From an optimization exercise on the open Yosys and OpenROAD flow, aimed at small area and a short achievable clock period; shortcuts taken in it are not production practice.
RTL that was checked went through simulation tests only; none was proved equivalent to the original.
Some runs may be left out. An edit can pass the tests and still lose a function that they never use.
Only the layout flow was run in runs 2 to 6 and 8 to 11; the RTL was not checked for function there.

==> flow/design.v <==
`timescale 1ns / 1ps
module full_adder (
    input wire A,
    input wire B,
    input wire Cin,
    output wire Sum,
    output wire Cout
);
    assign Sum = A ^ B ^ Cin;
    assign Cout = (A & B) | (B & Cin) | (A & Cin);
endmodule
`timescale 1ns / 1ps
module mux4_to_1 (
    input wire I0,
    input wire I1,
    input wire I2,
    input wire I3,
    input wire [1:0] sel,
    output reg Out
);
    always @(*) begin
        case (sel)
            2'b00: Out = I0;
            2'b01: Out = I1;
            2'b10: Out = I2;
            2'b11: Out = I3;
				default: Out = I0;
        endcase
    end
endmodule
`timescale 1ns / 1ps
module alu (
    input wire [15:0] A,  
    input wire [15:0] B,  
    input wire [3:0] sel,  
    input wire clk,
    input wire resetn,
	 input wire is_compare,
    output wire [15:0] S,  
    output reg NEGATIVE_reg,  
    output reg ZERO_reg,  
    output reg CARRY_reg,  
    output reg OVERFLOW_reg,  
	 output reg LOW_reg  
);
    wire [15:0] B_muxed;
    wire [15:0] Cin_sig;
    wire [15:0] C_out;
	 wire [15:0] S_out;
    reg NEGATIVE;
    reg ZERO;
    reg CARRY;
    reg OVERFLOW;
	 reg LOW;
    assign B_muxed = sel[0] ? ~B : B;
    generate
        genvar i;
        for (i = 0; i < 16; i = i + 1) begin
            if (i == 0) begin
                mux4_to_1 m4_to_1 (
                    .I0(1'b0),
                    .I1(1'b1),
                    .I2(sel[0]),
                    .I3(B[i]),
                    .sel(sel[2:1]),
                    .Out(Cin_sig[i])
                );
                full_adder fa (
                    .A(A[i]),
                    .B(B_muxed[i]),
                    .Cin(Cin_sig[i]),
                    .Sum(S_out[i]),
                    .Cout(C_out[i])
                );
            end else begin
                mux4_to_1 m4_to_1 (
                    .I0(1'b0),
                    .I1(1'b1),
                    .I2(C_out[i-1]),
                    .I3(B[i]),
                    .sel(sel[2:1]),
                    .Out(Cin_sig[i])
                );
                full_adder fa (
                    .A(A[i]),
                    .B(B_muxed[i]),
                    .Cin(Cin_sig[i]),
                    .Sum(S_out[i]),
                    .Cout(C_out[i])
                );
            end
        end
    endgenerate
	 assign S[15:0] = sel[3] ? C_out[15:0] : S_out[15:0];
	always @(*) begin
		case(sel)
			4'b0100 : begin  
							CARRY = C_out[15];
							OVERFLOW = Cin_sig[15] ^ C_out[15];
							NEGATIVE = 0;
							ZERO = 0;
							LOW = 0;
						 end
			4'b0101 : begin 
							if (is_compare == 0) begin  
								CARRY = ~C_out[15];
								OVERFLOW = Cin_sig[15] ^ C_out[15];
								LOW = 0;
								NEGATIVE = S_out[15] ^ C_out[15] ^ Cin_sig[15];
							end else begin  
								LOW = ~C_out[15];
								NEGATIVE = S_out[15] ^ C_out[15] ^ Cin_sig[15];
								CARRY = 0;
								OVERFLOW = 0;
							end
							if (S == 0) begin  
								ZERO = 1;
							end else begin
								ZERO = 0;
							end
						 end
			default: begin
							if (S == 0) begin
								ZERO = 1;
							end else begin
								ZERO = 0;
							end
							CARRY = 0;
							OVERFLOW = 0;
							LOW = 0;
							NEGATIVE = 0;
						end
		endcase
	end
    always @(posedge clk or negedge resetn) begin
        if (!resetn) begin
            NEGATIVE_reg <= 0;
            ZERO_reg <= 0;
            CARRY_reg <= 0;
            OVERFLOW_reg <= 0;
				LOW_reg <= 0;
        end else begin
            NEGATIVE_reg <= NEGATIVE;
            ZERO_reg <= ZERO;
            CARRY_reg <= CARRY;
            OVERFLOW_reg <= OVERFLOW;
				LOW_reg <= LOW;
        end
    end
endmodule
`timescale 1ns / 1ps
`timescale 1ns / 1ps
module condition_logic (
    input wire [3:0] condition_code,  
    input wire negative_flag,
    input wire zero_flag,
    input wire carry_flag,
    input wire overflow_flag,
    output reg condition_met  
);
    always @(*) begin
        case (condition_code)
            4'b0000: condition_met = zero_flag;  
            4'b0001: condition_met = ~zero_flag;  
            4'b0010: condition_met = carry_flag;  
            4'b0011: condition_met = ~carry_flag;  
            4'b0100: condition_met = negative_flag;  
            4'b0101: condition_met = ~negative_flag;  
            4'b0110: condition_met = overflow_flag;  
            4'b0111: condition_met = ~overflow_flag;  
            4'b1000: condition_met = carry_flag & ~zero_flag;  
            4'b1001: condition_met = ~carry_flag | zero_flag;  
            4'b1010: condition_met = negative_flag == overflow_flag;  
            4'b1011: condition_met = negative_flag != overflow_flag;  
            4'b1100: condition_met = ~zero_flag & (negative_flag == overflow_flag);  
            4'b1101: condition_met = zero_flag | (negative_flag != overflow_flag);  
            4'b1110: condition_met = 1'b1;  
            default: condition_met = 1'b0;  
        endcase
    end
endmodule
`timescale 1ns / 1ps
module control_unit (
    input wire clk,
    input wire resetn,
    output reg load_enable,
    output reg pc_enable,
	 output reg wen_rf_wb_state
);
    localparam FETCH = 2'b00;
    localparam EXECUTE = 2'b01;
    localparam WRITE_BACK = 2'b10;
    reg [1:0] current_state, next_state;
    always @(posedge clk or negedge resetn) begin
        if (!resetn)
            current_state <= FETCH;
        else
            current_state <= next_state;
    end
    always @(*) begin
        case (current_state)
            FETCH: next_state = EXECUTE;
            EXECUTE: next_state = WRITE_BACK;
            WRITE_BACK: next_state = FETCH;
            default: next_state = FETCH;
        endcase
    end
    always @(*) begin        
        case (current_state)
            FETCH: begin
                   load_enable = 1;
                   pc_enable = 0;
						 wen_rf_wb_state = 0;
            end
            EXECUTE: begin
                     load_enable = 0;
                     pc_enable = 0;
                     wen_rf_wb_state = 0;
            end
            WRITE_BACK: begin
                        load_enable = 0;
                        pc_enable = 1;
								wen_rf_wb_state = 1;
            end
				default: begin
							load_enable = 0;
							pc_enable = 0;
							wen_rf_wb_state = 0;
				end				
        endcase
    end
endmodule
`timescale 1ns / 1ps
module spblockram (
    input wire clk,
    input wire mem_write,
    input wire [4:0] address,  
    input wire [15:0] write_data,  
    output [15:0] read_data  
);
    reg [15:0] RAM [0:31];
	 reg [4:0] read_addr;
    always @(posedge clk) begin
        if (mem_write) begin
            RAM[address] <= write_data;
        end
		  read_addr <= address;
    end
	 assign read_data = RAM[read_addr];
endmodule
module instruction_decoder (
    input wire [15:0] instruction,  
    output reg [3:0] opcode,        
    output reg [3:0] rdest,         
    output reg [3:0] rsrc,          
    output reg [3:0] imm_high,      
    output reg [3:0] imm_low,       
    output reg [3:0] alu_sel,       
    output reg is_branch,           
    output reg is_jump,             
    output reg is_imm,              
	 output reg is_imm_signext,      
	 output reg is_imm_zeroext,      
	 output reg is_imm_8bit_ls_ext,  
    output reg is_cmp,              
	 output reg wen_rf,              
	 output reg [3:0] cond,          
	 output reg is_shifter,          
	 output reg [4:0] shift_imm,     
	 output reg [2:0] wdata_sel_rf,  
	 output reg wen_mem,
	 output reg [7:0] displacement,
	 output reg is_jal
);
    always @(*) begin
        opcode = instruction[15:12];
        rdest = instruction[11:8];
        rsrc = instruction[3:0];
        imm_high = instruction[7:4];
        imm_low = instruction[3:0];
        alu_sel = 4'b1010;
        is_branch = 0;
        is_jump = 0;
        is_imm = 0; 
        is_cmp = 0; 
		  wen_rf = 0;
		  is_imm_signext = 0;
		  is_imm_zeroext = 0;
		  is_imm_8bit_ls_ext = 0;
		  cond = 0;
		  is_shifter = 0;
		  wdata_sel_rf = 3'b000;
		  wen_mem = 0;
		  displacement = 0;
		  is_jal = 0;
		  shift_imm = instruction[4:0];
        case (opcode)
            4'b0000: begin  
				    rsrc = instruction[3:0];
					 rdest = instruction[11:8];
                case (instruction[7:4])
                    4'b0101: begin alu_sel = 4'b0100;  
						                 wen_rf = 1;
											  wdata_sel_rf = 3'b000;
						           end
                    4'b1001: begin alu_sel = 4'b0101;  
						                 wen_rf = 1;
											  wdata_sel_rf = 3'b000;
						           end
                    4'b1011: begin
                                   alu_sel = 4'b0101;  
                                   is_cmp = 1;
								           wen_rf = 0;
                             end
                    4'b0001: begin alu_sel = 4'b1000;  
						                 wen_rf = 1;
											  wdata_sel_rf = 3'b000;
						           end
                    4'b0010: begin alu_sel = 4'b1010;  
						                 wen_rf = 1;
											  wdata_sel_rf = 3'b000;
						           end
                    4'b0011: begin alu_sel = 4'b0000;  
						                 wen_rf = 1;
											  wdata_sel_rf = 3'b000;
						           end
						  4'b1101: begin                     
									        wen_rf = 1;
											  wdata_sel_rf = 3'b001;
						           end
                    default: begin alu_sel = 4'b1010;  
						                 wen_rf = 1;
											  wdata_sel_rf = 3'b000;
						           end
                endcase
            end
            4'b0101: begin  
                is_imm = 1;  
                imm_high = instruction[7:4];  
                imm_low = instruction[3:0];  
                is_imm_signext = 1;
					 alu_sel = 4'b0100;  
					 wen_rf = 1;
					 wdata_sel_rf = 3'b000;
            end
				4'b0001: begin  
                is_imm = 1;  
                imm_high = instruction[7:4];  
                imm_low = instruction[3:0];  
                is_imm_zeroext = 1;
					 alu_sel = 4'b1000;  
					 wen_rf = 1;
					 wdata_sel_rf = 3'b000;
            end
				4'b1001: begin  
                is_imm = 1;  
                imm_high = instruction[7:4];  
                imm_low = instruction[3:0];  
                is_imm_signext = 1;
					 alu_sel = 4'b0101;  
					 wen_rf = 1;
					 wdata_sel_rf = 3'b000;
            end
				4'b1101: begin  
                is_imm = 1;  
                imm_high = instruction[7:4];  
                imm_low = instruction[3:0];  
                is_imm_zeroext = 1;
					 wen_rf = 1;
					 wdata_sel_rf = 3'b001;
            end
				4'b0010: begin  
                is_imm = 1;  
                imm_high = instruction[7:4];  
                imm_low = instruction[3:0];  
                is_imm_zeroext = 1;
					 alu_sel = 4'b1010;  
					 wen_rf = 1;
					 wdata_sel_rf = 3'b000;
            end
				4'b0011: begin  
                is_imm = 1;  
                imm_high = instruction[7:4];  
                imm_low = instruction[3:0];  
                is_imm_zeroext = 1;
					 alu_sel = 4'b0000;  
					 wen_rf = 1;
					 wdata_sel_rf = 3'b000;
            end
				4'b1011: begin  
                is_imm = 1;  
                imm_high = instruction[7:4];  
                imm_low = instruction[3:0];  
                is_imm_signext = 1;
					 alu_sel = 4'b0101;  
					 is_cmp = 1;
            end
            4'b1111: begin  
                is_imm = 1;  
                imm_high = instruction[7:4];
                imm_low = instruction[3:0];
					 is_imm_8bit_ls_ext = 1;
					 wen_rf = 1;
					 wdata_sel_rf = 3'b010;
            end
            4'b1000: begin  
					 is_shifter = 1;
					 wen_rf = 1;
					 wdata_sel_rf = 3'b011;
                if (instruction[7:4] == 4'b0100) begin  
                    rsrc = instruction[3:0];
						  rdest = instruction[11:8];
                end else if (instruction[7:4] == 4'b0000 || instruction[7:4] == 4'b0001) begin  
                    is_imm = 1;
						  shift_imm = instruction[4:0];
                end
            end
            4'b0100: begin  
                if (instruction[7:4] == 4'b0000) begin  
                    wdata_sel_rf = 3'b101;
						  wen_rf = 1;
                end else if (instruction[7:4] == 4'b0100) begin  
                    rsrc = instruction[3:0];
						  rdest = instruction[11:8];
						  wen_mem = 1;
                end else if (instruction[7:4] == 4'b1000) begin  
						wdata_sel_rf = 3'b100;
						is_jal = 1;
					 end else if (instruction[7:4] == 4'b1100) begin  
						cond = instruction[11:8];
						is_jump = 1;
					 end
            end
            4'b1100: begin  
                is_branch = 1;
					 cond = instruction[11:8];
					 displacement = instruction[7:0];
            end
        endcase
    end
endmodule
`timescale 1ns / 1ps
module instruction_register (
    input wire clk,                 
    input wire resetn,              
    input wire [15:0] instruction_in,  
    input wire load_enable,         
    output reg [15:0] instruction_out  
);
    always @(posedge clk or negedge resetn) begin
        if (!resetn) begin
            instruction_out <= 16'b0;
        end else if (load_enable) begin
            instruction_out <= instruction_in;
        end
    end
endmodule
`timescale 1ns / 1ps
module program_counter(
    input wire clk,
    input wire resetn,
    input wire [3:0] cond,
    input wire is_branch,
    input wire is_jump,
    input wire is_jal,
    input wire [7:0] disp,
    input wire [15:0] jump_target,
    input wire PC_enb,
	 input wire negative_flag,
	 input wire zero_flag,
	 input wire carry_flag,
	 input wire overflow_flag,
    output wire [15:0] PC
    );
	wire condition_met;
	wire jump;
	wire branch;
	wire signed [15:0] disp_ext;
	reg [15:0] PC_reg;
	wire [15:0] next_PC;
	wire [15:0] adder_out;
	wire adder_in;
	condition_logic inst_cl (
		 .condition_code(cond), 
		 .negative_flag(negative_flag), 
		 .zero_flag(zero_flag), 
		 .carry_flag(carry_flag), 
		 .overflow_flag(overflow_flag), 
		 .condition_met(condition_met)
    );
	assign jump = (is_jal) ? 1 :
	              (is_jump) ? condition_met : 0;
	assign branch = (is_branch) ? condition_met : 0;
	assign disp_ext = {{8{disp[7]}}, disp};  
	assign adder_in = (branch) ? disp_ext : 1;
	assign adder_out = adder_in + PC_reg;
	assign next_PC = (jump) ? jump_target : adder_out;
	always@(posedge clk,negedge resetn) begin
		if (~resetn) begin
			PC_reg <= 0;
		end else if(PC_enb == 1) begin
			PC_reg <= next_PC;
		end	
	end
	assign PC = PC_reg;
endmodule
`timescale 1ns / 1ps
module register_file (
    input wire clk,                 
    input wire resetn,              
    input wire [3:0] read_addr1,    
    input wire [3:0] read_addr2,    
    input wire [3:0] write_addr,    
    input wire [15:0] write_data,   
    input wire write_enable,        
    output reg [15:0] read_data1,   
    output reg [15:0] read_data2    
);
    reg [15:0] general_purpose_registers [15:0];
    always @(*) begin
        read_data1 = general_purpose_registers[read_addr1];
        read_data2 = general_purpose_registers[read_addr2];
    end
	 integer i;
    always @(posedge clk or negedge resetn) begin
        if (!resetn) begin
            for (i = 0; i < 16; i = i + 1) begin
                general_purpose_registers[i] <= 16'b0;
            end
        end else if (write_enable) begin
            general_purpose_registers[write_addr] <= write_data;
        end
    end
endmodule
`timescale 1ns / 1ps
module shifter(
    input wire [15:0] data_in,         
    input wire [4:0] shift,            
    output reg [15:0] data_out         
);
    wire [15:0] left_shifted;          
    wire [15:0] right_shifted;         
    wire signed [4:0] signed_shift = shift;  
    assign left_shifted = data_in << signed_shift;
    assign right_shifted = data_in >> -signed_shift;
    always @(*) begin
        if (signed_shift >= 0) begin
            data_out = left_shifted;
        end else begin
            data_out = right_shifted;
        end
    end
endmodule
`timescale 1ns / 1ps
module processor_top (
    input wire clk,
    input wire resetn,
	 input wire [15:0] instruction_input,
	 input wire mem_write,
	 output wire [15:0] PC_out
);
	wire pc_enable;
	wire load_enable;
	wire wen_rf_wb_state;
	wire wen_rf_sync;
	wire wen_rf;
	wire [15:0] instruction;
	wire [15:0] instruction_in;
	wire [3:0] opcode;
	wire [3:0] rdest;
	wire [3:0] rsrc;
	wire [3:0] imm_high;
	wire [3:0] imm_low;
	wire [3:0] alu_sel;
	wire is_branch;
	wire is_jump;
	wire is_jal;
	wire [7:0] disp;
	wire [15:0] read_data1;
	wire [15:0] read_data2;
	wire negative_flag;
	wire zero_flag;
	wire carry_flag;
	wire overflow_flag;
	wire low_flag;
	wire [15:0] PC;
	wire is_imm;
	wire [7:0] imm;
	reg [15:0] imm_ext;
	wire is_cmp;
	wire [3:0] cond;
	wire [4:0] shift_imm;
	wire [4:0] shift;
	wire [15:0] shifter_out;
	wire [2:0] wdata_sel_rf;
	wire [15:0] mem_data;
	wire [15:0] B_operand;
	wire [15:0] alu_result;
	reg [15:0] write_data;
	wire is_imm_signext;
	wire is_imm_zeroext;
	wire is_imm_8bit_ls_ext;
	wire wen_mem;
	assign imm = {imm_high,imm_low};
	assign wen_rf_sync = wen_rf_wb_state && wen_rf;
		control_unit controller (
			 .clk(clk), 
			 .resetn(resetn), 
			 .load_enable(load_enable), 
			 .pc_enable(pc_enable), 
			 .wen_rf_wb_state(wen_rf_wb_state)
			 );
		program_counter pc_inst (
			 .clk(clk), 
			 .resetn(resetn), 
			 .cond(cond), 
			 .is_branch(is_branch), 
			 .is_jump(is_jump), 
			 .is_jal(is_jal), 
			 .disp(disp), 
			 .jump_target(read_data2), 
			 .PC_enb(pc_enable), 
			 .negative_flag(negative_flag), 
			 .zero_flag(zero_flag), 
			 .carry_flag(carry_flag), 
			 .overflow_flag(overflow_flag), 
			 .PC(PC)
			 );
	assign PC_out = PC;
    instruction_register IR_inst (
			.clk(clk), 
			.resetn(resetn), 
			.instruction_in(instruction_in), 
			.load_enable(load_enable), 
			.instruction_out(instruction)
    );
		instruction_decoder instr_decoder (
			 .instruction(instruction), 
			 .opcode(opcode), 
			 .rdest(rdest), 
			 .rsrc(rsrc), 
			 .imm_high(imm_high), 
			 .imm_low(imm_low), 
			 .alu_sel(alu_sel), 
			 .is_branch(is_branch), 
			 .is_jump(is_jump), 
			 .is_imm(is_imm), 
			 .is_imm_signext(is_imm_signext), 
			 .is_imm_zeroext(is_imm_zeroext), 
			 .is_imm_8bit_ls_ext(is_imm_8bit_ls_ext), 
			 .is_cmp(is_cmp), 
			 .wen_rf(wen_rf), 
			 .cond(cond), 
			 .is_shifter(), 
			 .shift_imm(shift_imm), 
			 .wdata_sel_rf(wdata_sel_rf), 
			 .wen_mem(wen_mem), 
			 .displacement(disp), 
			 .is_jal(is_jal)
			 );
	always@(*) begin
		if (is_imm_signext == 1) begin
			imm_ext = {{8{imm[7]}}, imm};
		end else if (is_imm_8bit_ls_ext == 1) begin
			imm_ext = {imm,{8{1'b0}}};
		end else begin
			imm_ext = {{8{1'b0}},imm};
		end
	end
	assign shift = (is_imm) ? shift_imm : read_data2[4:0];
		register_file RF_inst (
			 .clk(clk), 
			 .resetn(resetn), 
			 .read_addr1(rdest), 
			 .read_addr2(rsrc), 
			 .write_addr(rdest), 
			 .write_data(write_data), 
			 .write_enable(wen_rf_sync), 
			 .read_data1(read_data1), 
			 .read_data2(read_data2)
			 );
	always@(*) begin
		case(wdata_sel_rf)
			3'b000: write_data = alu_result;
			3'b001: write_data = B_operand;
			3'b010: write_data = imm_ext;
			3'b011: write_data = shifter_out;
			3'b100: write_data = PC + 1;
			3'b101: write_data = mem_data;
			default: write_data = alu_result;
		endcase
	end
		alu ALU_inst (
			 .A(read_data1), 
			 .B(B_operand), 
			 .sel(alu_sel), 
			 .clk(clk), 
			 .resetn(resetn), 
			 .is_compare(is_cmp), 
			 .S(alu_result), 
			 .NEGATIVE_reg(negative_flag), 
			 .ZERO_reg(zero_flag), 
			 .CARRY_reg(carry_flag), 
			 .OVERFLOW_reg(overflow_flag), 
			 .LOW_reg(low_flag)
			 );
	assign B_operand = (is_imm) ? imm_ext : read_data2;
			shifter brl_shifter (
			 .data_in(read_data1), 
			 .shift(shift), 
			 .data_out(shifter_out)
			 );
		spblockram instr_mem (
			 .clk(clk), 
			 .mem_write(mem_write), 
			 .address(PC[4:0]), 
			 .write_data(instruction_input), 
			 .read_data(instruction_in)
			 );
		spblockram data_mem (
			 .clk(clk), 
			 .mem_write(wen_mem), 
			 .address(read_data2[4:0]), 
			 .write_data(read_data1), 
			 .read_data(mem_data)
			 );
endmodule
==> flow/run.sh <==
#!/bin/bash
# synth_recipe.tcl (not shown) runs the flow's synth.tcl, then flattens the netlist and writes it again
# the make line also repeats each setting of config.mk as NAME=value (left out here)
make -C /OpenROAD-flow-scripts/flow DESIGN_CONFIG=/design/flow/config.mk WORK_HOME=/design/flow/orfs CLKGATE_MAP_FILE= SYNTH_SCRIPT=/design/flow/synth_recipe.tcl finish
==> flow/config.mk <==
export PLATFORM = sky130hd
export DESIGN_NAME = processor_top
export DESIGN_NICKNAME = processor_top
export VERILOG_FILES = /design/flow/design.v
export SDC_FILE = /design/flow/constraint.sdc
export NUM_CORES = 4
export LEC_CHECK = 0
export CAP_MARGIN = 20
export CORE_MARGIN = 2
export CORE_UTILIZATION = 40
export SLEW_MARGIN = 20
==> flow/constraint.sdc <==
create_clock -name core_clock -period 15.0 [get_ports {clk}]
set_input_delay 3.0000 -clock core_clock [delete_from_list [all_inputs] [get_ports {clk}]]
set_output_delay 3.0000 -clock core_clock [all_outputs]
set_load 0.01 [all_outputs]
==> run_1/cts.png <==
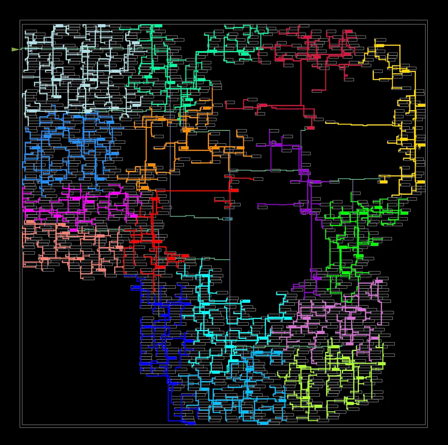
Sink Count: 1328
TritonCTS Buffers: 141
seq_cells: 1328
Root Driver: clkbuf_16

==> run_1/util_map.png <==
Drawn at 1 px/um. The die is cut into 39 by 39 equal tiles; dark purple is low, yellow is high, 0 to 100% covered.
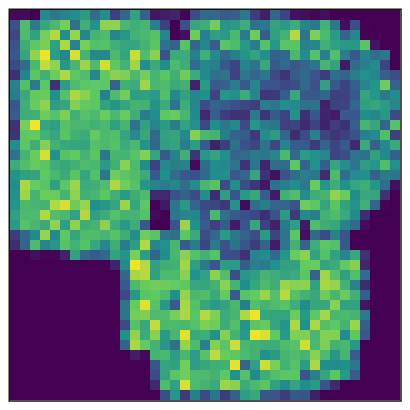
18% of the tiles are nearly empty. 11% of the tiles are over 75% full. The mean over all tiles is 43%. The fullest tile reaches 98%. The emptiest ninth of the die: south-west.
final core occ: 45.7%
Starting Density: 40.3%
Core ar.: 148000 um2

==> run_1/m4.png <==
Drawn at 1.5 px/um. Supply wires on this layer in grey. Cells faint in the background.
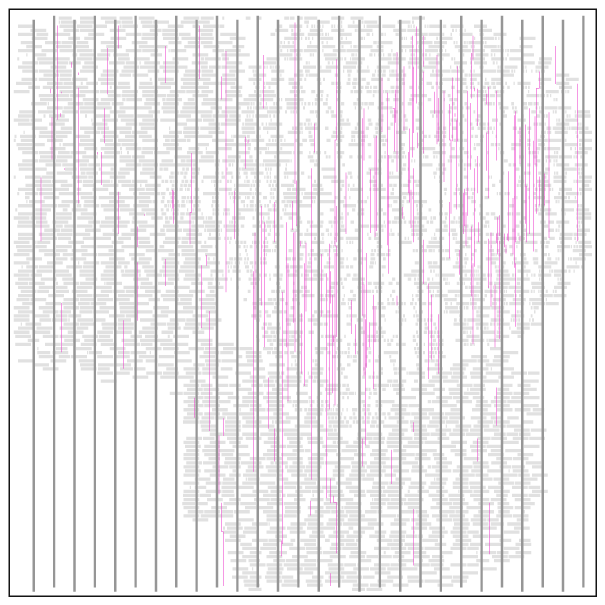
The wires run mostly vertical. The layer carries 7590 um of wire.
Vias: 37.5k
drt total wl: 195000 um

==> summary.txt, run 1 <==
outcome complete, no violations; Most Crowded Layer GR met2; CP bufs+invs 1; num rows 141; pre-CTS setup slack 0.760 ns; Simple-Gate Fraction of Synth Area 7.22%; I/O Buffers 34; hold path endpoint controller.current_state[1]; vias per cell 6.16; hold slack final 0.476 ns; first-pass GRT wire length ~280000 um; Seq/Total Area, Yosys 64.2%; Layout fillers between 10k and 15k; setup TNS 0 ns; most common cell after layout, fill and taps aside edfxtp_1; Hold-fix buffers, CTS 0; Crit. Startpoint IR_inst.instruction_out[0]; register area 38300 um2; count of final hold-check violations 0; Synth Area in Compound Gates between 9 and 10%; Synth Area in XOR/XNOR 0.543%; leading area contributor after synthesis edfxtp_1; clk slew on worst S/H paths 0.06 ns; Die H roughly 390 um; largest family of logic cells by synthesized area multiplexers; Max Fclk about 69 MHz; max_slew headroom 22.4%; CP Depth 43; Placed Cells 5821; antenna-violating nets left 0; Setup CP Type reg -> reg; area of the multi-input gates 20300 um2; initial DRC count 4436; drt drc 0; Final nets 4078; final slew viol count 0; CP delay by family, top adder cells; number of gates resized after cts 0; R2R cell count 43; met1 Use GR 35.3%; fin crit period 14.40 ns; routing usage on met3 4.82%; Area contributors post-synth edfxtp_1, mux4_2, dfrtp_1; M2 GR Usage between 40% and 50%; DP Area 63000 um2; R2R Path Start IR_inst.instruction_out[0]; die width 390 um; initial antenna violation count 12; Crit path required time 15.67 ns; synth unique cells 111; Syn Inst Count 3952; GRT Residual Overflow 0; hpwl dp 128000 um; # Taps 1930; Period Utilization, post-route between 90% and 100%; Post-Synth Adder-Cell Area 0.717%; # Max-Cap Violations 0; pin count of the biggest net entering global routing 105; # clk buffers approximately 190; area of the die 152000 um2; post-CTS setup buffer count 0; Critical Path Max Stage Delay 0.58 ns; design area 67700 um2; TritonRoute pass-1 iters 6; top-count cell post-synth edfxtp_1; dominant synthesized flop cell edfxtp_1; antenna diode count 4; Mapped Nets 3995; CTS max path bufs 3; most frequent cells in the layout edfxtp_1, mux4_2, nand2_1; synthesized area 59700 um2; mux cell area share after synthesis 15.5%; routability cong. 0.984; R2R setup slack 0.60 ns; Seq cells post-synth roughly 1.3k; RSZ-0062 raised after global routing false; Worst-Skew Late Latency 0.82 ns; Top Ports 35; layout cells sized above 1 22.7%; Non-clock buffers approximately 220; Startpoint Class flip-flop; Synth-to-Final Area Change 13.5%; multi-input combinational area share between 20% and 30%; critical path arrival 15.08 ns; syn avg cell area 15.1 um2; Post-synth top cells edfxtp_1, mux4_2, nand2_1; clock skew 0.0558 ns; post-route insts no fill 6084; Tightest Hold Check Type reg -> reg; Worst-Margin Slew 1.16 ns; Tot GR Track Use 25.5%
==> run 2: a larger rewrite; changed files in full <==
==> flow/design.v <==
`timescale 1ns / 1ps
module processor_top (
    input wire clk,
    input wire resetn,
    input wire [15:0] instruction_input,
    input wire mem_write,
    output wire [15:0] PC_out
);
    reg st_e, st_w;                  
    wire st_f = ~st_e & ~st_w;
    always @(posedge clk or negedge resetn) begin
        if (!resetn) begin
            st_e <= 1'b0;
            st_w <= 1'b0;
        end else begin
            st_e <= st_f;
            st_w <= st_e;
        end
    end
    reg  [15:0] pc;
    wire [15:0] pc_next;
    always @(posedge clk or negedge resetn) begin
        if (!resetn)
            pc <= 16'd0;
        else if (st_w)
            pc <= pc_next;
    end
    assign PC_out = pc;
    reg [15:0] imem [0:31];
    reg [4:0]  ra;
    always @(posedge clk) begin
        if (mem_write)
            imem[pc[4:0]] <= instruction_input;
        ra <= pc[4:0];
    end
    reg [15:0] ir;
    always @(posedge clk) begin
        if (st_f)
            ir <= imem[ra];
    end
    wire [3:0] op = ir[15:12];
    wire [3:0] fn = ir[7:4];
    wire [3:0] rd = ir[11:8];
    wire [3:0] rs = ir[3:0];
    reg [15:0] rf [0:15];
    reg [15:0] rv;
    wire       rf_we;
    wire [15:0] wd;
    always @(posedge clk) begin
        if (rf_we)
            rf[rd] <= wd;
    end
    always @(posedge clk or negedge resetn) begin
        if (!resetn)
            rv <= 16'd0;
        else if (rf_we)
            rv[rd] <= 1'b1;
    end
    reg [15:0] A, B;
    always @(posedge clk) begin
        A <= rv[rd] ? rf[rd] : 16'd0;
        B <= rv[rs] ? rf[rs] : 16'd0;
    end
    reg [15:0] dmem [0:31];
    reg        sp;                   
    always @(posedge clk) begin
        sp <= st_e & (op == 4'b0100) & (fn == 4'b0100);
        if (sp)
            dmem[B[4:0]] <= A;
    end
    wire [15:0] mdata = dmem[B[4:0]];
    wire z = ~|(A | B);
    reg  taken;
    always @(*) begin
        case (rd)
            4'd0, 4'd13: taken = z;
            4'd1, 4'd12: taken = ~z;
            4'd3, 4'd5, 4'd7, 4'd9, 4'd10, 4'd14: taken = 1'b1;
            default: taken = 1'b0;
        endcase
    end
    wire is_jal = (op == 4'b0100) & (fn == 4'b1000);
    wire is_jc  = (op == 4'b0100) & (fn == 4'b1100);
    wire is_bc  = (op == 4'b1100);
    wire jump   = is_jal | (is_jc & taken);
    wire inc    = (is_bc & taken) ? ir[0] : 1'b1;
    assign pc_next = jump ? B : pc + {15'd0, inc};
    wire is_imm  = (op != 4'b0000);
    wire sext    = (op == 4'b0101) | (op == 4'b1001);
    wire [15:0] Y = is_imm ? {{8{sext & ir[7]}}, ir[7:0]} : B;
    wire sub     = (op == 4'b1001) | (op == 4'b0000 & fn == 4'b1001);
    wire [15:0] sum = A + (sub ? ~Y : Y) + {15'd0, sub};
    wire [4:0]  sh = (fn[3:1] == 3'b000) ? ir[4:0] : B[4:0];
    wire [4:0]  nsh = -sh;
    wire [15:0] shl = A << sh[3:0];
    wire [15:0] shr = A >> nsh;
    wire [15:0] shout = sh[4] ? shr : shl;
    reg [15:0] res;
    reg        wen;
    always @(*) begin
        res = A | Y;
        wen = 1'b0;
        case (op)
            4'b0000: begin
                wen = (fn != 4'b1011);
                case (fn)
                    4'b0101, 4'b1001: res = sum;
                    4'b0001: res = A & Y;
                    4'b0011: res = A ^ Y;
                    4'b1101: res = Y;
                    default: res = A | Y;
                endcase
            end
            4'b0101, 4'b1001: begin wen = 1'b1; res = sum;   end
            4'b0001:          begin wen = 1'b1; res = A & Y; end
            4'b0010:          begin wen = 1'b1; res = A | Y; end
            4'b0011:          begin wen = 1'b1; res = A ^ Y; end
            4'b1101:          begin wen = 1'b1; res = Y;     end
            4'b1111:          begin wen = 1'b1; res = {ir[7:0], 8'h00}; end
            4'b1000:          begin wen = 1'b1; res = shout; end
            4'b0100:          begin wen = (fn == 4'b0000); res = mdata; end
            default:          begin wen = 1'b0; end
        endcase
    end
    assign wd    = res;
    assign rf_we = st_w & wen;
endmodule
==> run_2/route_heat.png <==
Drawn at 1 px/um. The die is cut into 39 by 39 equal tiles; dark purple is low, yellow is high, scaled to the fullest tile. Values are wire area over tile area, all layers added.
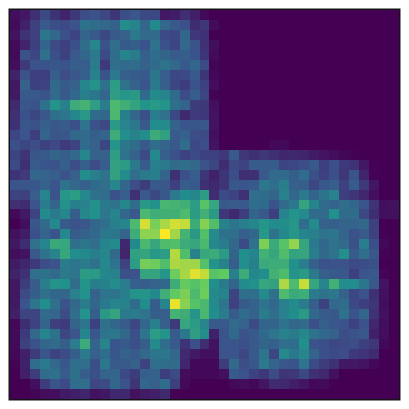
22% of the tiles are nearly empty. 11% of the tiles are over half the peak. The emptiest ninth of the die: north-east. The densest ninth of the die: centre. The fullest tile reaches 0.66. The mean over all tiles is 0.17.
Vias: 32.0k
drt wl/cell: 30.0 um
Tot GR Track Use: 20.9%
drt total wl: 159000 um

==> run_2/m4.png <==
Drawn at 1.5 px/um. Supply wires on this layer in grey. Cells faint in the background.
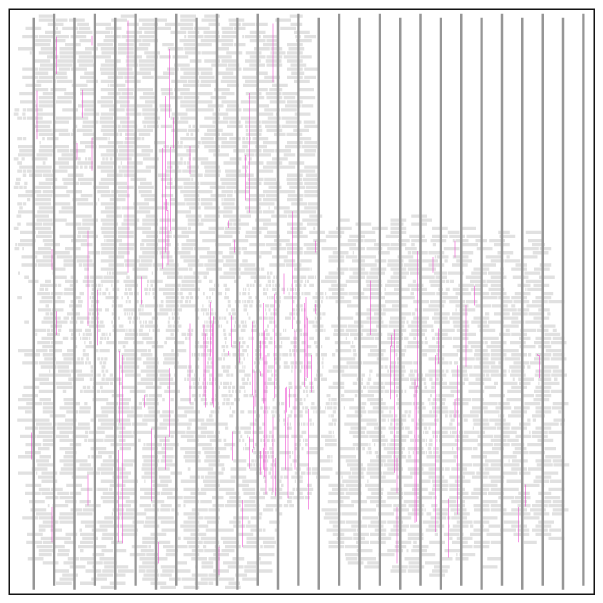
67 nets have wire on it. The longest straight run is 168 um. The layer carries 3880 um of wire. The layer holds 2.4% of the routed length.

==> summary.txt, run 2 <==
largest family of logic cells by synthesized area multiplexers; register area 40600 um2 (+5.8%); post-route setup slack 9.66 ns; leading area contributor after synthesis edfxtp_1; first-pass GRT wire length 229000 um (-18%); Seq cells post-synth 1368 (+3.0%); area of the die 151000 um2 (-0.67%); CTS tree done; Max Fclk 187 MHz (+170%); RSZ-0062 raised after global routing false; Tightest Hold Check Type reg -> reg; design area 67000 um2 (-1.1%); TritonRoute pass-1 iters 9 (+3); antenna diode count 0 (-4); Worst Hold Launch st_e; initial antenna violation count 3 (-9); routability cong. 0.950 (-3.4%); Crit. Startpoint ir[5]; setup TNS 0 ns (unchanged); Non-clock buffers 172 (-23%); syn avg cell area 18.8 um2 (+25%); R2R setup slack 9.66 ns (+9.06 ns); reg2reg end rf[9][10]; Root Driver clkbuf_16; synth unique cells 94 (-15%); R2R cell count 12 (-72%); CP max stage cell ha_1; hold slack final 0.468 ns (-0.00842 ns); CP Depth 12 (-72%); hold path endpoint st_w; met1 Use GR 30.3% (-4.9 points); most frequent cells in the layout edfxtp_1, mux4_2, clkbuf_16; seq_cells 1368 (+3.0%); Inverters 50; GRT Residual Overflow 0 (unchanged); Worst-Margin Slew 1.06 ns (-0.106 ns); Hold-fix buffers, CTS 0 (unchanged); Setup crit end rf[9][10]; CP cell instances buf_4 > or4b_1 > nand2_2 > inv_2 > ha_1 > inv_2 > mux4_2 > mux2i_1 > nor3_1 > o41ai_1 > a32oi_1 > buf_4; Critical Path Max Stage Delay 0.77 ns (+0.19 ns); Final nets 3332 (-18%); Post-synth top cells edfxtp_1, mux4_2, nor2_1; Simple-Gate Fraction of Synth Area 4.09% (-3.1 points); CTS max path bufs 3 (unchanged); wl on met1 68600 um; post-CTS setup buffer count 0 (unchanged); Synth Area in XOR/XNOR 0.530% (-0.013 points); hpwl dp 97800 um (-23%); number of gates resized after cts 0 (unchanged); # Max-Cap Violations 0 (unchanged); Sink Count 1368 (+3.0%); top-count cell post-synth edfxtp_1; Seq/Total Area, Yosys 68.4% (+4.2 points); Synth-to-Final Area Change 13.0%; M2 GR Usage 32.1% (-8.1 points); vias in the first global route 31.8k; CP delay by family, top simple AND/OR/NAND/NOR gates; Seq area share 60.6%; Syn Inst Count 3147 (-20%); Routed met2 length roughly 74000 um; yosys warns 1; Async SR Flop Fraction ~2.5%; vias per cell 6.05 (-1.6%); # clk buffers 183 (-1.6%); Non-Clock Buffer Area Fraction 2.05%; comb_multi_in 1523; initial DRC count 3715 (-16%); CP Max Fanout 47; Post-Synth Adder-Cell Area 1.19% (+0.48 points); final slew viol count 0 (unchanged); TritonCTS Buffers 142 (+0.71%); Crit. End Element flip-flop; max_slew headroom 28.9% (+6.5 points); area of the multi-input gates 17900 um2 (-12%); Most Crowded Layer GR met2; Die H 389 um (-0.34%); pre-CTS setup slack 9.50 ns (+8.74 ns); critical path arrival 5.85 ns (-9.23 ns); outcome complete, no violations; dominant synthesized flop cell edfxtp_1; Post-synth EDFFs between 1k and 1.5k; mux cell area share after synthesis 19.3% (+3.8 points); # setup viols final 0; clk slew on worst S/H paths 0.06 ns (about the same); die width 389 um (-0.34%); R2R Path Start ir[5]; Worst Hold Depth 0; routing usage on met3 4.46% (-0.35 points); clock tree cell share of total cell area 6.83%; Startpoint Class flip-flop; Layout fillers 12.5k (-2.2%); DP Area 62400 um2 (-0.92%); count of final hold-check violations 0 (unchanged); synthesized area 59300 um2 (-0.68%); Synth Area in Compound Gates 4.79% (-4.5 points); Biggest Area Class sequential cells; Period Utilization, post-route 35.6% (-60 points); # Taps 1930 (unchanged); Top Ports 35 (unchanged); I/O Buffers 34 (unchanged); CP bufs+invs 4 (+3); drt drc 0 (unchanged); num rows 141 (unchanged); pin count of the biggest net entering global routing 97 (-7.6%); Top Layer Used met5; fin crit period 5.34 ns (-9.06 ns); layout cells sized above 1 27.7% (+4.9 points); Synth top area share between 60 and 70%; antenna-violating nets left 0 (unchanged); Placed Cells 5043 (-13%); Worst-Skew Late Latency 0.78 ns (-0.04 ns); clock skew 0.0401 ns (-0.0157 ns); Area contributors post-synth edfxtp_1, mux4_2, dfrtp_1; Setup CP Type reg -> reg; met3 WL post-DR between 10000 and 15000 um; Crit path required time 15.51 ns (-0.16 ns); H-tree level count 4; Mapped Nets 3222 (-19%)
==> run_2/gates.png <==
Drawn at 1.5 px/um.
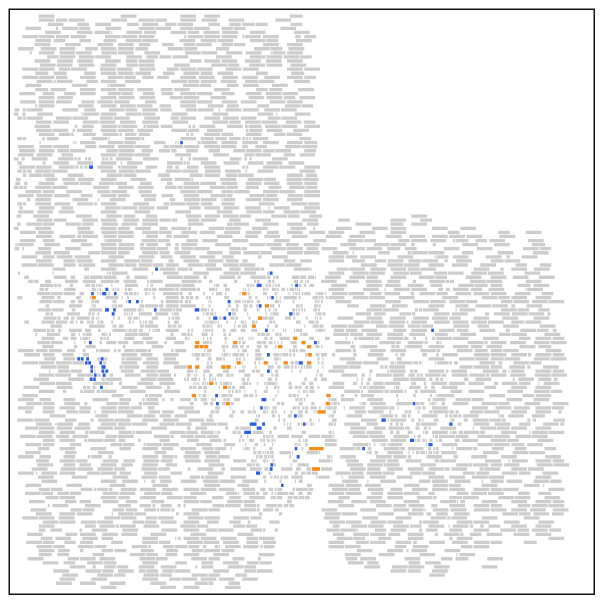
xor and xnor cells: marked orange, cells 32, most used xnor2_1, where centre. and/or cells: marked blue, cells 70, most used and2_1.
multi-input combinational area share: 26.7%
most common cell after layout, fill and taps aside: edfxtp_1
post-route insts no fill: 5292

==> run_2/util_map.png <==
Drawn at 1 px/um. The die is cut into 39 by 39 equal tiles; dark purple is low, yellow is high, 0 to 100% covered.
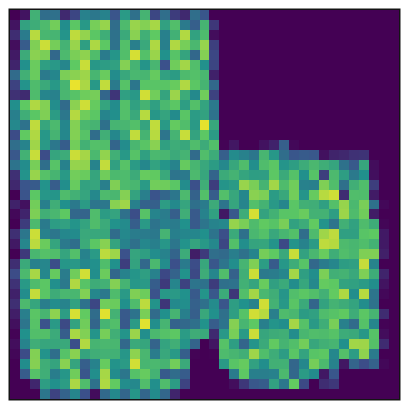
The mean over all tiles is 43%. 23% of the tiles are nearly empty. The fullest tile reaches 97%. The emptiest ninth of the die: north-east. 13% of the tiles are over 75% full. The densest ninth of the die: north-west.
Starting Density: 40.2%
final core occ: 45.4%
Core ar.: 147000 um2

==> run 3: a larger rewrite; changed files in full <==
==> flow/design.v <==
`timescale 1ns / 1ps
module processor_top (
    input wire clk,
    input wire resetn,
    input wire [15:0] instruction_input,
    input wire mem_write,
    output wire [15:0] PC_out
);
    integer i;
    reg st_e, st_w;                  
    wire st_f = ~st_e & ~st_w;
    always @(posedge clk or negedge resetn) begin
        if (!resetn) begin
            st_e <= 1'b0;
            st_w <= 1'b0;
        end else begin
            st_e <= st_f;
            st_w <= st_e;
        end
    end
    reg  [15:0] pc;
    wire [15:0] pc_next;
    always @(posedge clk or negedge resetn) begin
        if (!resetn)
            pc <= 16'd0;
        else if (st_w)
            pc <= pc_next;
    end
    assign PC_out = pc;
    reg [15:0] imem [0:31];
    reg [4:0]  ra;
    always @(posedge clk) begin
        for (i = 0; i < 32; i = i + 1)
            if (mem_write && pc[4:0] == i)
                imem[i] <= instruction_input;
    end
    always @(posedge clk or negedge resetn) begin
        if (!resetn)
            ra <= 5'd0;
        else
            ra <= pc[4:0];
    end
    reg [15:0] imem_q;
    always @(*) begin
        imem_q = 16'd0;
        for (i = 0; i < 32; i = i + 1)
            imem_q = imem_q | ({16{ra == i}} & imem[i]);
    end
    reg [15:0] ir;
    always @(posedge clk) begin
        if (st_f)
            ir <= imem_q;
    end
    wire [3:0] op = ir[15:12];
    wire [3:0] fn = ir[7:4];
    wire [3:0] rd = ir[11:8];
    wire [3:0] rs = ir[3:0];
    wire op_rr   = (op == 4'b0000);
    wire op_mem  = (op == 4'b0100);
    wire is_sub  = (op == 4'b1001) | (op == 4'b1011) | (op_rr & (fn == 4'b1001 | fn == 4'b1011));
    wire is_sext = (op == 4'b0101) | (op == 4'b1001) | (op == 4'b1011);
    wire is_zext = (op == 4'b0001) | (op == 4'b0010) | (op == 4'b0011) | (op == 4'b1101);
    wire is_lui  = (op == 4'b1111);
    wire is_lshi = (op == 4'b1000) & (fn[3:1] == 3'b000);
    wire c_sum   = (op == 4'b0101) | (op == 4'b1001) | (op_rr & (fn == 4'b0101 | fn == 4'b1001));
    wire c_and   = (op == 4'b0001) | (op_rr & fn == 4'b0001);
    wire c_xor   = (op == 4'b0011) | (op_rr & fn == 4'b0011);
    wire c_pass  = (op == 4'b1101) | is_lui | (op_rr & fn == 4'b1101);
    wire c_sh    = (op == 4'b1000);
    wire c_ld    = op_mem & (fn == 4'b0000);
    wire c_or    = (op == 4'b0010) | (op_rr & ~(fn == 4'b0101 | fn == 4'b1001 | fn == 4'b1011 |
                                                fn == 4'b0001 | fn == 4'b0011 | fn == 4'b1101));
    wire wen     = c_sum | c_and | c_xor | c_pass | c_sh | c_ld | c_or;
    reg [15:0] rf [0:15];
    reg [15:0] rv;
    wire [15:0] wd;
    wire        rf_we = st_w & wen;
    always @(posedge clk) begin
        for (i = 0; i < 16; i = i + 1)
            if (rf_we && rd == i)
                rf[i] <= wd;
    end
    always @(posedge clk or negedge resetn) begin
        if (!resetn)
            rv <= 16'd0;
        else
            for (i = 0; i < 16; i = i + 1)
                if (rf_we && rd == i)
                    rv[i] <= 1'b1;
    end
    reg [15:0] rdat_d, rdat_s;
    always @(*) begin
        rdat_d = 16'd0;
        rdat_s = 16'd0;
        for (i = 0; i < 16; i = i + 1) begin
            rdat_d = rdat_d | ({16{rd == i && rv[i]}} & rf[i]);
            rdat_s = rdat_s | ({16{rs == i && rv[i]}} & rf[i]);
        end
    end
    reg [15:0] A, B;
    wire [15:0] yimm = is_lui  ? {ir[7:0], 8'h00} :
                       is_lshi ? {11'd0, ir[4:0]} :
                                 {{8{is_sext & ir[7]}}, ir[7:0]};
    wire        use_imm = is_sext | is_zext | is_lui | is_lshi;
    wire [15:0] y = use_imm ? yimm : rdat_s;
    always @(posedge clk) begin
        A <= rdat_d;
        B <= is_sub ? ~y : y;
    end
    reg [15:0] dmem [0:31];
    reg        sp;                   
    always @(posedge clk) begin
        sp <= st_e & op_mem & (fn == 4'b0100);
        for (i = 0; i < 32; i = i + 1)
            if (sp && B[4:0] == i)
                dmem[i] <= A;
    end
    reg [15:0] mdata;
    always @(*) begin
        mdata = 16'd0;
        for (i = 0; i < 32; i = i + 1)
            mdata = mdata | ({16{B[4:0] == i}} & dmem[i]);
    end
    wire z = ~|(A | B);
    reg  taken;
    always @(*) begin
        case (rd)
            4'd0, 4'd13: taken = z;
            4'd1, 4'd12: taken = ~z;
            4'd3, 4'd5, 4'd7, 4'd9, 4'd10, 4'd14: taken = 1'b1;
            default: taken = 1'b0;
        endcase
    end
    wire is_jal = op_mem & (fn == 4'b1000);
    wire is_jc  = op_mem & (fn == 4'b1100);
    wire is_bc  = (op == 4'b1100);
    wire jump   = is_jal | (is_jc & taken);
    wire inc    = ~(is_bc & taken) | ir[0];
    assign pc_next = jump ? B : pc + {15'd0, inc};
    wire [15:0] sum = A + B + {15'd0, is_sub};
    wire [31:0] shx = {16'd0, A} << {~B[4], B[3:0]};
    assign wd = ({16{c_sum}}  & sum)      |
                ({16{c_and}}  & (A & B))  |
                ({16{c_or}}   & (A | B))  |
                ({16{c_xor}}  & (A ^ B))  |
                ({16{c_pass}} & B)        |
                ({16{c_sh}}   & shx[31:16]) |
                ({16{c_ld}}   & mdata);
endmodule
==> flow/config.mk <==
export PLATFORM = sky130hd
export DESIGN_NAME = processor_top
export DESIGN_NICKNAME = processor_top
export VERILOG_FILES = /design/flow/design.v
export SDC_FILE = /design/flow/constraint.sdc
export NUM_CORES = 4
export LEC_CHECK = 0
export CAP_MARGIN = 20
export CORE_MARGIN = 2
export CORE_UTILIZATION = 40
export CTS_BUF_LIST = sky130_fd_sc_hd__clkbuf_4 sky130_fd_sc_hd__clkbuf_8
export CTS_CLUSTER_SIZE = 30
export SLEW_MARGIN = 20
==> run_3/util_map.png <==
Drawn at 1 px/um. The die is cut into 37 by 37 equal tiles; dark purple is low, yellow is high, 0 to 100% covered.
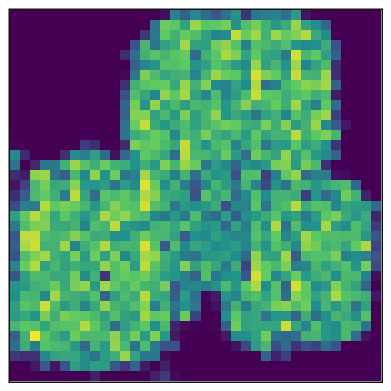
14% of the tiles are over 75% full. The emptiest ninth of the die: north-west. The mean over all tiles is 43%. 25% of the tiles are nearly empty. The fullest tile reaches 99%.

==> run_3/gates.png <==
Drawn at 1.5 px/um.
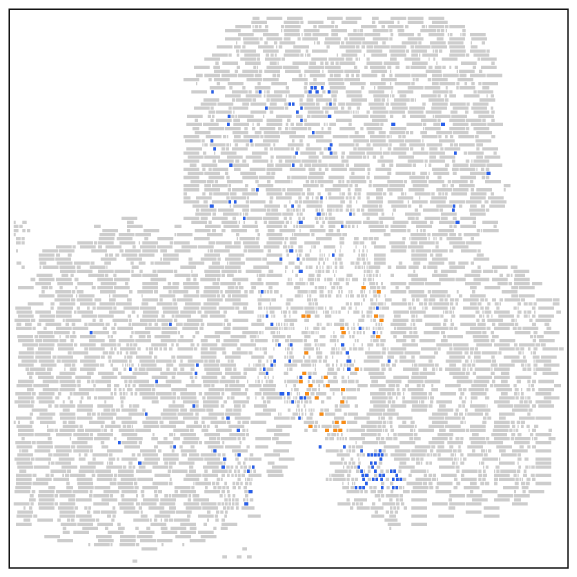
and/or cells: marked blue, cells 135, most used and3_1. xor and xnor cells: marked orange, cells 27, most used xnor2_1.
post-route insts no fill: 5610
multi-input combinational area share: 20.7%

==> summary.txt, run 3 <==
outcome complete, no violations; dominant synthesized flop cell edfxtp_1; largest family of logic cells by synthesized area compound AO/OA/AOI/OAI gates; mux cell area share after synthesis 0.966% (-18 points); Synth top area share 72.1% (+6.4 points); antenna-violating nets left 0 (unchanged); first-pass GRT wire length 264000 um (+15%); final core occ 46.2% (+0.77 points); clock tree cell share of total cell area 7.24% (+0.41 points); RSZ-0062 raised after global routing false; fin crit period 5.42 ns (+0.0778 ns); die width 371 um (-4.5%); initial DRC count 6118 (+65%); design area 61800 um2 (-7.7%); hold path endpoint st_w; R2R cell count 13 (+1); CP cell instances clkdlybuf4s50_1; Tightest Hold Check Type reg -> reg; Non-clock buffers 205 (+19%); Top Ports 35 (unchanged); TritonCTS Buffers 216 (+52%); routability cong. 0.942 (-0.87%); met1 Use GR 36.4% (+6.0 points); R2R Path Start ir[13]; synth unique cells 84 (-11%); # clk buffers 299 (+63%); num rows 134 (-5.0%); vias in the first global route 34.2k (+7.5%); Top Layer Used met5; CP Depth 1 (-11); routing usage on met3 7.71% (+3.2 points); Mapped Nets 3482 (+8.1%); reg2reg end rf[13][14]; Layout fillers 11.6k (-7.2%); GRT Residual Overflow 0 (unchanged); Startpoint Class flip-flop; pre-CTS setup slack 9.43 ns (-0.0735 ns); Max Fclk 185 MHz (-1.4%); Hold-fix buffers, CTS 0 (unchanged); yosys warns 4 (+3); initial antenna violation count 10 (+7); Worst-Margin Slew 1.29 ns (+0.230 ns); Area contributors post-synth edfxtp_1, a22oi_1, a221oi_1; area of the die 138000 um2 (-8.8%); Die H 371 um (-4.5%); Sink Count 1368 (unchanged); # Max-Cap Violations 0 (unchanged); Inverters 49 (-2.0%); Worst Hold Depth 0 (unchanged); Synth-to-Final Area Change 14.4%; Crit path required time 12.00 ns (-3.51 ns); Synth Area in Compound Gates 14.1% (+9.3 points); top-count cell post-synth edfxtp_1; clk slew on worst S/H paths 0.06 ns (about the same); number of gates resized after cts 0 (unchanged); Starting Density 40.4% (+0.17 points); drt drc 0 (unchanged); Placed Cells 5199 (+3.1%); H-tree level count 4 (unchanged); DP Area 57200 um2 (-8.3%); # setup viols final 0 (unchanged); Simple-Gate Fraction of Synth Area 6.70% (+2.6 points); M2 GR Usage 41.1% (+9.0 points); CP max stage cell dfrtp_1; R2R setup slack 9.99 ns (+0.33 ns); I/O Buffers 34 (unchanged); hpwl dp 115000 um (+18%); Async SR Flop Fraction 2.85% (+0.37 points); leading area contributor after synthesis edfxtp_1; CTS max path bufs 3 (unchanged); antenna diode count 4 (+4); Critical Path Max Stage Delay 0.78 ns (about the same); Final nets 3708 (+11%); Seq cells post-synth 1368 (unchanged); Root Driver clkbuf_8; Setup CP Type reg -> out; Synth Area in XOR/XNOR 0.438% (-0.092 points); Seq area share 65.6% (+5.1 points); pin count of the biggest net entering global routing 40 (-59%); Period Utilization, post-route 36.1% (+0.52 points); met3 WL post-DR 23700 um (+85%); final slew viol count 0 (unchanged); Non-Clock Buffer Area Fraction 2.57% (+0.52 points); # Taps 1768 (-8.4%); count of final hold-check violations 0 (unchanged); Post-synth top cells edfxtp_1, a22oi_1, nand2_1; layout cells sized above 1 17.5% (-10 points); most common cell after layout, fill and taps aside edfxtp_1
==> run_3/m4.png <==
Drawn at 1.5 px/um. Supply wires on this layer in grey. Cells faint in the background.
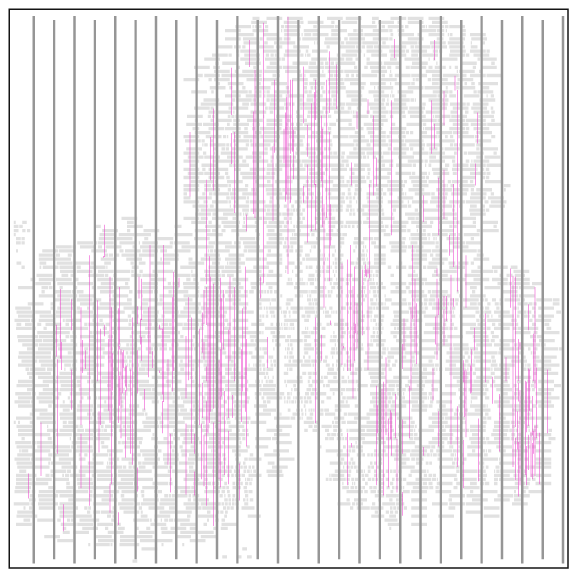
The wires run mostly vertical. The layer holds 5.2% of the routed length. The layer carries 9990 um of wire. The longest straight run is 173 um. 160 nets have wire on it.
drt total wl: 191000 um
Vias: 36.2k

==> run_3/route_heat.png <==
Drawn at 1 px/um. The die is cut into 37 by 37 equal tiles; dark purple is low, yellow is high, scaled to the fullest tile. Values are wire area over tile area, all layers added.
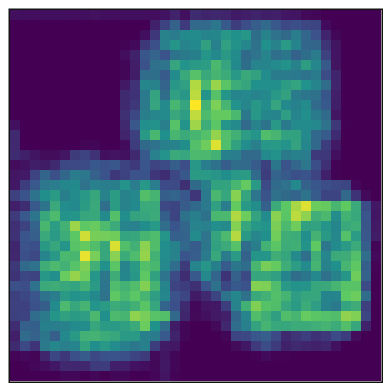
The densest ninth of the die: centre. The mean over all tiles is 0.24. 29% of the tiles are over half the peak. 24% of the tiles are nearly empty. The emptiest ninth of the die: north-west. The fullest tile reaches 0.76.
drt wl/cell: 34.0 um
Tot GR Track Use: 27.3%

==> run 4: changes to the inputs <==
--- a/flow/config.mk
+++ b/flow/config.mk
@@ -8,6 +8,4 @@
 export CAP_MARGIN = 20
 export CORE_MARGIN = 2
 export CORE_UTILIZATION = 40
-export CTS_BUF_LIST = sky130_fd_sc_hd__clkbuf_4 sky130_fd_sc_hd__clkbuf_8
-export CTS_CLUSTER_SIZE = 30
 export SLEW_MARGIN = 20
==> run_4/m4.png <==
Drawn at 1.5 px/um. Supply wires on this layer in grey. Cells faint in the background.
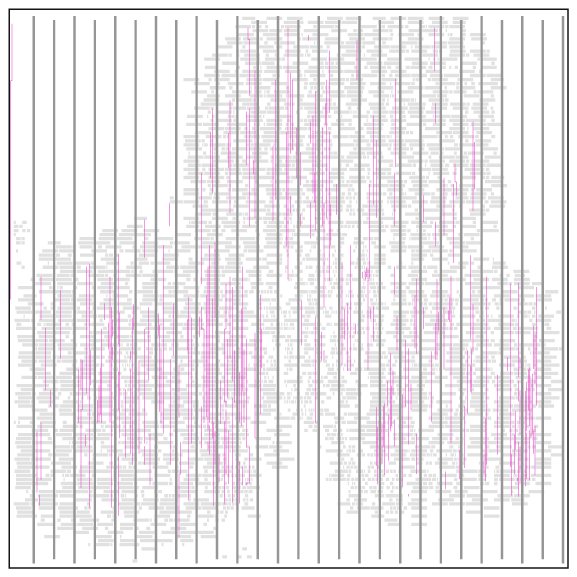
The layer holds 5.0% of the routed length. The longest straight run is 167 um. The layer carries 9470 um of wire.

==> run_4/util_map.png <==
Drawn at 1 px/um. The die is cut into 37 by 37 equal tiles; dark purple is low, yellow is high, 0 to 100% covered.
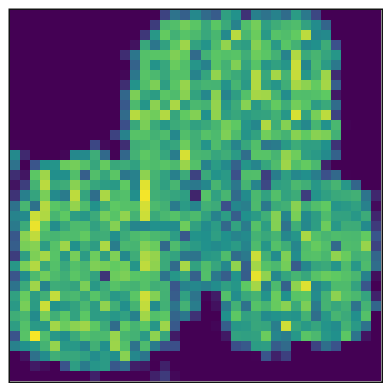
The mean over all tiles is 43%. The emptiest ninth of the die: north-west. The fullest tile reaches 99%. 13% of the tiles are over 75% full.
Core ar.: 134000 um2
Starting Density: 40.4%
final core occ: 46.3%

==> summary.txt, run 4 <==
Seq cells post-synth 1368 (unchanged); synth unique cells 84 (unchanged); Synth-to-Final Area Change 14.7%; routability cong. 0.942 (unchanged); fin crit period 5.23 ns (-0.191 ns); vias per cell 6.55; hold path endpoint st_w; largest family of logic cells by synthesized area compound AO/OA/AOI/OAI gates; Mapped Nets 3482 (unchanged); yosys warns 4 (unchanged); reg2reg end rf[5][14]; leading area contributor after synthesis edfxtp_1; R2R Path Start ir[13]; pre-CTS setup slack 9.43 ns (unchanged); Area contributors post-synth edfxtp_1, a22oi_1, a221oi_1; Post-Synth Adder-Cell Area 0.885%; area of the die 138000 um2 (unchanged); # setup viols final 0 (unchanged); Top Layer Used met5; Setup crit end PC_out[2]; Setup CP Type reg -> out; Root Driver clkbuf_16; CP Depth 1 (unchanged); drt drc 0 (unchanged); final slew viol count 0 (unchanged); initial antenna violation count 7 (-3); Synth Area in Compound Gates 14.1% (unchanged); mux cell area share after synthesis 0.966% (unchanged); clk slew on worst S/H paths 0.06 ns (about the same); Startpoint Class flip-flop; Async SR Flop Fraction 2.85% (unchanged); drt wl/cell 34.7 um (+2.1%); antenna-violating nets left 0 (unchanged); most common cell after layout, fill and taps aside edfxtp_1; number of gates resized after cts 0 (unchanged); drt total wl 190000 um (-0.57%); first-pass GRT wire length 262000 um (-0.56%); outcome complete, no violations; Die H 371 um (unchanged); GRT Residual Overflow 0 (unchanged); Hold-fix buffers, CTS 0 (unchanged); Layout fillers 11.5k (-0.59%); Syn Inst Count 3426; layout cells sized above 1 13.9% (-3.6 points); vias in the first global route 33.5k (-2.0%); routing usage on met3 7.11% (-0.60 points); clock tree cell share of total cell area 7.43% (+0.18 points); max_slew headroom 17.1%; met3 WL post-DR 24500 um (+3.6%); Max Fclk 191 MHz (+3.7%); CP max stage cell dfrtp_1; CTS max path bufs 3 (unchanged); TritonRoute pass-1 iters 7; Non-clock buffers 204 (-0.49%); top-count cell post-synth edfxtp_1; Worst Hold Depth 0 (unchanged); Sink Count 1368 (unchanged); Placed Cells 5199 (unchanged); dominant synthesized flop cell edfxtp_1; design area 61900 um2 (+0.20%); Tot GR Track Use 27.2% (-0.14 points); post-route insts no fill 5464 (-2.6%); Final nets 3635 (-2.0%); clock skew 0.0260 ns; initial DRC count 6250 (+2.2%); Tightest Hold Check Type reg -> reg; Post-synth top cells edfxtp_1, a22oi_1, nand2_1; num rows 134 (unchanged); Crit path required time 12.00 ns (about the same); Inverters 49 (unchanged); pin count of the biggest net entering global routing 40 (unchanged); # Max-Cap Violations 0 (unchanged); hpwl dp 115000 um (unchanged); CP cell instances clkdlybuf4s50_1; Top Ports 35 (unchanged); Non-Clock Buffer Area Fraction 2.55% (-0.017 points); Synth Area in XOR/XNOR 0.438% (unchanged); R2R setup slack 10.04 ns (+0.05 ns); Vias 35.8k (-1.2%); post-CTS setup buffer count 0; count of final hold-check violations 0 (unchanged); Seq area share 65.5% (-0.13 points); Critical Path Max Stage Delay 0.77 ns (about the same); RSZ-0062 raised after global routing false; Worst-Margin Slew 1.23 ns (-0.0560 ns); Synth top area share 72.1% (unchanged); # Taps 1768 (unchanged); # clk buffers 180 (-40%); met1 Use GR 36.6% (+0.28 points); antenna diode count 4 (unchanged); die width 371 um (unchanged); Period Utilization, post-route 34.9% (-1.3 points); I/O Buffers 34 (unchanged); M2 GR Usage 41.4% (+0.26 points); multi-input combinational area share 20.6% (-0.024 points); Simple-Gate Fraction of Synth Area 6.70% (unchanged)
==> run_4/gates.png <==
Drawn at 1.5 px/um.
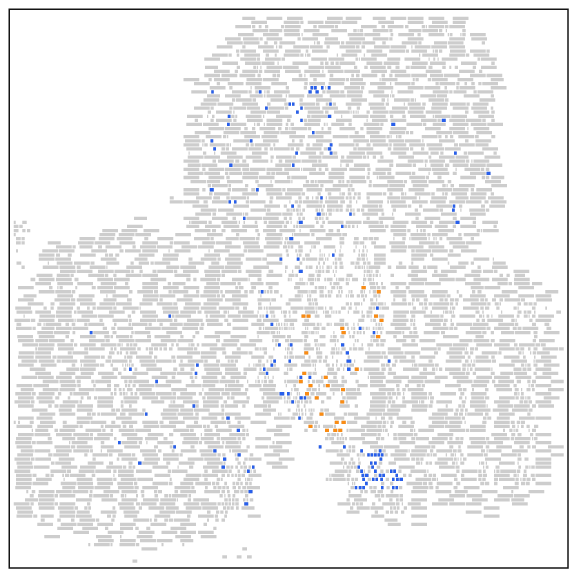
xor and xnor cells: marked orange, cells 27, most used xnor2_1. and/or cells: marked blue, cells 135, most used and3_1.

==> run_4/cts.png <==
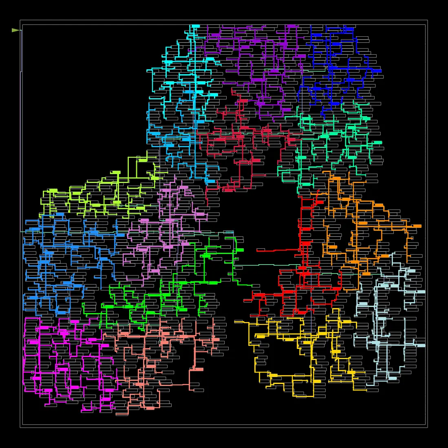
seq_cells: 1368
TritonCTS Buffers: 144
H-tree level count: 4

==> run 5: changes to the inputs <==
==> flow/flow/run.sh (new file) <==
#!/bin/bash
# The standard layout (standard.sh: ORFS synthesis through finish), with timing repair
# asked to keep more setup slack than the clock period needs, so that it also shortens the paths
# that already meet the clock. The clock, constraints and everything else are the standard flow's.
set -euo pipefail
bash standard.sh SETUP_SLACK_MARGIN=10.8 finish > make_finish.log 2>&1
==> flow/standard.sh (new file) <==
#!/bin/bash
# synth_recipe.tcl (not shown) runs the flow's synth.tcl, then flattens the netlist and writes it again
# the make line also repeats each setting of config.mk as NAME=value (left out here)
make -C /OpenROAD-flow-scripts/flow DESIGN_CONFIG=/design/flow/config.mk WORK_HOME=/design/flow/orfs CLKGATE_MAP_FILE= SYNTH_SCRIPT=/design/flow/synth_recipe.tcl "${@:-finish}"
removed: flow/run.sh
==> run_5/cts.png <==
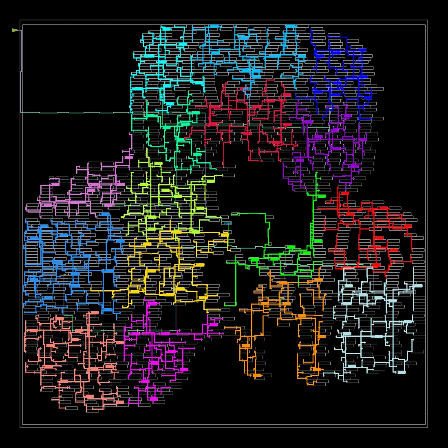
Sink Count: 1368

==> run_5/util_map.png <==
Drawn at 1 px/um. The die is cut into 37 by 37 equal tiles; dark purple is low, yellow is high, 0 to 100% covered.
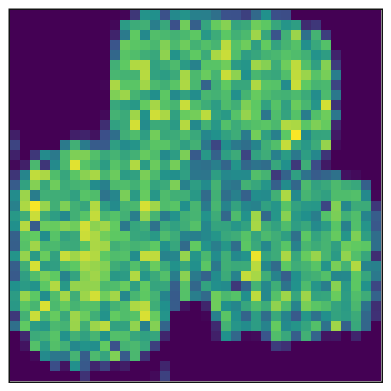
The emptiest ninth of the die: north-west. The mean over all tiles is 44%. 14% of the tiles are over 75% full. The densest ninth of the die: north. The fullest tile reaches 99%. 25% of the tiles are nearly empty.
final core occ: 47.1%

==> summary.txt, run 5 <==
outcome complete, no violations; layout cells sized above 1 16.6% (+2.7 points); wl on met1 71300 um; synth unique cells 84 (unchanged); R2R cell count 13; Hold-fix buffers, CTS 0 (unchanged); Crit path required time 12.00 ns (about the same); Synth-to-Final Area Change 16.6%; synthesized area 54000 um2; CP delay by family, top flip-flops; GRT Residual Overflow 0 (unchanged); post-route insts no fill 5519 (+1.0%); # Max-Cap Violations 0 (unchanged); max_slew headroom 16.9% (-0.23 points); Tightest Hold Check Type reg -> reg; most common cell after layout, fill and taps aside edfxtp_1; die width 371 um (unchanged); yosys warns 4 (unchanged); routability cong. 0.909 (-3.5%); TritonRoute pass-1 iters 6 (-1); M2 GR Usage 41.6% (+0.29 points); Worst Hold Launch st_e; critical path arrival 1.46 ns; Synth Area in XOR/XNOR 0.438% (unchanged); CTS max path bufs 3 (unchanged); # Taps 1768 (unchanged); CTS tree done; Inverters 49 (unchanged); Mapped Nets 3482 (unchanged); RSZ-0062 raised after global routing true; Max Fclk 224 MHz (+17%); clock tree cell share of total cell area 7.40% (-0.021 points); largest family of logic cells by synthesized area compound AO/OA/AOI/OAI gates; Async SR Flop Fraction 2.85% (unchanged); antenna-violating nets left 0 (unchanged); Layout fillers 11.5k (-0.42%); area of the die 138000 um2 (unchanged); pre-CTS setup slack 9.47 ns (+0.0366 ns); Seq area share 64.4% (-1.0 points); most frequent cells in the layout edfxtp_1, a22oi_1, buf_4; Setup CP Type reg -> out; register area approximately 41000 um2; final slew viol count 0 (unchanged); CP Depth 1 (unchanged); Post-synth EDFFs about 1.3k; post-CTS setup buffer count 55 (+55); top-count cell post-synth edfxtp_1; vias in the first global route 34.0k (+1.5%); Area contributors post-synth edfxtp_1, a22oi_1, a221oi_1; Synth top area share 72.1% (unchanged); pin count of the biggest net entering global routing 40 (unchanged); mux cell area share after synthesis 0.966% (unchanged); vias per cell 6.55 (about the same); Biggest Area Class sequential cells; CP Max Fanout 2; Startpoint Class flip-flop; post-route setup slack 10.54 ns; Top Layer Used met5; dominant synthesized flop cell edfxtp_1; Simple-Gate Fraction of Synth Area 6.70% (unchanged); Worst Hold Depth 0 (unchanged); R2R setup slack 10.93 ns (+0.89 ns); number of gates resized after cts 130 (+130); Core ar. 134000 um2 (unchanged); Non-Clock Buffer Area Fraction 3.66% (+1.1 points); first-pass GRT wire length 262000 um (+0.11%); R2R Path Start ir[12]; Non-clock buffers 262 (+28%); Final nets 3694 (+1.6%); drt drc 0 (unchanged); hold slack final 0.437 ns; Post-Synth Adder-Cell Area 0.885% (unchanged); met3 WL post-DR 23900 um (-2.6%); I/O Buffers 34 (unchanged); Starting Density 40.4% (unchanged); Critical Path Max Stage Delay 0.50 ns (-0.27 ns); initial antenna violation count 7 (unchanged); seq_cells 1368 (unchanged); Period Utilization, post-route 29.7% (-5.1 points); Root Driver clkbuf_16; DP Area 57300 um2; H-tree level count 4 (unchanged); leading area contributor after synthesis edfxtp_1; antenna diode count 5 (+1); CP cell instances buf_6; Placed Cells 5197 (-0.038%); num rows 134 (unchanged); setup TNS 0 ns; # setup viols final 0 (unchanged); TritonCTS Buffers 144 (unchanged); initial DRC count 6118 (-2.1%); CP bufs+invs 1; syn avg cell area 15.8 um2; Crit. Startpoint pc[1]; # clk buffers 175 (-2.8%); Seq cells post-synth 1368 (unchanged); multi-input combinational area share 20.6% (about the same); fin crit period 4.46 ns (-0.766 ns); count of final hold-check violations 0 (unchanged); hold path endpoint st_w; design area 63000 um2 (+1.7%); reg2reg end rf[10][14]; hpwl dp 115000 um (+0.13%); Synth Area in Compound Gates 14.1% (unchanged); CP max stage cell dfrtp_2; Post-synth top cells edfxtp_1, a22oi_1, nand2_1; routing usage on met3 7.03% (-0.076 points); Seq/Total Area, Yosys between 70 and 80%; Top Ports 35 (unchanged); area of the multi-input gates around 13000 um2; Worst-Margin Slew 1.25 ns (+0.0148 ns); comb_multi_in 1813; clk slew on worst S/H paths 0.06 ns (about the same); met1 Use GR 36.7% (+0.084 points); Crit. End Element primary output; Syn Inst Count 3426 (unchanged); clock skew 0.0580 ns (+0.0320 ns); Setup crit end PC_out[1]; Die H 371 um (unchanged)
==> run_5/route_heat.png <==
Drawn at 1 px/um. The die is cut into 37 by 37 equal tiles; dark purple is low, yellow is high, scaled to the fullest tile. Values are wire area over tile area, all layers added.
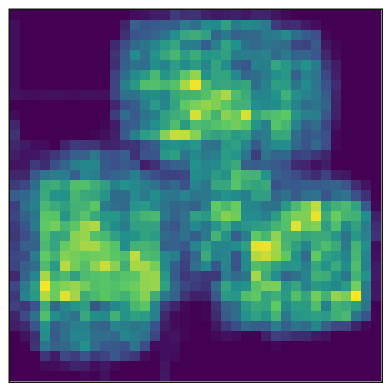
The emptiest ninth of the die: north-west. The mean over all tiles is 0.24. 24% of the tiles are nearly empty. The fullest tile reaches 0.73.
drt wl/cell: 34.4 um
Tot GR Track Use: 27.1%
Vias: 36.1k
drt total wl: 190000 um

==> run_5/m4.png <==
Drawn at 1.5 px/um. Supply wires on this layer in grey. Cells faint in the background.
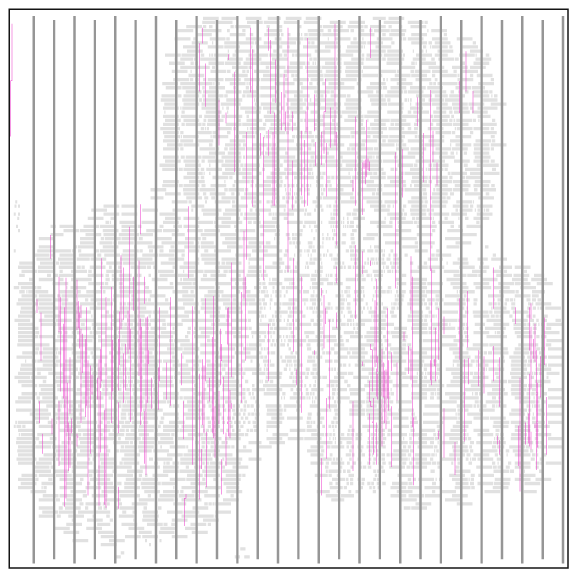
167 nets have wire on it. The layer carries 8760 um of wire. The wires run mostly vertical. The longest straight run is 163 um.

==> run 6: changes to the inputs <==
--- a/flow/design.v
+++ b/flow/design.v
@@ -98,6 +98,7 @@
         end
     end
     reg [15:0] A, B;
+    reg        sub_q;                
     wire [15:0] yimm = is_lui  ? {ir[7:0], 8'h00} :
                        is_lshi ? {11'd0, ir[4:0]} :
                                  {{8{is_sext & ir[7]}}, ir[7:0]};
@@ -106,6 +107,7 @@
     always @(posedge clk) begin
         A <= rdat_d;
         B <= is_sub ? ~y : y;
+        sub_q <= is_sub;
     end
     reg [15:0] dmem [0:31];
     reg        sp;                   
@@ -136,8 +138,10 @@
     wire is_bc  = (op == 4'b1100);
     wire jump   = is_jal | (is_jc & taken);
     wire inc    = ~(is_bc & taken) | ir[0];
-    assign pc_next = jump ? B : pc + {15'd0, inc};
-    wire [15:0] sum = A + B + {15'd0, is_sub};
+    wire [15:0] pc_inc = pc + 16'd1;
+    assign pc_next = jump ? B : (inc ? pc_inc : pc);
+    wire [16:0] sum1 = {A, 1'b1} + {B, sub_q};
+    wire [15:0] sum  = sum1[16:1];
     wire [31:0] shx = {16'd0, A} << {~B[4], B[3:0]};
     assign wd = ({16{c_sum}}  & sum)      |
                 ({16{c_and}}  & (A & B))  |
==> flow/flow/run.sh (replaced) <==
#!/bin/bash
# The standard layout (standard.sh: ORFS synthesis through finish), with timing repair
# asked to keep more setup slack than the clock period needs, so that it also shortens the paths
# that already meet the clock, and clock tree synthesis without dummy loads. The clock,
# constraints and everything else are the standard flow's.
set -euo pipefail
bash standard.sh SETUP_SLACK_MARGIN=11 \
  "CTS_ARGS=-sink_clustering_enable -repair_clock_nets -dont_use_dummy_load -sink_clustering_size 30 -sink_clustering_max_diameter 60" \
  finish > make_finish.log 2>&1
--- a/flow/config.mk
+++ b/flow/config.mk
@@ -7,5 +7,5 @@
 export LEC_CHECK = 0
 export CAP_MARGIN = 20
 export CORE_MARGIN = 2
-export CORE_UTILIZATION = 40
+export CORE_UTILIZATION = 55
 export SLEW_MARGIN = 20
==> run_6/m4.png <==
Drawn at 2 px/um. Supply wires on this layer in grey. Cells faint in the background.
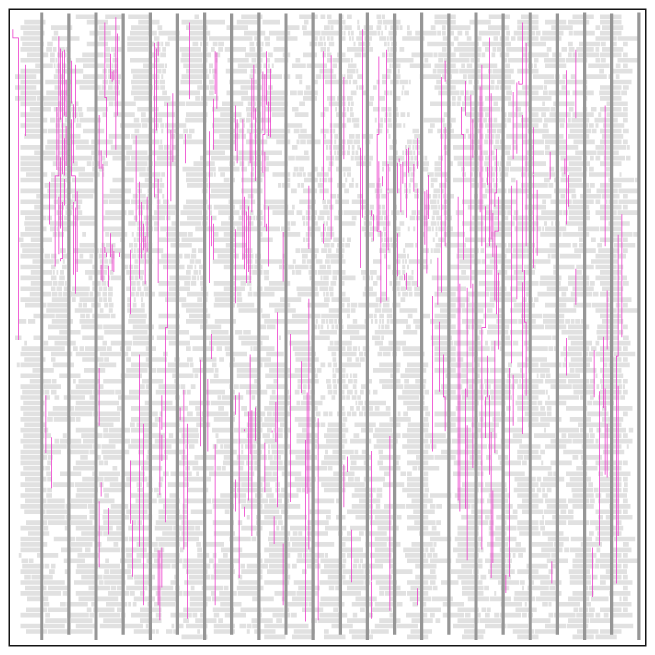
The layer holds 5.0% of the routed length. The longest straight run is 152 um. The wires run mostly vertical.
drt total wl: 191000 um
Vias: 35.6k

==> run_6/route_heat.png <==
Drawn at 1 px/um. The die is cut into 32 by 32 equal tiles; dark purple is low, yellow is high, scaled to the fullest tile. Values are wire area over tile area, all layers added.
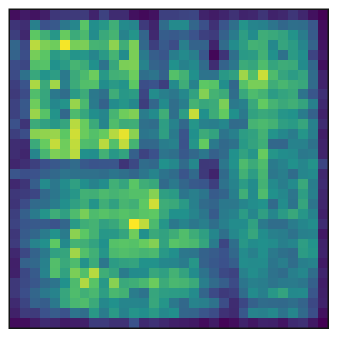
The fullest tile reaches 0.74. 39% of the tiles are over half the peak. The mean over all tiles is 0.33. The emptiest ninth of the die: south-east.

==> summary.txt, run 6 <==
outcome complete, no violations; leading area contributor after synthesis edfxtp_1; Biggest Area Class sequential cells; Crit. End Element primary output; CTS tree done; Top Layer Used met5; Tightest Hold Check Type reg -> reg; fin crit period 4.37 ns (-0.0945 ns); Syn Inst Count 3424 (-0.058%); antenna-violating nets left 0 (unchanged); CP max stage cell dfrtp_4; top-count cell post-synth edfxtp_1; clock tree cell share of total cell area 3.97% (-3.4 points); syn avg cell area 15.8 um2 (+0.18%); Top Ports 35 (unchanged); CP bufs+invs 1 (unchanged); layout cells sized above 1 13.5% (-3.1 points); hpwl dp 119000 um (+3.2%); Hold-fix buffers, CTS 0 (unchanged); final core occ 61.3% (+14 points); # setup viols final 0 (unchanged); Starting Density 55.3% (+15 points); Worst Hold Launch st_e; Area contributors post-synth edfxtp_1, a22oi_1, a22o_1; R2R Path Start B[3]; Setup crit end PC_out[4]; RSZ-0062 raised after global routing true; Synth Area in Compound Gates 13.7% (-0.34 points); CP cell instances buf_6; routing usage on met3 8.88% (+1.9 points); GRT Residual Overflow 0 (unchanged); vias in the first global route 34.0k (-0.071%); R2R setup slack 11.12 ns (+0.19 ns); vias per cell 7.32 (+12%); mux cell area share after synthesis 1.06% (+0.098 points); CP delay by family, top flip-flops; reg2reg end rf[4][12]; post-route setup slack 10.63 ns (+0.0945 ns); Synth Area in XOR/XNOR 0.437% (-0.00054 points); number of gates resized after cts 116 (-11%); yosys warns 4 (unchanged); Simple-Gate Fraction of Synth Area 7.01% (+0.30 points); M2 GR Usage 58.1% (+17 points); Layout fillers 7180 (-37%); Non-Clock Buffer Area Fraction 3.54% (-0.12 points); R2R cell count 8 (-5); Post-synth EDFFs 1296 (unchanged); Root Driver clkbuf_16; clk slew on worst S/H paths 0.07 ns (about the same); num rows 115 (-14%); Seq/Total Area, Yosys 75.0% (about the same); initial DRC count 6200 (+1.3%); wl on met1 70200 um (-1.5%); hold path endpoint st_w; area of the die 101000 um2 (-27%); critical path arrival 1.37 ns (-0.09 ns)
==> run_6/util_map.png <==
Drawn at 1 px/um. The die is cut into 32 by 32 equal tiles; dark purple is low, yellow is high, 0 to 100% covered.
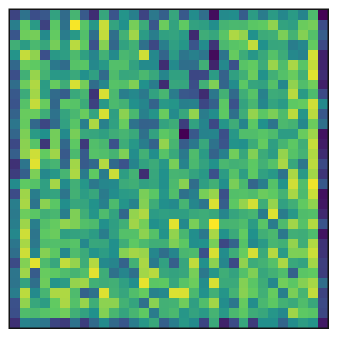
0.20% of the tiles are nearly empty. The fullest tile reaches 100%. The mean over all tiles is 58%. 21% of the tiles are over 75% full. The emptiest ninth of the die: north.

==> run_6/cts.png <==
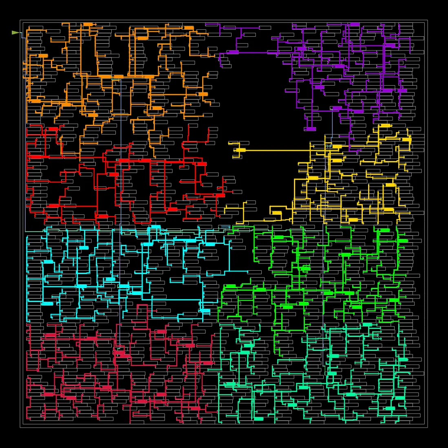
Sink Count: 1369
TritonCTS Buffers: 95
seq_cells: 1369
H-tree level count: 3

==> run 7: changes to the inputs <==
--- a/flow/design.v
+++ b/flow/design.v
@@ -29,10 +29,16 @@
     assign PC_out = pc;
     reg [15:0] imem [0:31];
     reg [4:0]  ra;
+    reg        pw;
+    reg [4:0]  pa;
+    reg [15:0] pd;
     always @(posedge clk) begin
+        pw <= mem_write;
+        pa <= pc[4:0];
+        pd <= instruction_input;
         for (i = 0; i < 32; i = i + 1)
-            if (mem_write && pc[4:0] == i)
-                imem[i] <= instruction_input;
+            if (pw && pa == i)
+                imem[i] <= pd;
     end
     always @(posedge clk or negedge resetn) begin
         if (!resetn)
@@ -49,7 +55,7 @@
     reg [15:0] ir;
     always @(posedge clk) begin
         if (st_f)
-            ir <= imem_q;
+            ir <= (pw && pa == ra) ? pd : imem_q;
     end
     wire [3:0] op = ir[15:12];
     wire [3:0] fn = ir[7:4];
==> run_7/route_heat.png <==
Drawn at 1 px/um. The die is cut into 32 by 32 equal tiles; dark purple is low, yellow is high, scaled to the fullest tile. Values are wire area over tile area, all layers added.
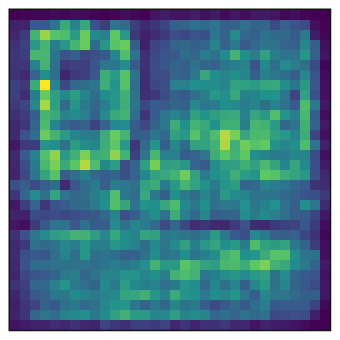
The fullest tile reaches 0.88. The mean over all tiles is 0.34. 2.0% of the tiles are nearly empty.
drt wl/cell: 39.5 um
Tot GR Track Use: 38.1%

==> run_7/m4.png <==
Drawn at 2 px/um. Supply wires on this layer in grey. Cells faint in the background.
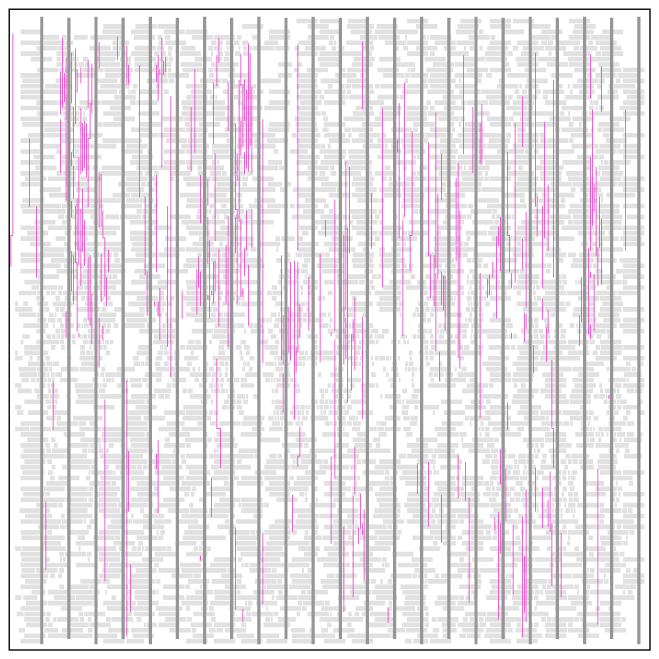
The wires run mostly vertical. The longest straight run is 140 um. 162 nets have wire on it. The layer holds 4.2% of the routed length. The layer carries 8150 um of wire.

==> summary.txt, run 7 <==
final core occ 61.6% (+0.35 points); max_slew headroom 19.3%; CTS tree done; post-route insts no fill 4953; dominant synthesized flop cell edfxtp_1; Placed Cells a little under 5k; Post-Synth Adder-Cell Area 0.813%; Mapped Nets 3582; syn avg cell area 15.5 um2 (-1.6%); Seq/Total Area, Yosys 74.8% (-0.20 points); initial DRC count 7642 (+23%); # setup viols final 0 (unchanged); register area a little over 40000 um2; Starting Density 55.6% (+0.34 points); die width 320 um; largest family of logic cells by synthesized area compound AO/OA/AOI/OAI gates; TritonRoute pass-1 iters 9; Worst-Margin Slew 1.20 ns; Inverters 45; drt total wl 196000 um (+2.3%); outcome complete, no violations; R2R Path Start B[3]; Worst-Skew Late Latency approximately 0.73 ns; I/O Buffers 34; Synth Area in XOR/XNOR 0.509% (+0.072 points); Top Layer Used met5; Async SR Flop Fraction 2.80%; Root Driver clkbuf_16; Tightest Hold Check Type reg -> reg; R2R cell count 9 (+1); most common cell after layout, fill and taps aside edfxtp_1; Synth top area share 71.0%; Seq cells post-synth ~1.4k; Simple-Gate Fraction of Synth Area 7.03% (+0.023 points); multi-input combinational area share 22.0%; Crit path required time ~12 ns; Top Ports 35 (unchanged); mux cell area share after synthesis 1.48% (+0.42 points); # clk buffers approximately 110; # Max-Cap Violations 0; Synth Area in Compound Gates 13.6% (-0.12 points); hold path endpoint rv[13]; CP cell instances buf_6; Startpoint Class flip-flop; Post-synth EDFFs 1296 (unchanged); M2 GR Usage 55.3% (-2.9 points); reg2reg end rf[13][8]; Non-clock buffers roughly 230; num rows 115 (unchanged); R2R setup slack 11.05 ns (-0.07 ns); synth unique cells 78; initial antenna violation count 4; Hold-fix buffers, CTS 0 (unchanged); CTS max path bufs 3; synthesized area ~55000 um2; Setup CP Type reg -> out; Syn Inst Count 3528 (+3.0%); vias per cell 7.41 (+1.3%); clock tree cell share of total cell area 4.37% (+0.40 points); H-tree level count 3 (unchanged); leading area contributor after synthesis edfxtp_1; drt drc 0; area of the die 102000 um2 (+1.3%); clock skew 0.0758 ns; post-route setup slack 10.74 ns (+0.108 ns); top-count cell post-synth edfxtp_1; Most Crowded Layer GR met2; Worst Hold Depth 1; hpwl dp 116000 um (-2.7%); post-CTS setup buffer count 27; critical path arrival 1.26 ns (-0.11 ns); CP bufs+invs 1 (unchanged); final slew viol count 0; Routed met2 length 84200 um; Non-Clock Buffer Area Fraction 3.16% (-0.38 points); clk slew on worst S/H paths 0.08 ns (about the same); pin count of the biggest net entering global routing 40; Max Fclk 235 MHz; hold slack final 0.487 ns; Critical Path Max Stage Delay 0.43 ns; Area contributors post-synth edfxtp_1, a22oi_1, dfxtp_1; number of gates resized after cts 92 (-21%); routing usage on met3 11.4% (+2.5 points); yosys warns 4 (unchanged); Vias 36.7k (+3.2%); Setup crit end PC_out[4]; CP max stage cell dfrtp_2; RSZ-0062 raised after global routing true; antenna-violating nets left 0 (unchanged); most frequent cells in the layout edfxtp_1, a22oi_1, nand2_1; GRT Residual Overflow 0 (unchanged); vias in the first global route 35.1k (+3.1%); Layout fillers 7121 (-0.82%); layout cells sized above 1 13.1% (-0.42 points); Biggest Area Class sequential cells; CP delay by family, top flip-flops; design area 60700 um2; Worst Hold Launch rv[13]; fin crit period 4.26 ns (-0.108 ns); met3 WL post-DR between 20000 and 30000 um; Crit. End Element primary output; wl on met1 74500 um (+6.1%); CP Depth 1; Core ar. 98600 um2
==> run_7/gates.png <==
Drawn at 2 px/um.
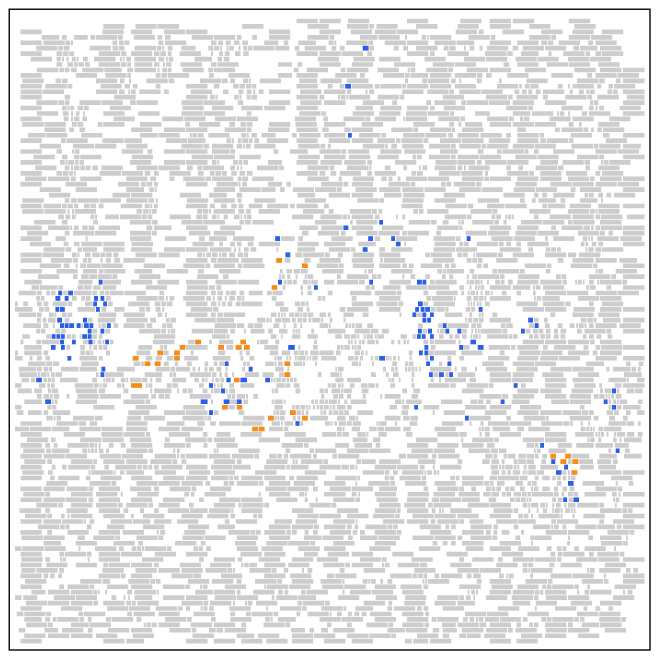
xor and xnor cells: marked orange, cells 31, most used xor2_1, where a horizontal strip, middle. and/or cells: marked blue, cells 118, most used and3_1, where a horizontal strip, middle.

==> run_7/cts.png <==
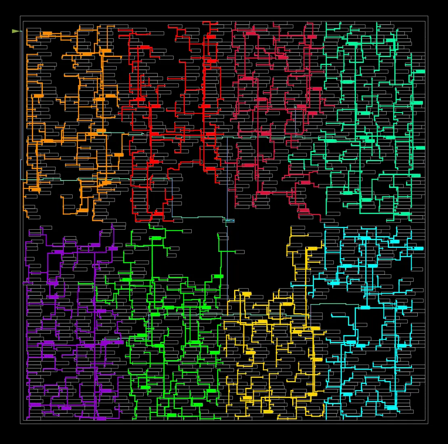
TritonCTS Buffers: 106
Sink Count: 1391
seq_cells: 1391

==> run 8: changes to the inputs <==
--- a/flow/design.v
+++ b/flow/design.v
@@ -26,7 +26,14 @@
         else if (st_w)
             pc <= pc_next;
     end
-    assign PC_out = pc;
+    reg  [15:0] pc_o;
+    always @(posedge clk or negedge resetn) begin
+        if (!resetn)
+            pc_o <= 16'd0;
+        else if (st_w & ~st_e)
+            pc_o <= pc_next;
+    end
+    assign PC_out = pc_o;
     reg [15:0] imem [0:31];
     reg [4:0]  ra;
     reg        pw;
==> run_8/gates.png <==
Drawn at 2 px/um.
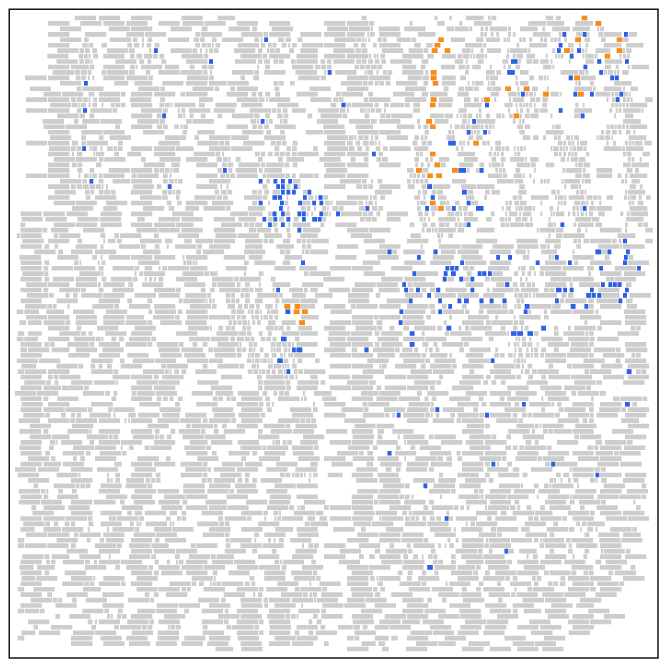
xor and xnor cells: marked orange, cells 39, most used xor2_1. and/or cells: marked blue, cells 188, most used and3_1.
post-route insts no fill: 5210
multi-input combinational area share: 22.8%

==> run_8/cts.png <==
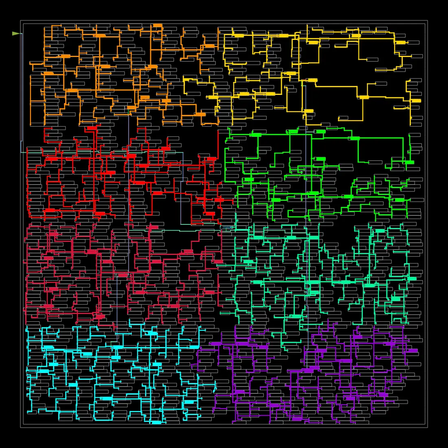
Sink Count: 1407
seq_cells: 1407

==> summary.txt, run 8 <==
outcome complete, no violations; Biggest Area Class sequential cells; Worst Hold Depth 1 (unchanged); hold slack final 0.497 ns (+0.0105 ns); routing usage on met3 9.33% (-2.1 points); GRT Residual Overflow 0 (unchanged); initial DRC count 6620 (-13%); M2 GR Usage 56.3% (+1.0 points); hpwl dp 120000 um (+3.7%); Layout fillers 7625 (+7.1%); Startpoint Class flip-flop; met3 WL post-DR 26600 um (-7.3%); Setup CP Type reg -> out; largest family of logic cells by synthesized area compound AO/OA/AOI/OAI gates; area of the die 105000 um2 (+2.5%); register area 41400 um2 (+0.98%); syn avg cell area 15.1 um2 (-2.6%); CP Max Fanout 2; Crit. End Element primary output; vias in the first global route 36.1k (+3.0%); Die H around 320 um; Synth Area in Compound Gates 13.4% (-0.17 points); TritonCTS Buffers 106 (unchanged); clock skew 0.0720 ns (-0.00376 ns); most common cell after layout, fill and taps aside edfxtp_1; R2R Path Start B[3]; Seq cells post-synth 1407 (+1.2%); number of gates resized after cts 98 (+6.5%); # Max-Cap Violations 0 (unchanged); Top Ports 35 (unchanged); Critical Path Max Stage Delay 0.43 ns (about the same); critical path arrival 1.28 ns (+0.02 ns); Non-Clock Buffer Area Fraction 3.11% (-0.049 points); most frequent cells in the layout edfxtp_1, a22oi_1, nand2_1; CP delay by family, top flip-flops; TritonRoute pass-1 iters 8 (-1); CP cell instances buf_2; # clk buffers 106 (unchanged); Simple-Gate Fraction of Synth Area 8.18% (+1.1 points); Post-Synth Adder-Cell Area 0.793% (-0.020 points); drt drc 0 (unchanged); hold path endpoint rv[4]; Async SR Flop Fraction 3.91% (+1.1 points); die width 324 um (+1.2%); top-count cell post-synth edfxtp_1; Crit path required time 12.00 ns (about the same); post-route setup slack 10.72 ns (-0.0200 ns); max_slew headroom 23.1% (+3.8 points); Placed Cells 5093 (+5.8%); Most Crowded Layer GR met2; Hold-fix buffers, CTS 0 (unchanged); Top Layer Used met5; Tightest Hold Check Type reg -> reg; pin count of the biggest net entering global routing 56 (+40%); H-tree level count 3 (unchanged); # Taps between 1k and 1.5k; drt wl/cell 37.9 um (-4.1%); dominant synthesized flop cell edfxtp_1; Core ar. 102000 um2 (+3.1%); Syn Inst Count 3714 (+5.3%); Area contributors post-synth edfxtp_1, a22oi_1, dfrtp_1; design area 62000 um2 (+2.1%); Max Fclk 234 MHz (-0.47%); synthesized area 56200 um2 (+2.5%); Routed met2 length 87900 um (+4.4%); Setup crit end PC_out[9]; I/O Buffers 34 (unchanged); num rows 117 (+1.7%); CP Depth 1 (unchanged); CP bufs+invs 1 (unchanged); Worst-Margin Slew 1.15 ns (-0.0529 ns); Synth top area share 69.3% (-1.7 points); Post-synth EDFFs 1296 (unchanged); Worst-Skew Late Latency 0.72 ns (about the same); Worst Hold Launch rv[4]; Seq/Total Area, Yosys 73.7% (-1.1 points); Root Driver clkbuf_16; Synth Area in XOR/XNOR 0.608% (+0.099 points); leading area contributor after synthesis edfxtp_1; Mapped Nets 3768 (+5.2%); synth unique cells 83 (+6.4%); Tot GR Track Use 37.5% (-0.60 points); R2R cell count 9 (unchanged); final slew viol count 0 (unchanged); antenna-violating nets left 0 (unchanged); wl on met1 72200 um (-3.1%); post-CTS setup buffer count 4 (-85%); RSZ-0062 raised after global routing true; Inverters 43 (-4.4%); mux cell area share after synthesis 1.35% (-0.13 points); Starting Density 55.3% (-0.30 points); Non-clock buffers 241 (+5.7%); # setup viols final 0 (unchanged); CTS max path bufs 3 (unchanged); yosys warns 4 (unchanged); clock tree cell share of total cell area 4.28% (-0.090 points); R2R setup slack 11.01 ns (-0.04 ns); initial antenna violation count 5 (+1); CP max stage cell dfrtp_1; layout cells sized above 1 13.4% (+0.29 points); CTS tree done; setup TNS 0 ns; vias per cell 7.28 (-1.9%); fin crit period 4.28 ns (+0.0200 ns); comb_multi_in 2044; final core occ 61.0% (-0.58 points); reg2reg end rf[8][7]; clk slew on worst S/H paths 0.06 ns (-0.02 ns)
==> run_8/util_map.png <==
Drawn at 1 px/um. The die is cut into 32 by 32 equal tiles; dark purple is low, yellow is high, 0 to 100% covered.
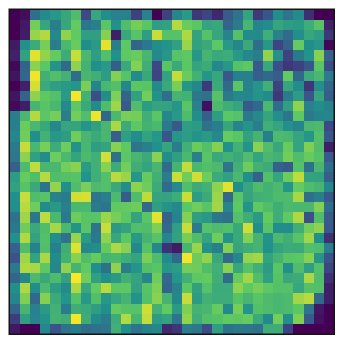
The fullest tile reaches 99%. The emptiest ninth of the die: north-east. 19% of the tiles are over 75% full.

==> run_8/m4.png <==
Drawn at 2 px/um. Supply wires on this layer in grey. Cells faint in the background.
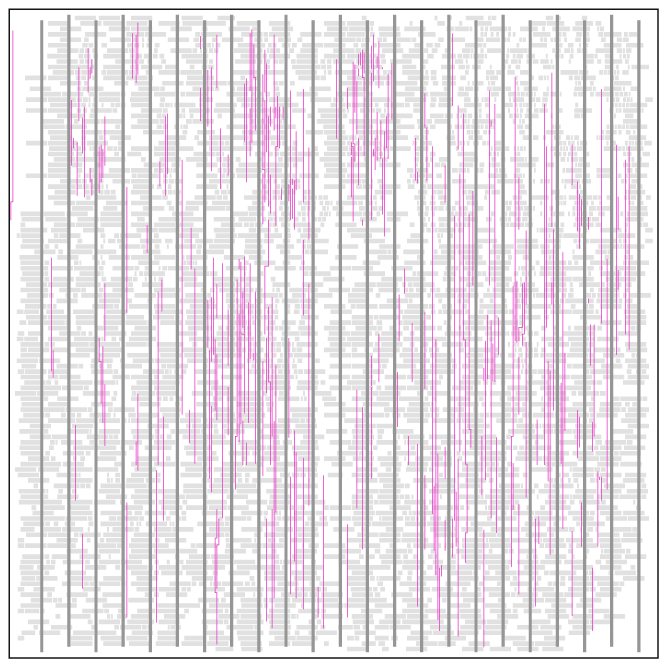
171 nets have wire on it. The layer holds 5.3% of the routed length. The longest straight run is 184 um. The layer carries 10500 um of wire. The wires run mostly vertical.
Vias: 37.9k
drt total wl: 197000 um

--- run 9 (changed files replaced; the others as in run 8) ---
==> flow/design.v <==
`timescale 1ns / 1ps
module processor_top (
    input wire clk,
    input wire resetn,
    input wire [15:0] instruction_input,
    input wire mem_write,
    output wire [15:0] PC_out
);
    integer i;
    function [14:0] encode(input [15:0] ins);
        reg [2:0] cls;
        reg [3:0] sub;
        begin
            case (ins[15:12])
                4'b0101: cls = 3'b000;
                4'b0001: cls = 3'b001;
                4'b0010: cls = 3'b010;
                4'b0011: cls = 3'b011;
                4'b1001: cls = 3'b100;
                4'b1101: cls = 3'b101;
                4'b1111: cls = 3'b110;
                default: cls = 3'b111;
            endcase
            case (ins[15:12])
                4'b0000:
                    case (ins[7:4])
                        4'b0101: sub = 4'b0000;
                        4'b1001: sub = 4'b0001;
                        4'b0001: sub = 4'b0010;
                        4'b0011: sub = 4'b0100;
                        4'b1101: sub = 4'b0101;
                        4'b1011: sub = 4'b1110;
                        default: sub = 4'b0011;
                    endcase
                4'b1000:
                    case (ins[7:4])
                        4'b0000: sub = 4'b0111;
                        4'b0001: sub = 4'b1000;
                        default: sub = 4'b0110;
                    endcase
                4'b0100:
                    case (ins[7:4])
                        4'b0000: sub = 4'b1001;
                        4'b0100: sub = 4'b1010;
                        4'b1000: sub = 4'b1011;
                        4'b1100: sub = 4'b1100;
                        default: sub = 4'b1110;
                    endcase
                4'b1100: sub = 4'b1101;
                default: sub = 4'b1110;
            endcase
            encode = {cls, ins[11:8], (cls == 3'b111) ? sub : ins[7:4], ins[3:0]};
        end
    endfunction
    reg st_e, st_w;                  
    wire st_f = ~st_e & ~st_w;
    always @(posedge clk or negedge resetn) begin
        if (!resetn) begin
            st_e <= 1'b0;
            st_w <= 1'b0;
        end else begin
            st_e <= st_f;
            st_w <= st_e;
        end
    end
    reg  [15:0] pc;
    wire [15:0] pc_next;
    always @(posedge clk or negedge resetn) begin
        if (!resetn)
            pc <= 16'd0;
        else if (st_w)
            pc <= pc_next;
    end
    assign PC_out = pc;
    reg [14:0] imem [0:31];
    reg [4:0]  ra;
    reg        pw;
    reg [4:0]  pa;
    reg [14:0] pd;
    always @(posedge clk) begin
        pw <= mem_write;
        pa <= pc[4:0];
        pd <= encode(instruction_input);
        for (i = 0; i < 32; i = i + 1)
            if (pw && pa == i)
                imem[i] <= pd;
    end
    always @(posedge clk or negedge resetn) begin
        if (!resetn)
            ra <= 5'd0;
        else
            ra <= pc[4:0];
    end
    reg [14:0] imem_q;
    always @(*) begin
        imem_q = 15'd0;
        for (i = 0; i < 32; i = i + 1)
            imem_q = imem_q | ({15{ra == i}} & imem[i]);
    end
    reg  [14:0] ir;
    wire [14:0] ifetch = (pw && pa == ra) ? pd : imem_q;
    always @(posedge clk) begin
        if (st_f)
            ir <= ifetch;
    end
    wire [2:0] cls = ir[14:12];
    wire [3:0] sop = ir[7:4];
    wire [3:0] rd  = ir[11:8];
    wire [3:0] rs  = ir[3:0];
    wire       oth = (cls == 3'b111);
    wire is_sub  = (cls == 3'b100) | (oth & sop == 4'b0001);
    wire is_sext = (cls == 3'b000) | (cls == 3'b100);
    wire is_lui  = (cls == 3'b110);
    wire is_lshi = oth & (sop == 4'b0111 | sop == 4'b1000);
    wire c_sum   = (cls == 3'b000) | (cls == 3'b100) | (oth & (sop == 4'b0000 | sop == 4'b0001));
    wire c_and   = (cls == 3'b001) | (oth & sop == 4'b0010);
    wire c_or    = (cls == 3'b010) | (oth & sop == 4'b0011);
    wire c_xor   = (cls == 3'b011) | (oth & sop == 4'b0100);
    wire c_pass  = (cls == 3'b101) | is_lui | (oth & sop == 4'b0101);
    wire c_sh    = oth & (sop == 4'b0110 | sop == 4'b0111 | sop == 4'b1000);
    wire c_ld    = oth & (sop == 4'b1001);
    wire wen     = c_sum | c_and | c_xor | c_pass | c_sh | c_ld | c_or;
    reg [15:0] rf [0:15];
    reg [15:0] rv;
    wire [15:0] wd;
    wire        rf_we = st_w & wen;
    always @(posedge clk) begin
        for (i = 0; i < 16; i = i + 1)
            if (rf_we && rd == i)
                rf[i] <= wd;
    end
    always @(posedge clk or negedge resetn) begin
        if (!resetn)
            rv <= 16'd0;
        else
            for (i = 0; i < 16; i = i + 1)
                if (rf_we && rd == i)
                    rv[i] <= 1'b1;
    end
    wire [3:0] raddr = st_f ? ifetch[11:8] : rs;
    reg [15:0] rdat;
    always @(*) begin
        rdat = 16'd0;
        for (i = 0; i < 16; i = i + 1)
            rdat = rdat | ({16{raddr == i && rv[i]}} & rf[i]);
    end
    reg [15:0] A, B;
    reg        sub_q;                
    wire [15:0] yimm = is_lui  ? {ir[7:0], 8'h00} :
                       is_lshi ? {11'd0, sop[3], ir[3:0]} :
                                 {{8{is_sext & ir[7]}}, ir[7:0]};
    wire        use_imm = ~oth | is_lshi;
    wire [15:0] y = use_imm ? yimm : rdat;
    always @(posedge clk) begin
        if (st_f)
            A <= rdat;
        B <= is_sub ? ~y : y;
        sub_q <= is_sub;
    end
    reg [15:0] dmem [0:31];
    reg        sp;                   
    always @(posedge clk) begin
        sp <= st_e & oth & (sop == 4'b1010);
        for (i = 0; i < 32; i = i + 1)
            if (sp && B[4:0] == i)
                dmem[i] <= A;
    end
    reg [15:0] mdata;
    always @(*) begin
        mdata = 16'd0;
        for (i = 0; i < 32; i = i + 1)
            mdata = mdata | ({16{B[4:0] == i}} & dmem[i]);
    end
    wire z = ~|(A | B);
    reg  taken;
    always @(*) begin
        case (rd)
            4'd0, 4'd13: taken = z;
            4'd1, 4'd12: taken = ~z;
            4'd3, 4'd5, 4'd7, 4'd9, 4'd10, 4'd14: taken = 1'b1;
            default: taken = 1'b0;
        endcase
    end
    wire is_jal = oth & (sop == 4'b1011);
    wire is_jc  = oth & (sop == 4'b1100);
    wire is_bc  = oth & (sop == 4'b1101);
    wire jump   = is_jal | (is_jc & taken);
    wire inc    = ~(is_bc & taken) | ir[0];
    wire [15:0] pc_inc = pc + 16'd1;
    assign pc_next = jump ? B : (inc ? pc_inc : pc);
    wire [16:0] sum1 = {A, 1'b1} + {B, sub_q};
    wire [15:0] sum  = sum1[16:1];
    wire [31:0] shx = {16'd0, A} << {~B[4], B[3:0]};
    assign wd = ({16{c_sum}}  & sum)      |
                ({16{c_and}}  & (A & B))  |
                ({16{c_or}}   & (A | B))  |
                ({16{c_xor}}  & (A ^ B))  |
                ({16{c_pass}} & B)        |
                ({16{c_sh}}   & shx[31:16]) |
                ({16{c_ld}}   & mdata);
endmodule
==> run_9/route_heat.png <==
Drawn at 1 px/um. The die is cut into 32 by 32 equal tiles; dark purple is low, yellow is high, scaled to the fullest tile. Values are wire area over tile area, all layers added.
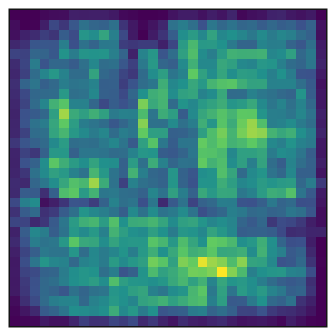
The densest ninth of the die: south. 29% of the tiles are over half the peak. The mean over all tiles is 0.31. The fullest tile reaches 0.80. 2.5% of the tiles are nearly empty.

==> run_9/m4.png <==
Drawn at 2 px/um. Supply wires on this layer in grey. Cells faint in the background.
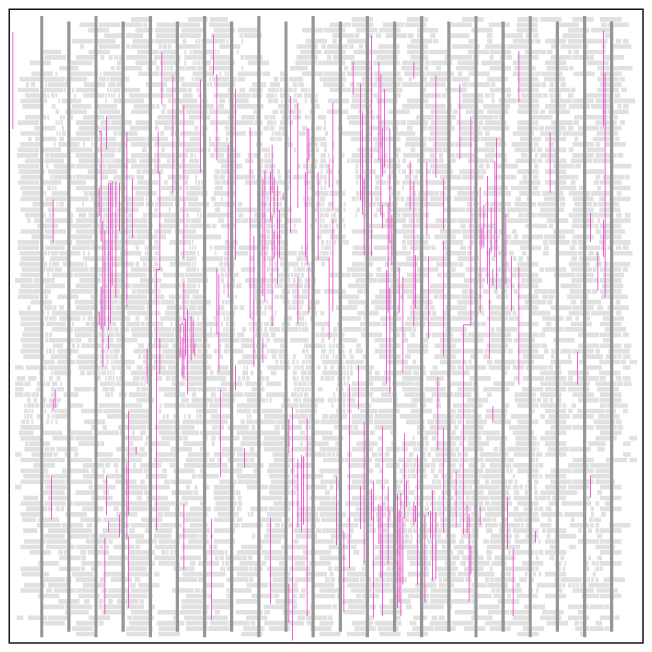
The wires run mostly vertical. The longest straight run is 130 um.
Vias: 35.7k
drt total wl: 180000 um

==> summary.txt, run 9 <==
Core ar. 96600 um2 (-5.0%); Starting Density 55.5% (+0.18 points); Synth Area in Compound Gates 11.7% (-1.7 points); # Max-Cap Violations 0 (unchanged); Die H 316 um (-2.3%); Seq/Total Area, Yosys 75.0% (+1.3 points); CP delay by family, top flip-flops; Setup CP Type reg -> out; post-CTS setup buffer count 96 (+92); max_slew headroom 20.4% (-2.7 points); vias in the first global route 33.5k (-7.4%); Worst-Skew Late Latency 0.71 ns (about the same); # Taps 1276 (-6.7%); Top Layer Used met4; setup TNS 0 ns (unchanged); R2R Path Start ra[2]; leading area contributor after synthesis edfxtp_1; synthesized area 53600 um2 (-4.6%); design area 62500 um2 (+0.75%); CP max stage cell dfrtp_2; Placed Cells 4790 (-5.9%); CP Max Fanout 2 (unchanged); seq_cells 1357 (-3.6%); routing usage on met3 8.06% (-1.3 points); most frequent cells in the layout edfxtp_1, buf_4, a22oi_1; Crit path required time 12.00 ns (about the same); clk slew on worst S/H paths 0.08 ns (+0.02 ns); Worst Hold Depth 1 (unchanged); met3 WL post-DR 24900 um (-6.6%); vias per cell 7.04 (-3.2%); Post-Synth Adder-Cell Area 0.831% (+0.039 points); Root Driver clkbuf_16; post-route setup slack 10.65 ns (-0.0690 ns); H-tree level count 3 (unchanged); CP bufs+invs 1 (unchanged); Tot GR Track Use 35.1% (-2.3 points); Max Fclk 230 MHz (-1.6%); outcome complete, no violations; num rows 114 (-2.6%); hold path endpoint rv[9]; most common cell after layout, fill and taps aside edfxtp_1; Routed met2 length 79300 um (-9.8%); synth unique cells 92 (+11%); Setup crit end PC_out[10]; Hold-fix buffers, CTS 0 (unchanged); Syn Inst Count 3490 (-6.0%); mux cell area share after synthesis 0.682% (-0.67 points); R2R cell count 15 (+6); RSZ-0062 raised after global routing true; yosys warns 4 (unchanged); final core occ 64.7% (+3.7 points); Biggest Area Class sequential cells; critical path arrival 1.35 ns (+0.07 ns); final slew viol count 0 (unchanged); antenna-violating nets left 0 (unchanged); GRT Residual Overflow 0 (unchanged); multi-input combinational area share 23.4% (+0.58 points); CTS tree done; Synth top area share 71.7% (+2.4 points); layout cells sized above 1 21.5% (+8.2 points); Non-Clock Buffer Area Fraction 5.51% (+2.4 points); Crit. End Element primary output; Post-synth EDFFs 1279 (-1.3%); R2R setup slack 10.82 ns (-0.19 ns); Worst Hold Launch rv[9]; Simple-Gate Fraction of Synth Area 9.54% (+1.4 points); Inverters 51 (+19%); CP cell instances buf_6; Critical Path Max Stage Delay 0.49 ns (+0.06 ns); CTS max path bufs 3 (unchanged); Tightest Hold Check Type reg -> reg; Non-clock buffers 373 (+55%); fin crit period 4.35 ns (+0.0690 ns); Top Ports 35 (unchanged); hold slack final 0.467 ns (-0.0307 ns); Worst-Margin Slew 1.19 ns (+0.0420 ns); area of the die 99900 um2 (-4.6%); clock skew 0.0676 ns (-0.00440 ns); number of gates resized after cts 327 (+230%); Area contributors post-synth edfxtp_1, a22oi_1, a22o_1; Mapped Nets 3544 (-5.9%); register area 40200 um2 (-2.9%); CP Depth 1 (unchanged); Most Crowded Layer GR met2; M2 GR Usage 52.8% (-3.5 points); Seq cells post-synth 1357 (-3.6%); clock tree cell share of total cell area 3.88% (-0.39 points); Layout fillers 6734 (-12%); hpwl dp 106000 um (-12%); syn avg cell area 15.4 um2 (+1.5%); TritonRoute pass-1 iters 8 (unchanged); wl on met1 68900 um (-4.4%); Startpoint Class flip-flop; Synth Area in XOR/XNOR 0.490% (-0.12 points); largest family of logic cells by synthesized area compound AO/OA/AOI/OAI gates; drt wl/cell 35.5 um (-6.2%); initial DRC count 6041 (-8.7%); pin count of the biggest net entering global routing 43 (-23%); reg2reg end B[2]; comb_multi_in 1915 (-6.3%); Seq area share 64.3%; # setup viols final 0 (unchanged)
==> run_9/cts.png <==
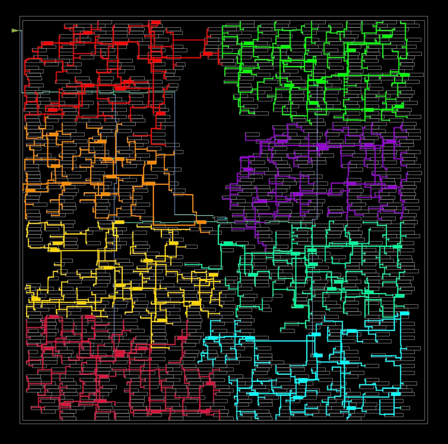
TritonCTS Buffers: 97
Sink Count: 1357

==> run_9/gates.png <==
Drawn at 2 px/um.
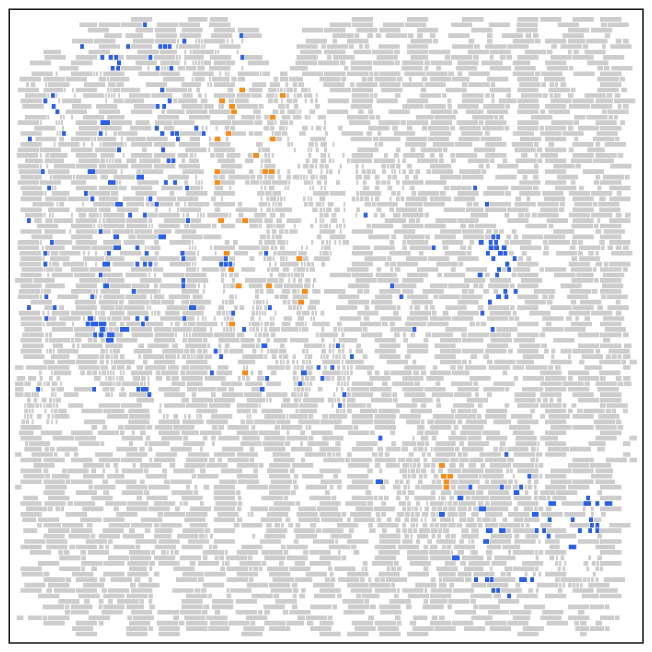
xor and xnor cells: marked orange, cells 30, most used xnor2_1. and/or cells: marked blue, cells 200, most used and3_1, where all over the die.

==> run 10: changes to the inputs <==
==> flow/flow/run.sh (replaced) <==
#!/bin/bash
# The standard layout (standard.sh: ORFS synthesis through finish), with timing repair
# asked to keep more setup slack than the clock period needs, so that it also shortens the paths
# that already meet the clock, and clock tree synthesis with larger sink clusters and without
# dummy loads. The clock, constraints and everything else are the standard flow's.
set -euo pipefail
bash standard.sh SETUP_SLACK_MARGIN=11 \
  "CTS_ARGS=-sink_clustering_enable -repair_clock_nets -dont_use_dummy_load -sink_clustering_size 36 -sink_clustering_max_diameter 60" \
  finish > make_finish.log 2>&1
--- a/flow/config.mk
+++ b/flow/config.mk
@@ -5,7 +5,7 @@
 export SDC_FILE = /design/flow/constraint.sdc
 export NUM_CORES = 4
 export LEC_CHECK = 0
-export CAP_MARGIN = 20
+export CAP_MARGIN = 0
 export CORE_MARGIN = 2
 export CORE_UTILIZATION = 55
-export SLEW_MARGIN = 20
+export SLEW_MARGIN = 0
==> run_10/m4.png <==
Drawn at 2 px/um. Supply wires on this layer in grey. Cells faint in the background.
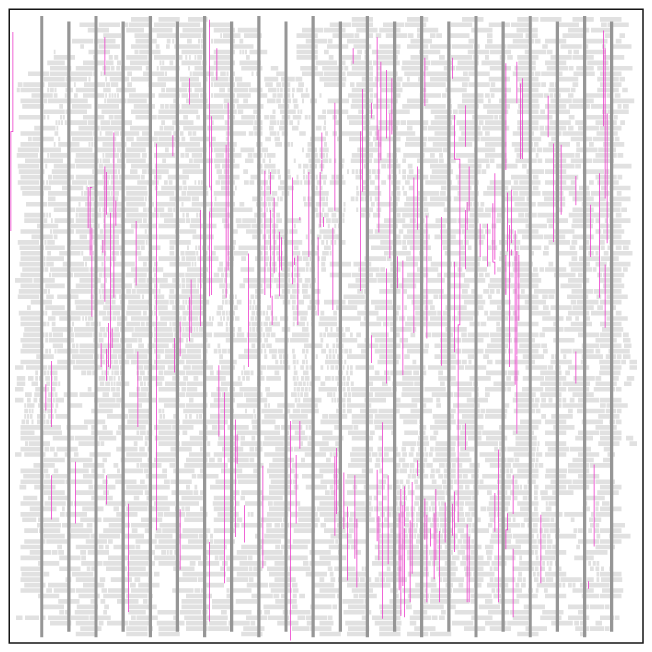
The layer holds 3.4% of the routed length. The wires run mostly vertical. 110 nets have wire on it. The longest straight run is 193 um. The layer carries 6140 um of wire.
Vias: 35.7k
drt total wl: 180000 um

==> run_10/util_map.png <==
Drawn at 1 px/um. The die is cut into 32 by 32 equal tiles; dark purple is low, yellow is high, 0 to 100% covered.
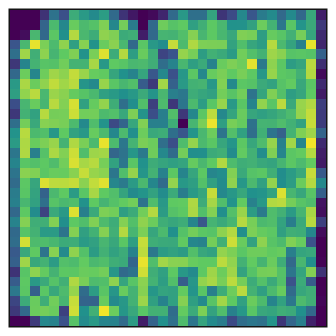
The densest ninth of the die: west. The mean over all tiles is 61%. The fullest tile reaches 98%. 28% of the tiles are over 75% full.
final core occ: 64.6%
Starting Density: 55.5%
Core ar.: 96600 um2

==> summary.txt, run 10 <==
Mapped Nets 3544 (unchanged); syn avg cell area 15.4 um2 (unchanged); CTS tree done; # Max-Cap Violations 0 (unchanged); CP Depth 1 (unchanged); Biggest Area Class sequential cells; Root Driver clkbuf_16; hpwl dp 106000 um (about the same); Area contributors post-synth edfxtp_1, a22oi_1, a22o_1; post-route setup slack 10.66 ns (+0.0129 ns); synthesized area 53600 um2 (unchanged); Synth top area share 71.7% (unchanged); R2R Path Start ra[2]; hold slack final 0.464 ns (-0.00213 ns); hold path endpoint rv[9]; Worst Hold Depth 1 (unchanged); yosys warns 4 (unchanged); CP cell instances buf_6; comb_multi_in 1916 (+0.052%); Worst-Skew Late Latency 0.73 ns (+0.02 ns); Sink Count 1357 (unchanged); register area 40200 um2 (about the same); most common cell after layout, fill and taps aside edfxtp_1; Post-synth EDFFs 1279 (unchanged); clock skew 0.0894 ns (+0.0217 ns); multi-input combinational area share 23.4% (about the same); Non-Clock Buffer Area Fraction 5.63% (+0.11 points); routability cong. 0.893; initial DRC count 5797 (-4.0%); leading area contributor after synthesis edfxtp_1; Inverters 51 (unchanged); Non-clock buffers 384 (+2.9%); Routed met2 length 81700 um (+3.0%); wl on met1 69800 um (+1.3%); max_slew headroom 4.04% (-16 points); count of final hold-check violations 0; synth unique cells 92 (unchanged); final slew viol count 0 (unchanged); layout cells sized above 1 21.5% (-0.072 points); CP Max Fanout 2 (unchanged); Syn Inst Count 3490 (unchanged); Seq cells post-synth 1357 (unchanged); Synth Area in Compound Gates 11.7% (unchanged); M2 GR Usage 53.9% (+1.1 points); outcome complete, no violations; antenna-violating nets left 0 (unchanged); Critical Path Max Stage Delay 0.49 ns (about the same); post-CTS setup buffer count 112 (+17%); mux cell area share after synthesis 0.682% (unchanged); CP delay by family, top flip-flops; Placed Cells 4789 (-0.021%); Setup CP Type reg -> out; met3 WL post-DR 22500 um (-9.5%); clk slew on worst S/H paths 0.10 ns (+0.02 ns); Max Fclk 231 MHz (+0.30%); Seq/Total Area, Yosys 75.0% (unchanged); Worst Hold Launch rv[9]; fin crit period 4.34 ns (-0.0129 ns); vias per cell 7.03 (-0.18%); CTS max path bufs 3 (unchanged); Seq area share 64.4% (about the same); # Taps 1276 (unchanged); Tightest Hold Check Type reg -> reg; # setup viols final 0 (unchanged); Synth Area in XOR/XNOR 0.490% (unchanged); TritonRoute pass-1 iters 8 (unchanged); routing usage on met3 7.74% (-0.32 points); most frequent cells in the layout edfxtp_1, buf_4, a22oi_1; max FFs per register 512; Startpoint Class flip-flop; pin count of the biggest net entering global routing 43 (unchanged); R2R cell count 16 (+1); Reg with most FFs dmem; setup TNS 0 ns (unchanged); Hold-fix buffers, CTS 0 (unchanged); RSZ-0062 raised after global routing true; GRT Residual Overflow 0 (unchanged); H-tree level count 3 (unchanged); drt drc 0; Post-Synth Adder-Cell Area 0.831% (unchanged); Top Layer Used met5; Crit. End Element primary output; area of the die 99900 um2 (unchanged); reg2reg end A[13]; Most Crowded Layer GR met2; num rows 114 (unchanged); Top Ports 35 (unchanged); Synth-to-Final Area Change 16.5%; design area 62400 um2 (-0.11%); met1 Use GR between 50% and 60%; largest family of logic cells by synthesized area compound AO/OA/AOI/OAI gates; CP bufs+invs 1 (unchanged); Die H 316 um (unchanged); Worst-Margin Slew 1.44 ns (+0.247 ns); critical path arrival 1.34 ns (about the same); vias in the first global route 33.6k (+0.33%); CP max stage cell dfrtp_2; Setup crit end PC_out[3]; clock tree cell share of total cell area 3.73% (-0.16 points); R2R setup slack 10.74 ns (-0.08 ns)
==> run_10/cts.png <==
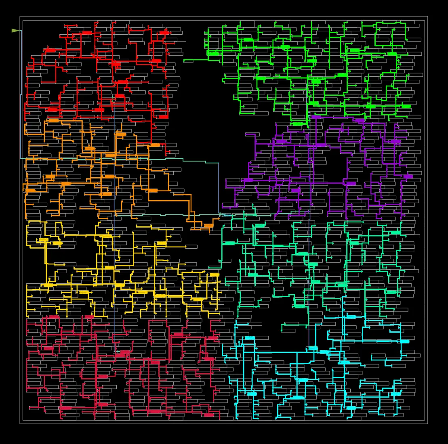
seq_cells: 1357
TritonCTS Buffers: 93

==> run_10/route_heat.png <==
Drawn at 1 px/um. The die is cut into 32 by 32 equal tiles; dark purple is low, yellow is high, scaled to the fullest tile. Values are wire area over tile area, all layers added.
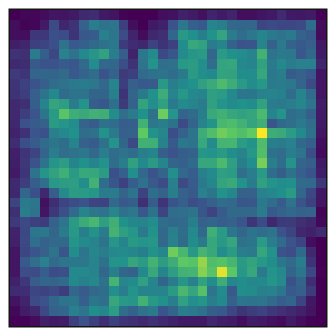
The densest ninth of the die: south. The mean over all tiles is 0.31. The fullest tile reaches 0.87. 21% of the tiles are over half the peak. 2.3% of the tiles are nearly empty.
Tot GR Track Use: 35.3%
drt wl/cell: 35.5 um

==> run 11: changes to the inputs <==
--- a/flow/design.v
+++ b/flow/design.v
@@ -74,16 +74,11 @@
     assign PC_out = pc;
     reg [14:0] imem [0:31];
     reg [4:0]  ra;
-    reg        pw;
-    reg [4:0]  pa;
-    reg [14:0] pd;
+    wire [14:0] wenc = encode(instruction_input);
     always @(posedge clk) begin
-        pw <= mem_write;
-        pa <= pc[4:0];
-        pd <= encode(instruction_input);
         for (i = 0; i < 32; i = i + 1)
-            if (pw && pa == i)
-                imem[i] <= pd;
+            if (mem_write && pc[4:0] == i)
+                imem[i] <= wenc;
     end
     always @(posedge clk or negedge resetn) begin
         if (!resetn)
@@ -98,10 +93,9 @@
             imem_q = imem_q | ({15{ra == i}} & imem[i]);
     end
     reg  [14:0] ir;
-    wire [14:0] ifetch = (pw && pa == ra) ? pd : imem_q;
     always @(posedge clk) begin
         if (st_f)
-            ir <= ifetch;
+            ir <= imem_q;
     end
     wire [2:0] cls = ir[14:12];
     wire [3:0] sop = ir[7:4];
@@ -137,12 +131,14 @@
                 if (rf_we && rd == i)
                     rv[i] <= 1'b1;
     end
-    wire [3:0] raddr = st_f ? ifetch[11:8] : rs;
-    reg [15:0] rdat;
+    reg [15:0] rdat_d, rdat_s;
     always @(*) begin
-        rdat = 16'd0;
-        for (i = 0; i < 16; i = i + 1)
-            rdat = rdat | ({16{raddr == i && rv[i]}} & rf[i]);
+        rdat_d = 16'd0;
+        rdat_s = 16'd0;
+        for (i = 0; i < 16; i = i + 1) begin
+            rdat_d = rdat_d | ({16{rd == i && rv[i]}} & rf[i]);
+            rdat_s = rdat_s | ({16{rs == i && rv[i]}} & rf[i]);
+        end
     end
     reg [15:0] A, B;
     reg        sub_q;                
@@ -150,10 +146,9 @@
                        is_lshi ? {11'd0, sop[3], ir[3:0]} :
                                  {{8{is_sext & ir[7]}}, ir[7:0]};
     wire        use_imm = ~oth | is_lshi;
-    wire [15:0] y = use_imm ? yimm : rdat;
+    wire [15:0] y = use_imm ? yimm : rdat_s;
     always @(posedge clk) begin
-        if (st_f)
-            A <= rdat;
+        A <= rdat_d;
         B <= is_sub ? ~y : y;
         sub_q <= is_sub;
     end
==> flow/flow/run.sh (replaced) <==
#!/bin/bash
# The standard layout (standard.sh: ORFS synthesis through finish), with timing repair
# asked to keep more setup slack than the clock period needs, so that it also shortens the paths
# that already meet the clock, and clock tree synthesis without dummy loads. The clock,
# constraints and everything else are the standard flow's.
set -euo pipefail
bash standard.sh SETUP_SLACK_MARGIN=11 \
  "CTS_ARGS=-sink_clustering_enable -repair_clock_nets -dont_use_dummy_load -sink_clustering_size 30 -sink_clustering_max_diameter 60" \
  finish > make_finish.log 2>&1
--- a/flow/config.mk
+++ b/flow/config.mk
@@ -5,7 +5,7 @@
 export SDC_FILE = /design/flow/constraint.sdc
 export NUM_CORES = 4
 export LEC_CHECK = 0
-export CAP_MARGIN = 0
+export CAP_MARGIN = 20
 export CORE_MARGIN = 2
 export CORE_UTILIZATION = 55
-export SLEW_MARGIN = 0
+export SLEW_MARGIN = 20
==> run_11/util_map.png <==
Drawn at 1 px/um. The die is cut into 31 by 31 equal tiles; dark purple is low, yellow is high, 0 to 100% covered.
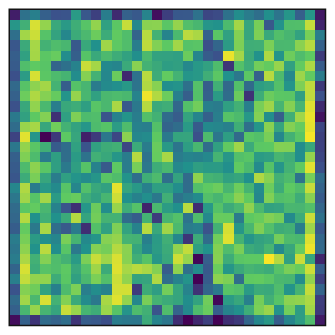
25% of the tiles are over 75% full. 0.50% of the tiles are nearly empty. The mean over all tiles is 59%.

==> run_11/gates.png <==
Drawn at 2 px/um.
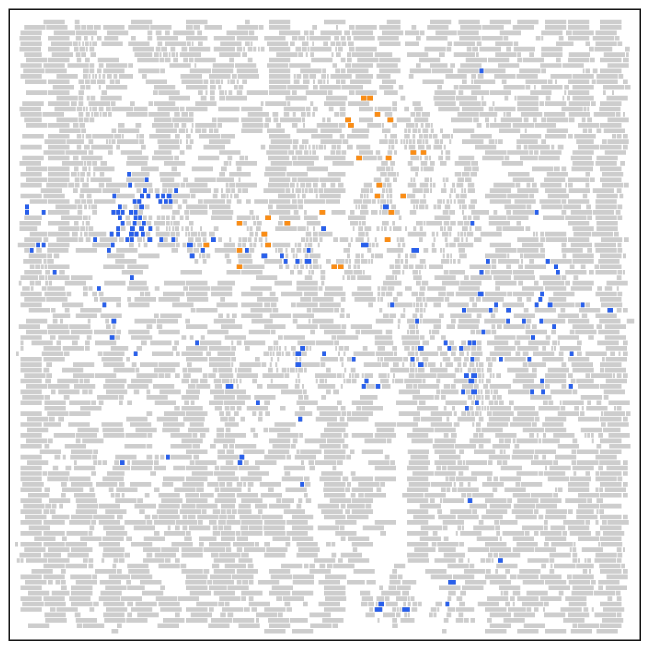
and/or cells: marked blue, cells 148, most used and3_1. xor and xnor cells: marked orange, cells 26, most used xnor2_1.

==> summary.txt, run 11 <==
pre-CTS setup slack around 9.4 ns; Placed Cells 4700 (-1.9%); Non-Clock Buffer Area Fraction 4.29% (-1.3 points); outcome complete, no violations; final core occ 62.6% (-2.1 points); layout cells sized above 1 15.0% (-6.5 points); wl on met1 69800 um (about the same); Root Driver clkbuf_16; die width 315 um; first-pass GRT wire length 267000 um; comb_multi_in 1857 (-3.1%); max FFs per register 512 (unchanged); routability cong. 0.939 (+5.2%); I/O Buffers 34; Area contributors post-synth edfxtp_1, a22oi_1, a22o_1; Setup CP Type reg -> out; clock tree cell share of total cell area 3.86% (+0.13 points); CP cell instances buf_6; TritonRoute pass-1 iters 8 (unchanged); yosys warns 4 (unchanged); # Taps 1265 (-0.86%); Setup crit end PC_out[15]; Vias 36.3k (+1.5%); synth unique cells 78 (-15%); Die H 315 um (-0.44%); design area 59600 um2 (-4.5%); post-route setup slack 10.69 ns (+0.0271 ns); Biggest Area Class sequential cells; count of final hold-check violations 0 (unchanged); post-route insts no fill about 4.9k; drt total wl 194000 um (+7.5%); DP Area 55900 um2; met1 Use GR 53.3% (+2.0 points); Layout fillers 6997; final slew viol count 0 (unchanged); R2R cell count 9 (-7); num rows 113 (-0.88%); leading area contributor after synthesis edfxtp_1; Seq/Total Area, Yosys 74.6% (-0.42 points); Inverters 49 (-3.9%); Starting Density 55.7% (+0.24 points); post-CTS setup buffer count 70 (-38%); fin crit period 4.31 ns (-0.0271 ns); Synth top area share 71.4% (-0.26 points); Simple-Gate Fraction of Synth Area 7.22%; hpwl dp 120000 um (+13%); Top Layer Used met5; CP Depth 1 (unchanged); hold slack final 0.404 ns (-0.0609 ns); M2 GR Usage 58.7% (+4.7 points); syn avg cell area 15.5 um2 (+0.96%); pin count of the biggest net entering global routing 40 (-7.0%); Non-clock buffers 286 (-26%); most common cell after layout, fill and taps aside edfxtp_1; RSZ-0062 raised after global routing true; CP bufs+invs 1 (unchanged); Worst Hold Depth 0 (-1); # clk buffers 92; Post-Synth Adder-Cell Area 0.957% (+0.13 points); initial DRC count 6768 (+17%); antenna-violating nets left 0 (unchanged); top-count cell post-synth edfxtp_1; dominant synthesized flop cell edfxtp_1; vias in the first global route 34.1k (+1.6%); CP max stage cell dfrtp_2; Worst Hold Launch st_e; number of gates resized after cts 190; max_slew headroom 17.3% (+13 points); Seq cells post-synth 1336 (-1.5%); Async SR Flop Fraction 2.92%; Top Ports 35 (unchanged); Worst-Skew Late Latency 0.71 ns (-0.02 ns); Mapped Nets 3485 (-1.7%); clock skew 0.0876 ns (-0.00170 ns); CP Max Fanout 2 (unchanged); R2R setup slack 11.08 ns (+0.34 ns); Crit path required time 12.00 ns; Synth Area in Compound Gates 14.0% (+2.3 points); Max Fclk 232 MHz (+0.63%); R2R Path Start B[0]; # Max-Cap Violations 0 (unchanged); Tot GR Track Use 39.1% (+3.8 points); # setup viols final 0 (unchanged); initial antenna violation count 5; Synth Area in XOR/XNOR 0.429% (-0.062 points); CP delay by family, top flip-flops; Crit. Startpoint pc[15]; most frequent cells in the layout edfxtp_1, a22oi_1, buf_4; met3 WL post-DR 26000 um (+16%); Startpoint Class flip-flop; Final nets 3681; Worst-Margin Slew 1.24 ns (-0.199 ns); hold path endpoint st_w; mux cell area share after synthesis 1.03% (+0.34 points); critical path arrival 1.31 ns (-0.03 ns); drt wl/cell 39.6 um (+12%); Seq area share 66.4% (+2.0 points); area of the multi-input gates 13400 um2; Post-synth EDFFs 1263 (-1.3%); Reg with most FFs dmem; Core ar. 95300 um2 (-1.3%); Routed met2 length 85900 um (+5.1%); Synth-to-Final Area Change 12.3%; routing usage on met3 9.71% (+2.0 points); H-tree level count 3 (unchanged); Most Crowded Layer GR met2; clk slew on worst S/H paths 0.08 ns (-0.02 ns); antenna diode count 3; Period Utilization, post-route 28.7%; GRT Residual Overflow 0 (unchanged); reg2reg end rf[7][9]; Hold-fix buffers, CTS 0 (unchanged); vias per cell 7.42 (+5.5%); setup TNS 0 ns (unchanged); drt drc 0 (unchanged); multi-input combinational area share 22.4% (-0.91 points); Tightest Hold Check Type reg -> reg; largest family of logic cells by synthesized area compound AO/OA/AOI/OAI gates; Syn Inst Count 3426 (-1.8%); Crit. End Element primary output; area of the die 99000 um2 (-0.88%); synthesized area 53100 um2 (-0.89%); Post-synth top cells edfxtp_1, a22oi_1, nand2_1; CTS tree done; Critical Path Max Stage Delay 0.47 ns (-0.02 ns); CTS max path bufs 3 (unchanged); register area 39600 um2 (-1.5%)
==> run_11/route_heat.png <==
Drawn at 1 px/um. The die is cut into 31 by 31 equal tiles; dark purple is low, yellow is high, scaled to the fullest tile. Values are wire area over tile area, all layers added.
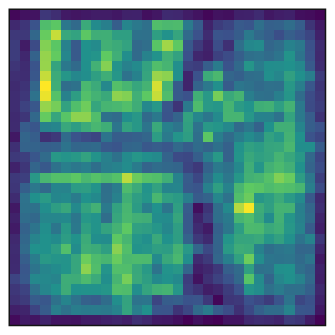
35% of the tiles are over half the peak. The mean over all tiles is 0.35. The densest ninth of the die: east.

==> run_11/cts.png <==
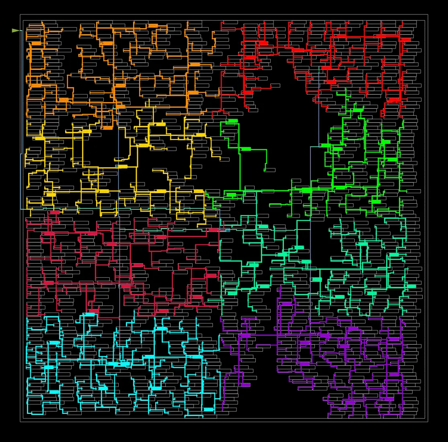
Sink Count: 1336
TritonCTS Buffers: 92
seq_cells: 1336

==> re-timing with driven ports <==
The flow's constraints put no driver on any port. The routed layouts listed below were extracted and timed again, unchanged, in two steps.
Step 1 assumes that a clkbuf_16 drives the clock port and a buf_2 every other input.
Step 2 times the ports against the registers' clock, not the clock port: input delays grow and output delays shrink by t, the midpoint of the rising clock arrivals with the driver on.
Slacks: ideal ports / drivers / drivers and shift; pairs: ideal ports / drivers.
| run | t (ns) | setup WS [ns] | worst slew at a driven data input, ns |
|---|---|---|---|
| run 1 | 0.873 | 0.595 / 0.595 / 0.595 | 0.10 |
| run 2 | 0.843 | 9.659 / 9.659 / 9.408 | 0.07 |
| run 3 | 1.010 | 9.581 / 9.503 / 9.432 | 0.17 |
| run 4 | 0.855 | 9.772 / 9.696 / 9.393 | 0.17 |
| run 5 | 0.853 | 10.538 / 10.461 / 9.877 | 0.17 |
| run 6 | 0.748 | 10.632 / 10.558 / 10.188 | 0.13 |
| run 7 | 0.763 | 10.740 / 10.669 / 11.049 | 0.05 |
| run 8 | 0.768 | 10.720 / 10.649 / 11.005 | 0.05 |
| run 9 | 0.748 | 10.651 / 10.583 / 10.365 | 0.04 |
| run 10 | 0.756 | 10.664 / 10.592 / 10.313 | 0.04 |
| run 11 | 0.744 | 10.691 / 10.621 / 10.223 | 0.13 |
After both steps every run listed still meets setup and hold. For run 5, which loses most, drivers alone change the setup slack by -0.077 ns; drivers and shift together by -0.661 ns.
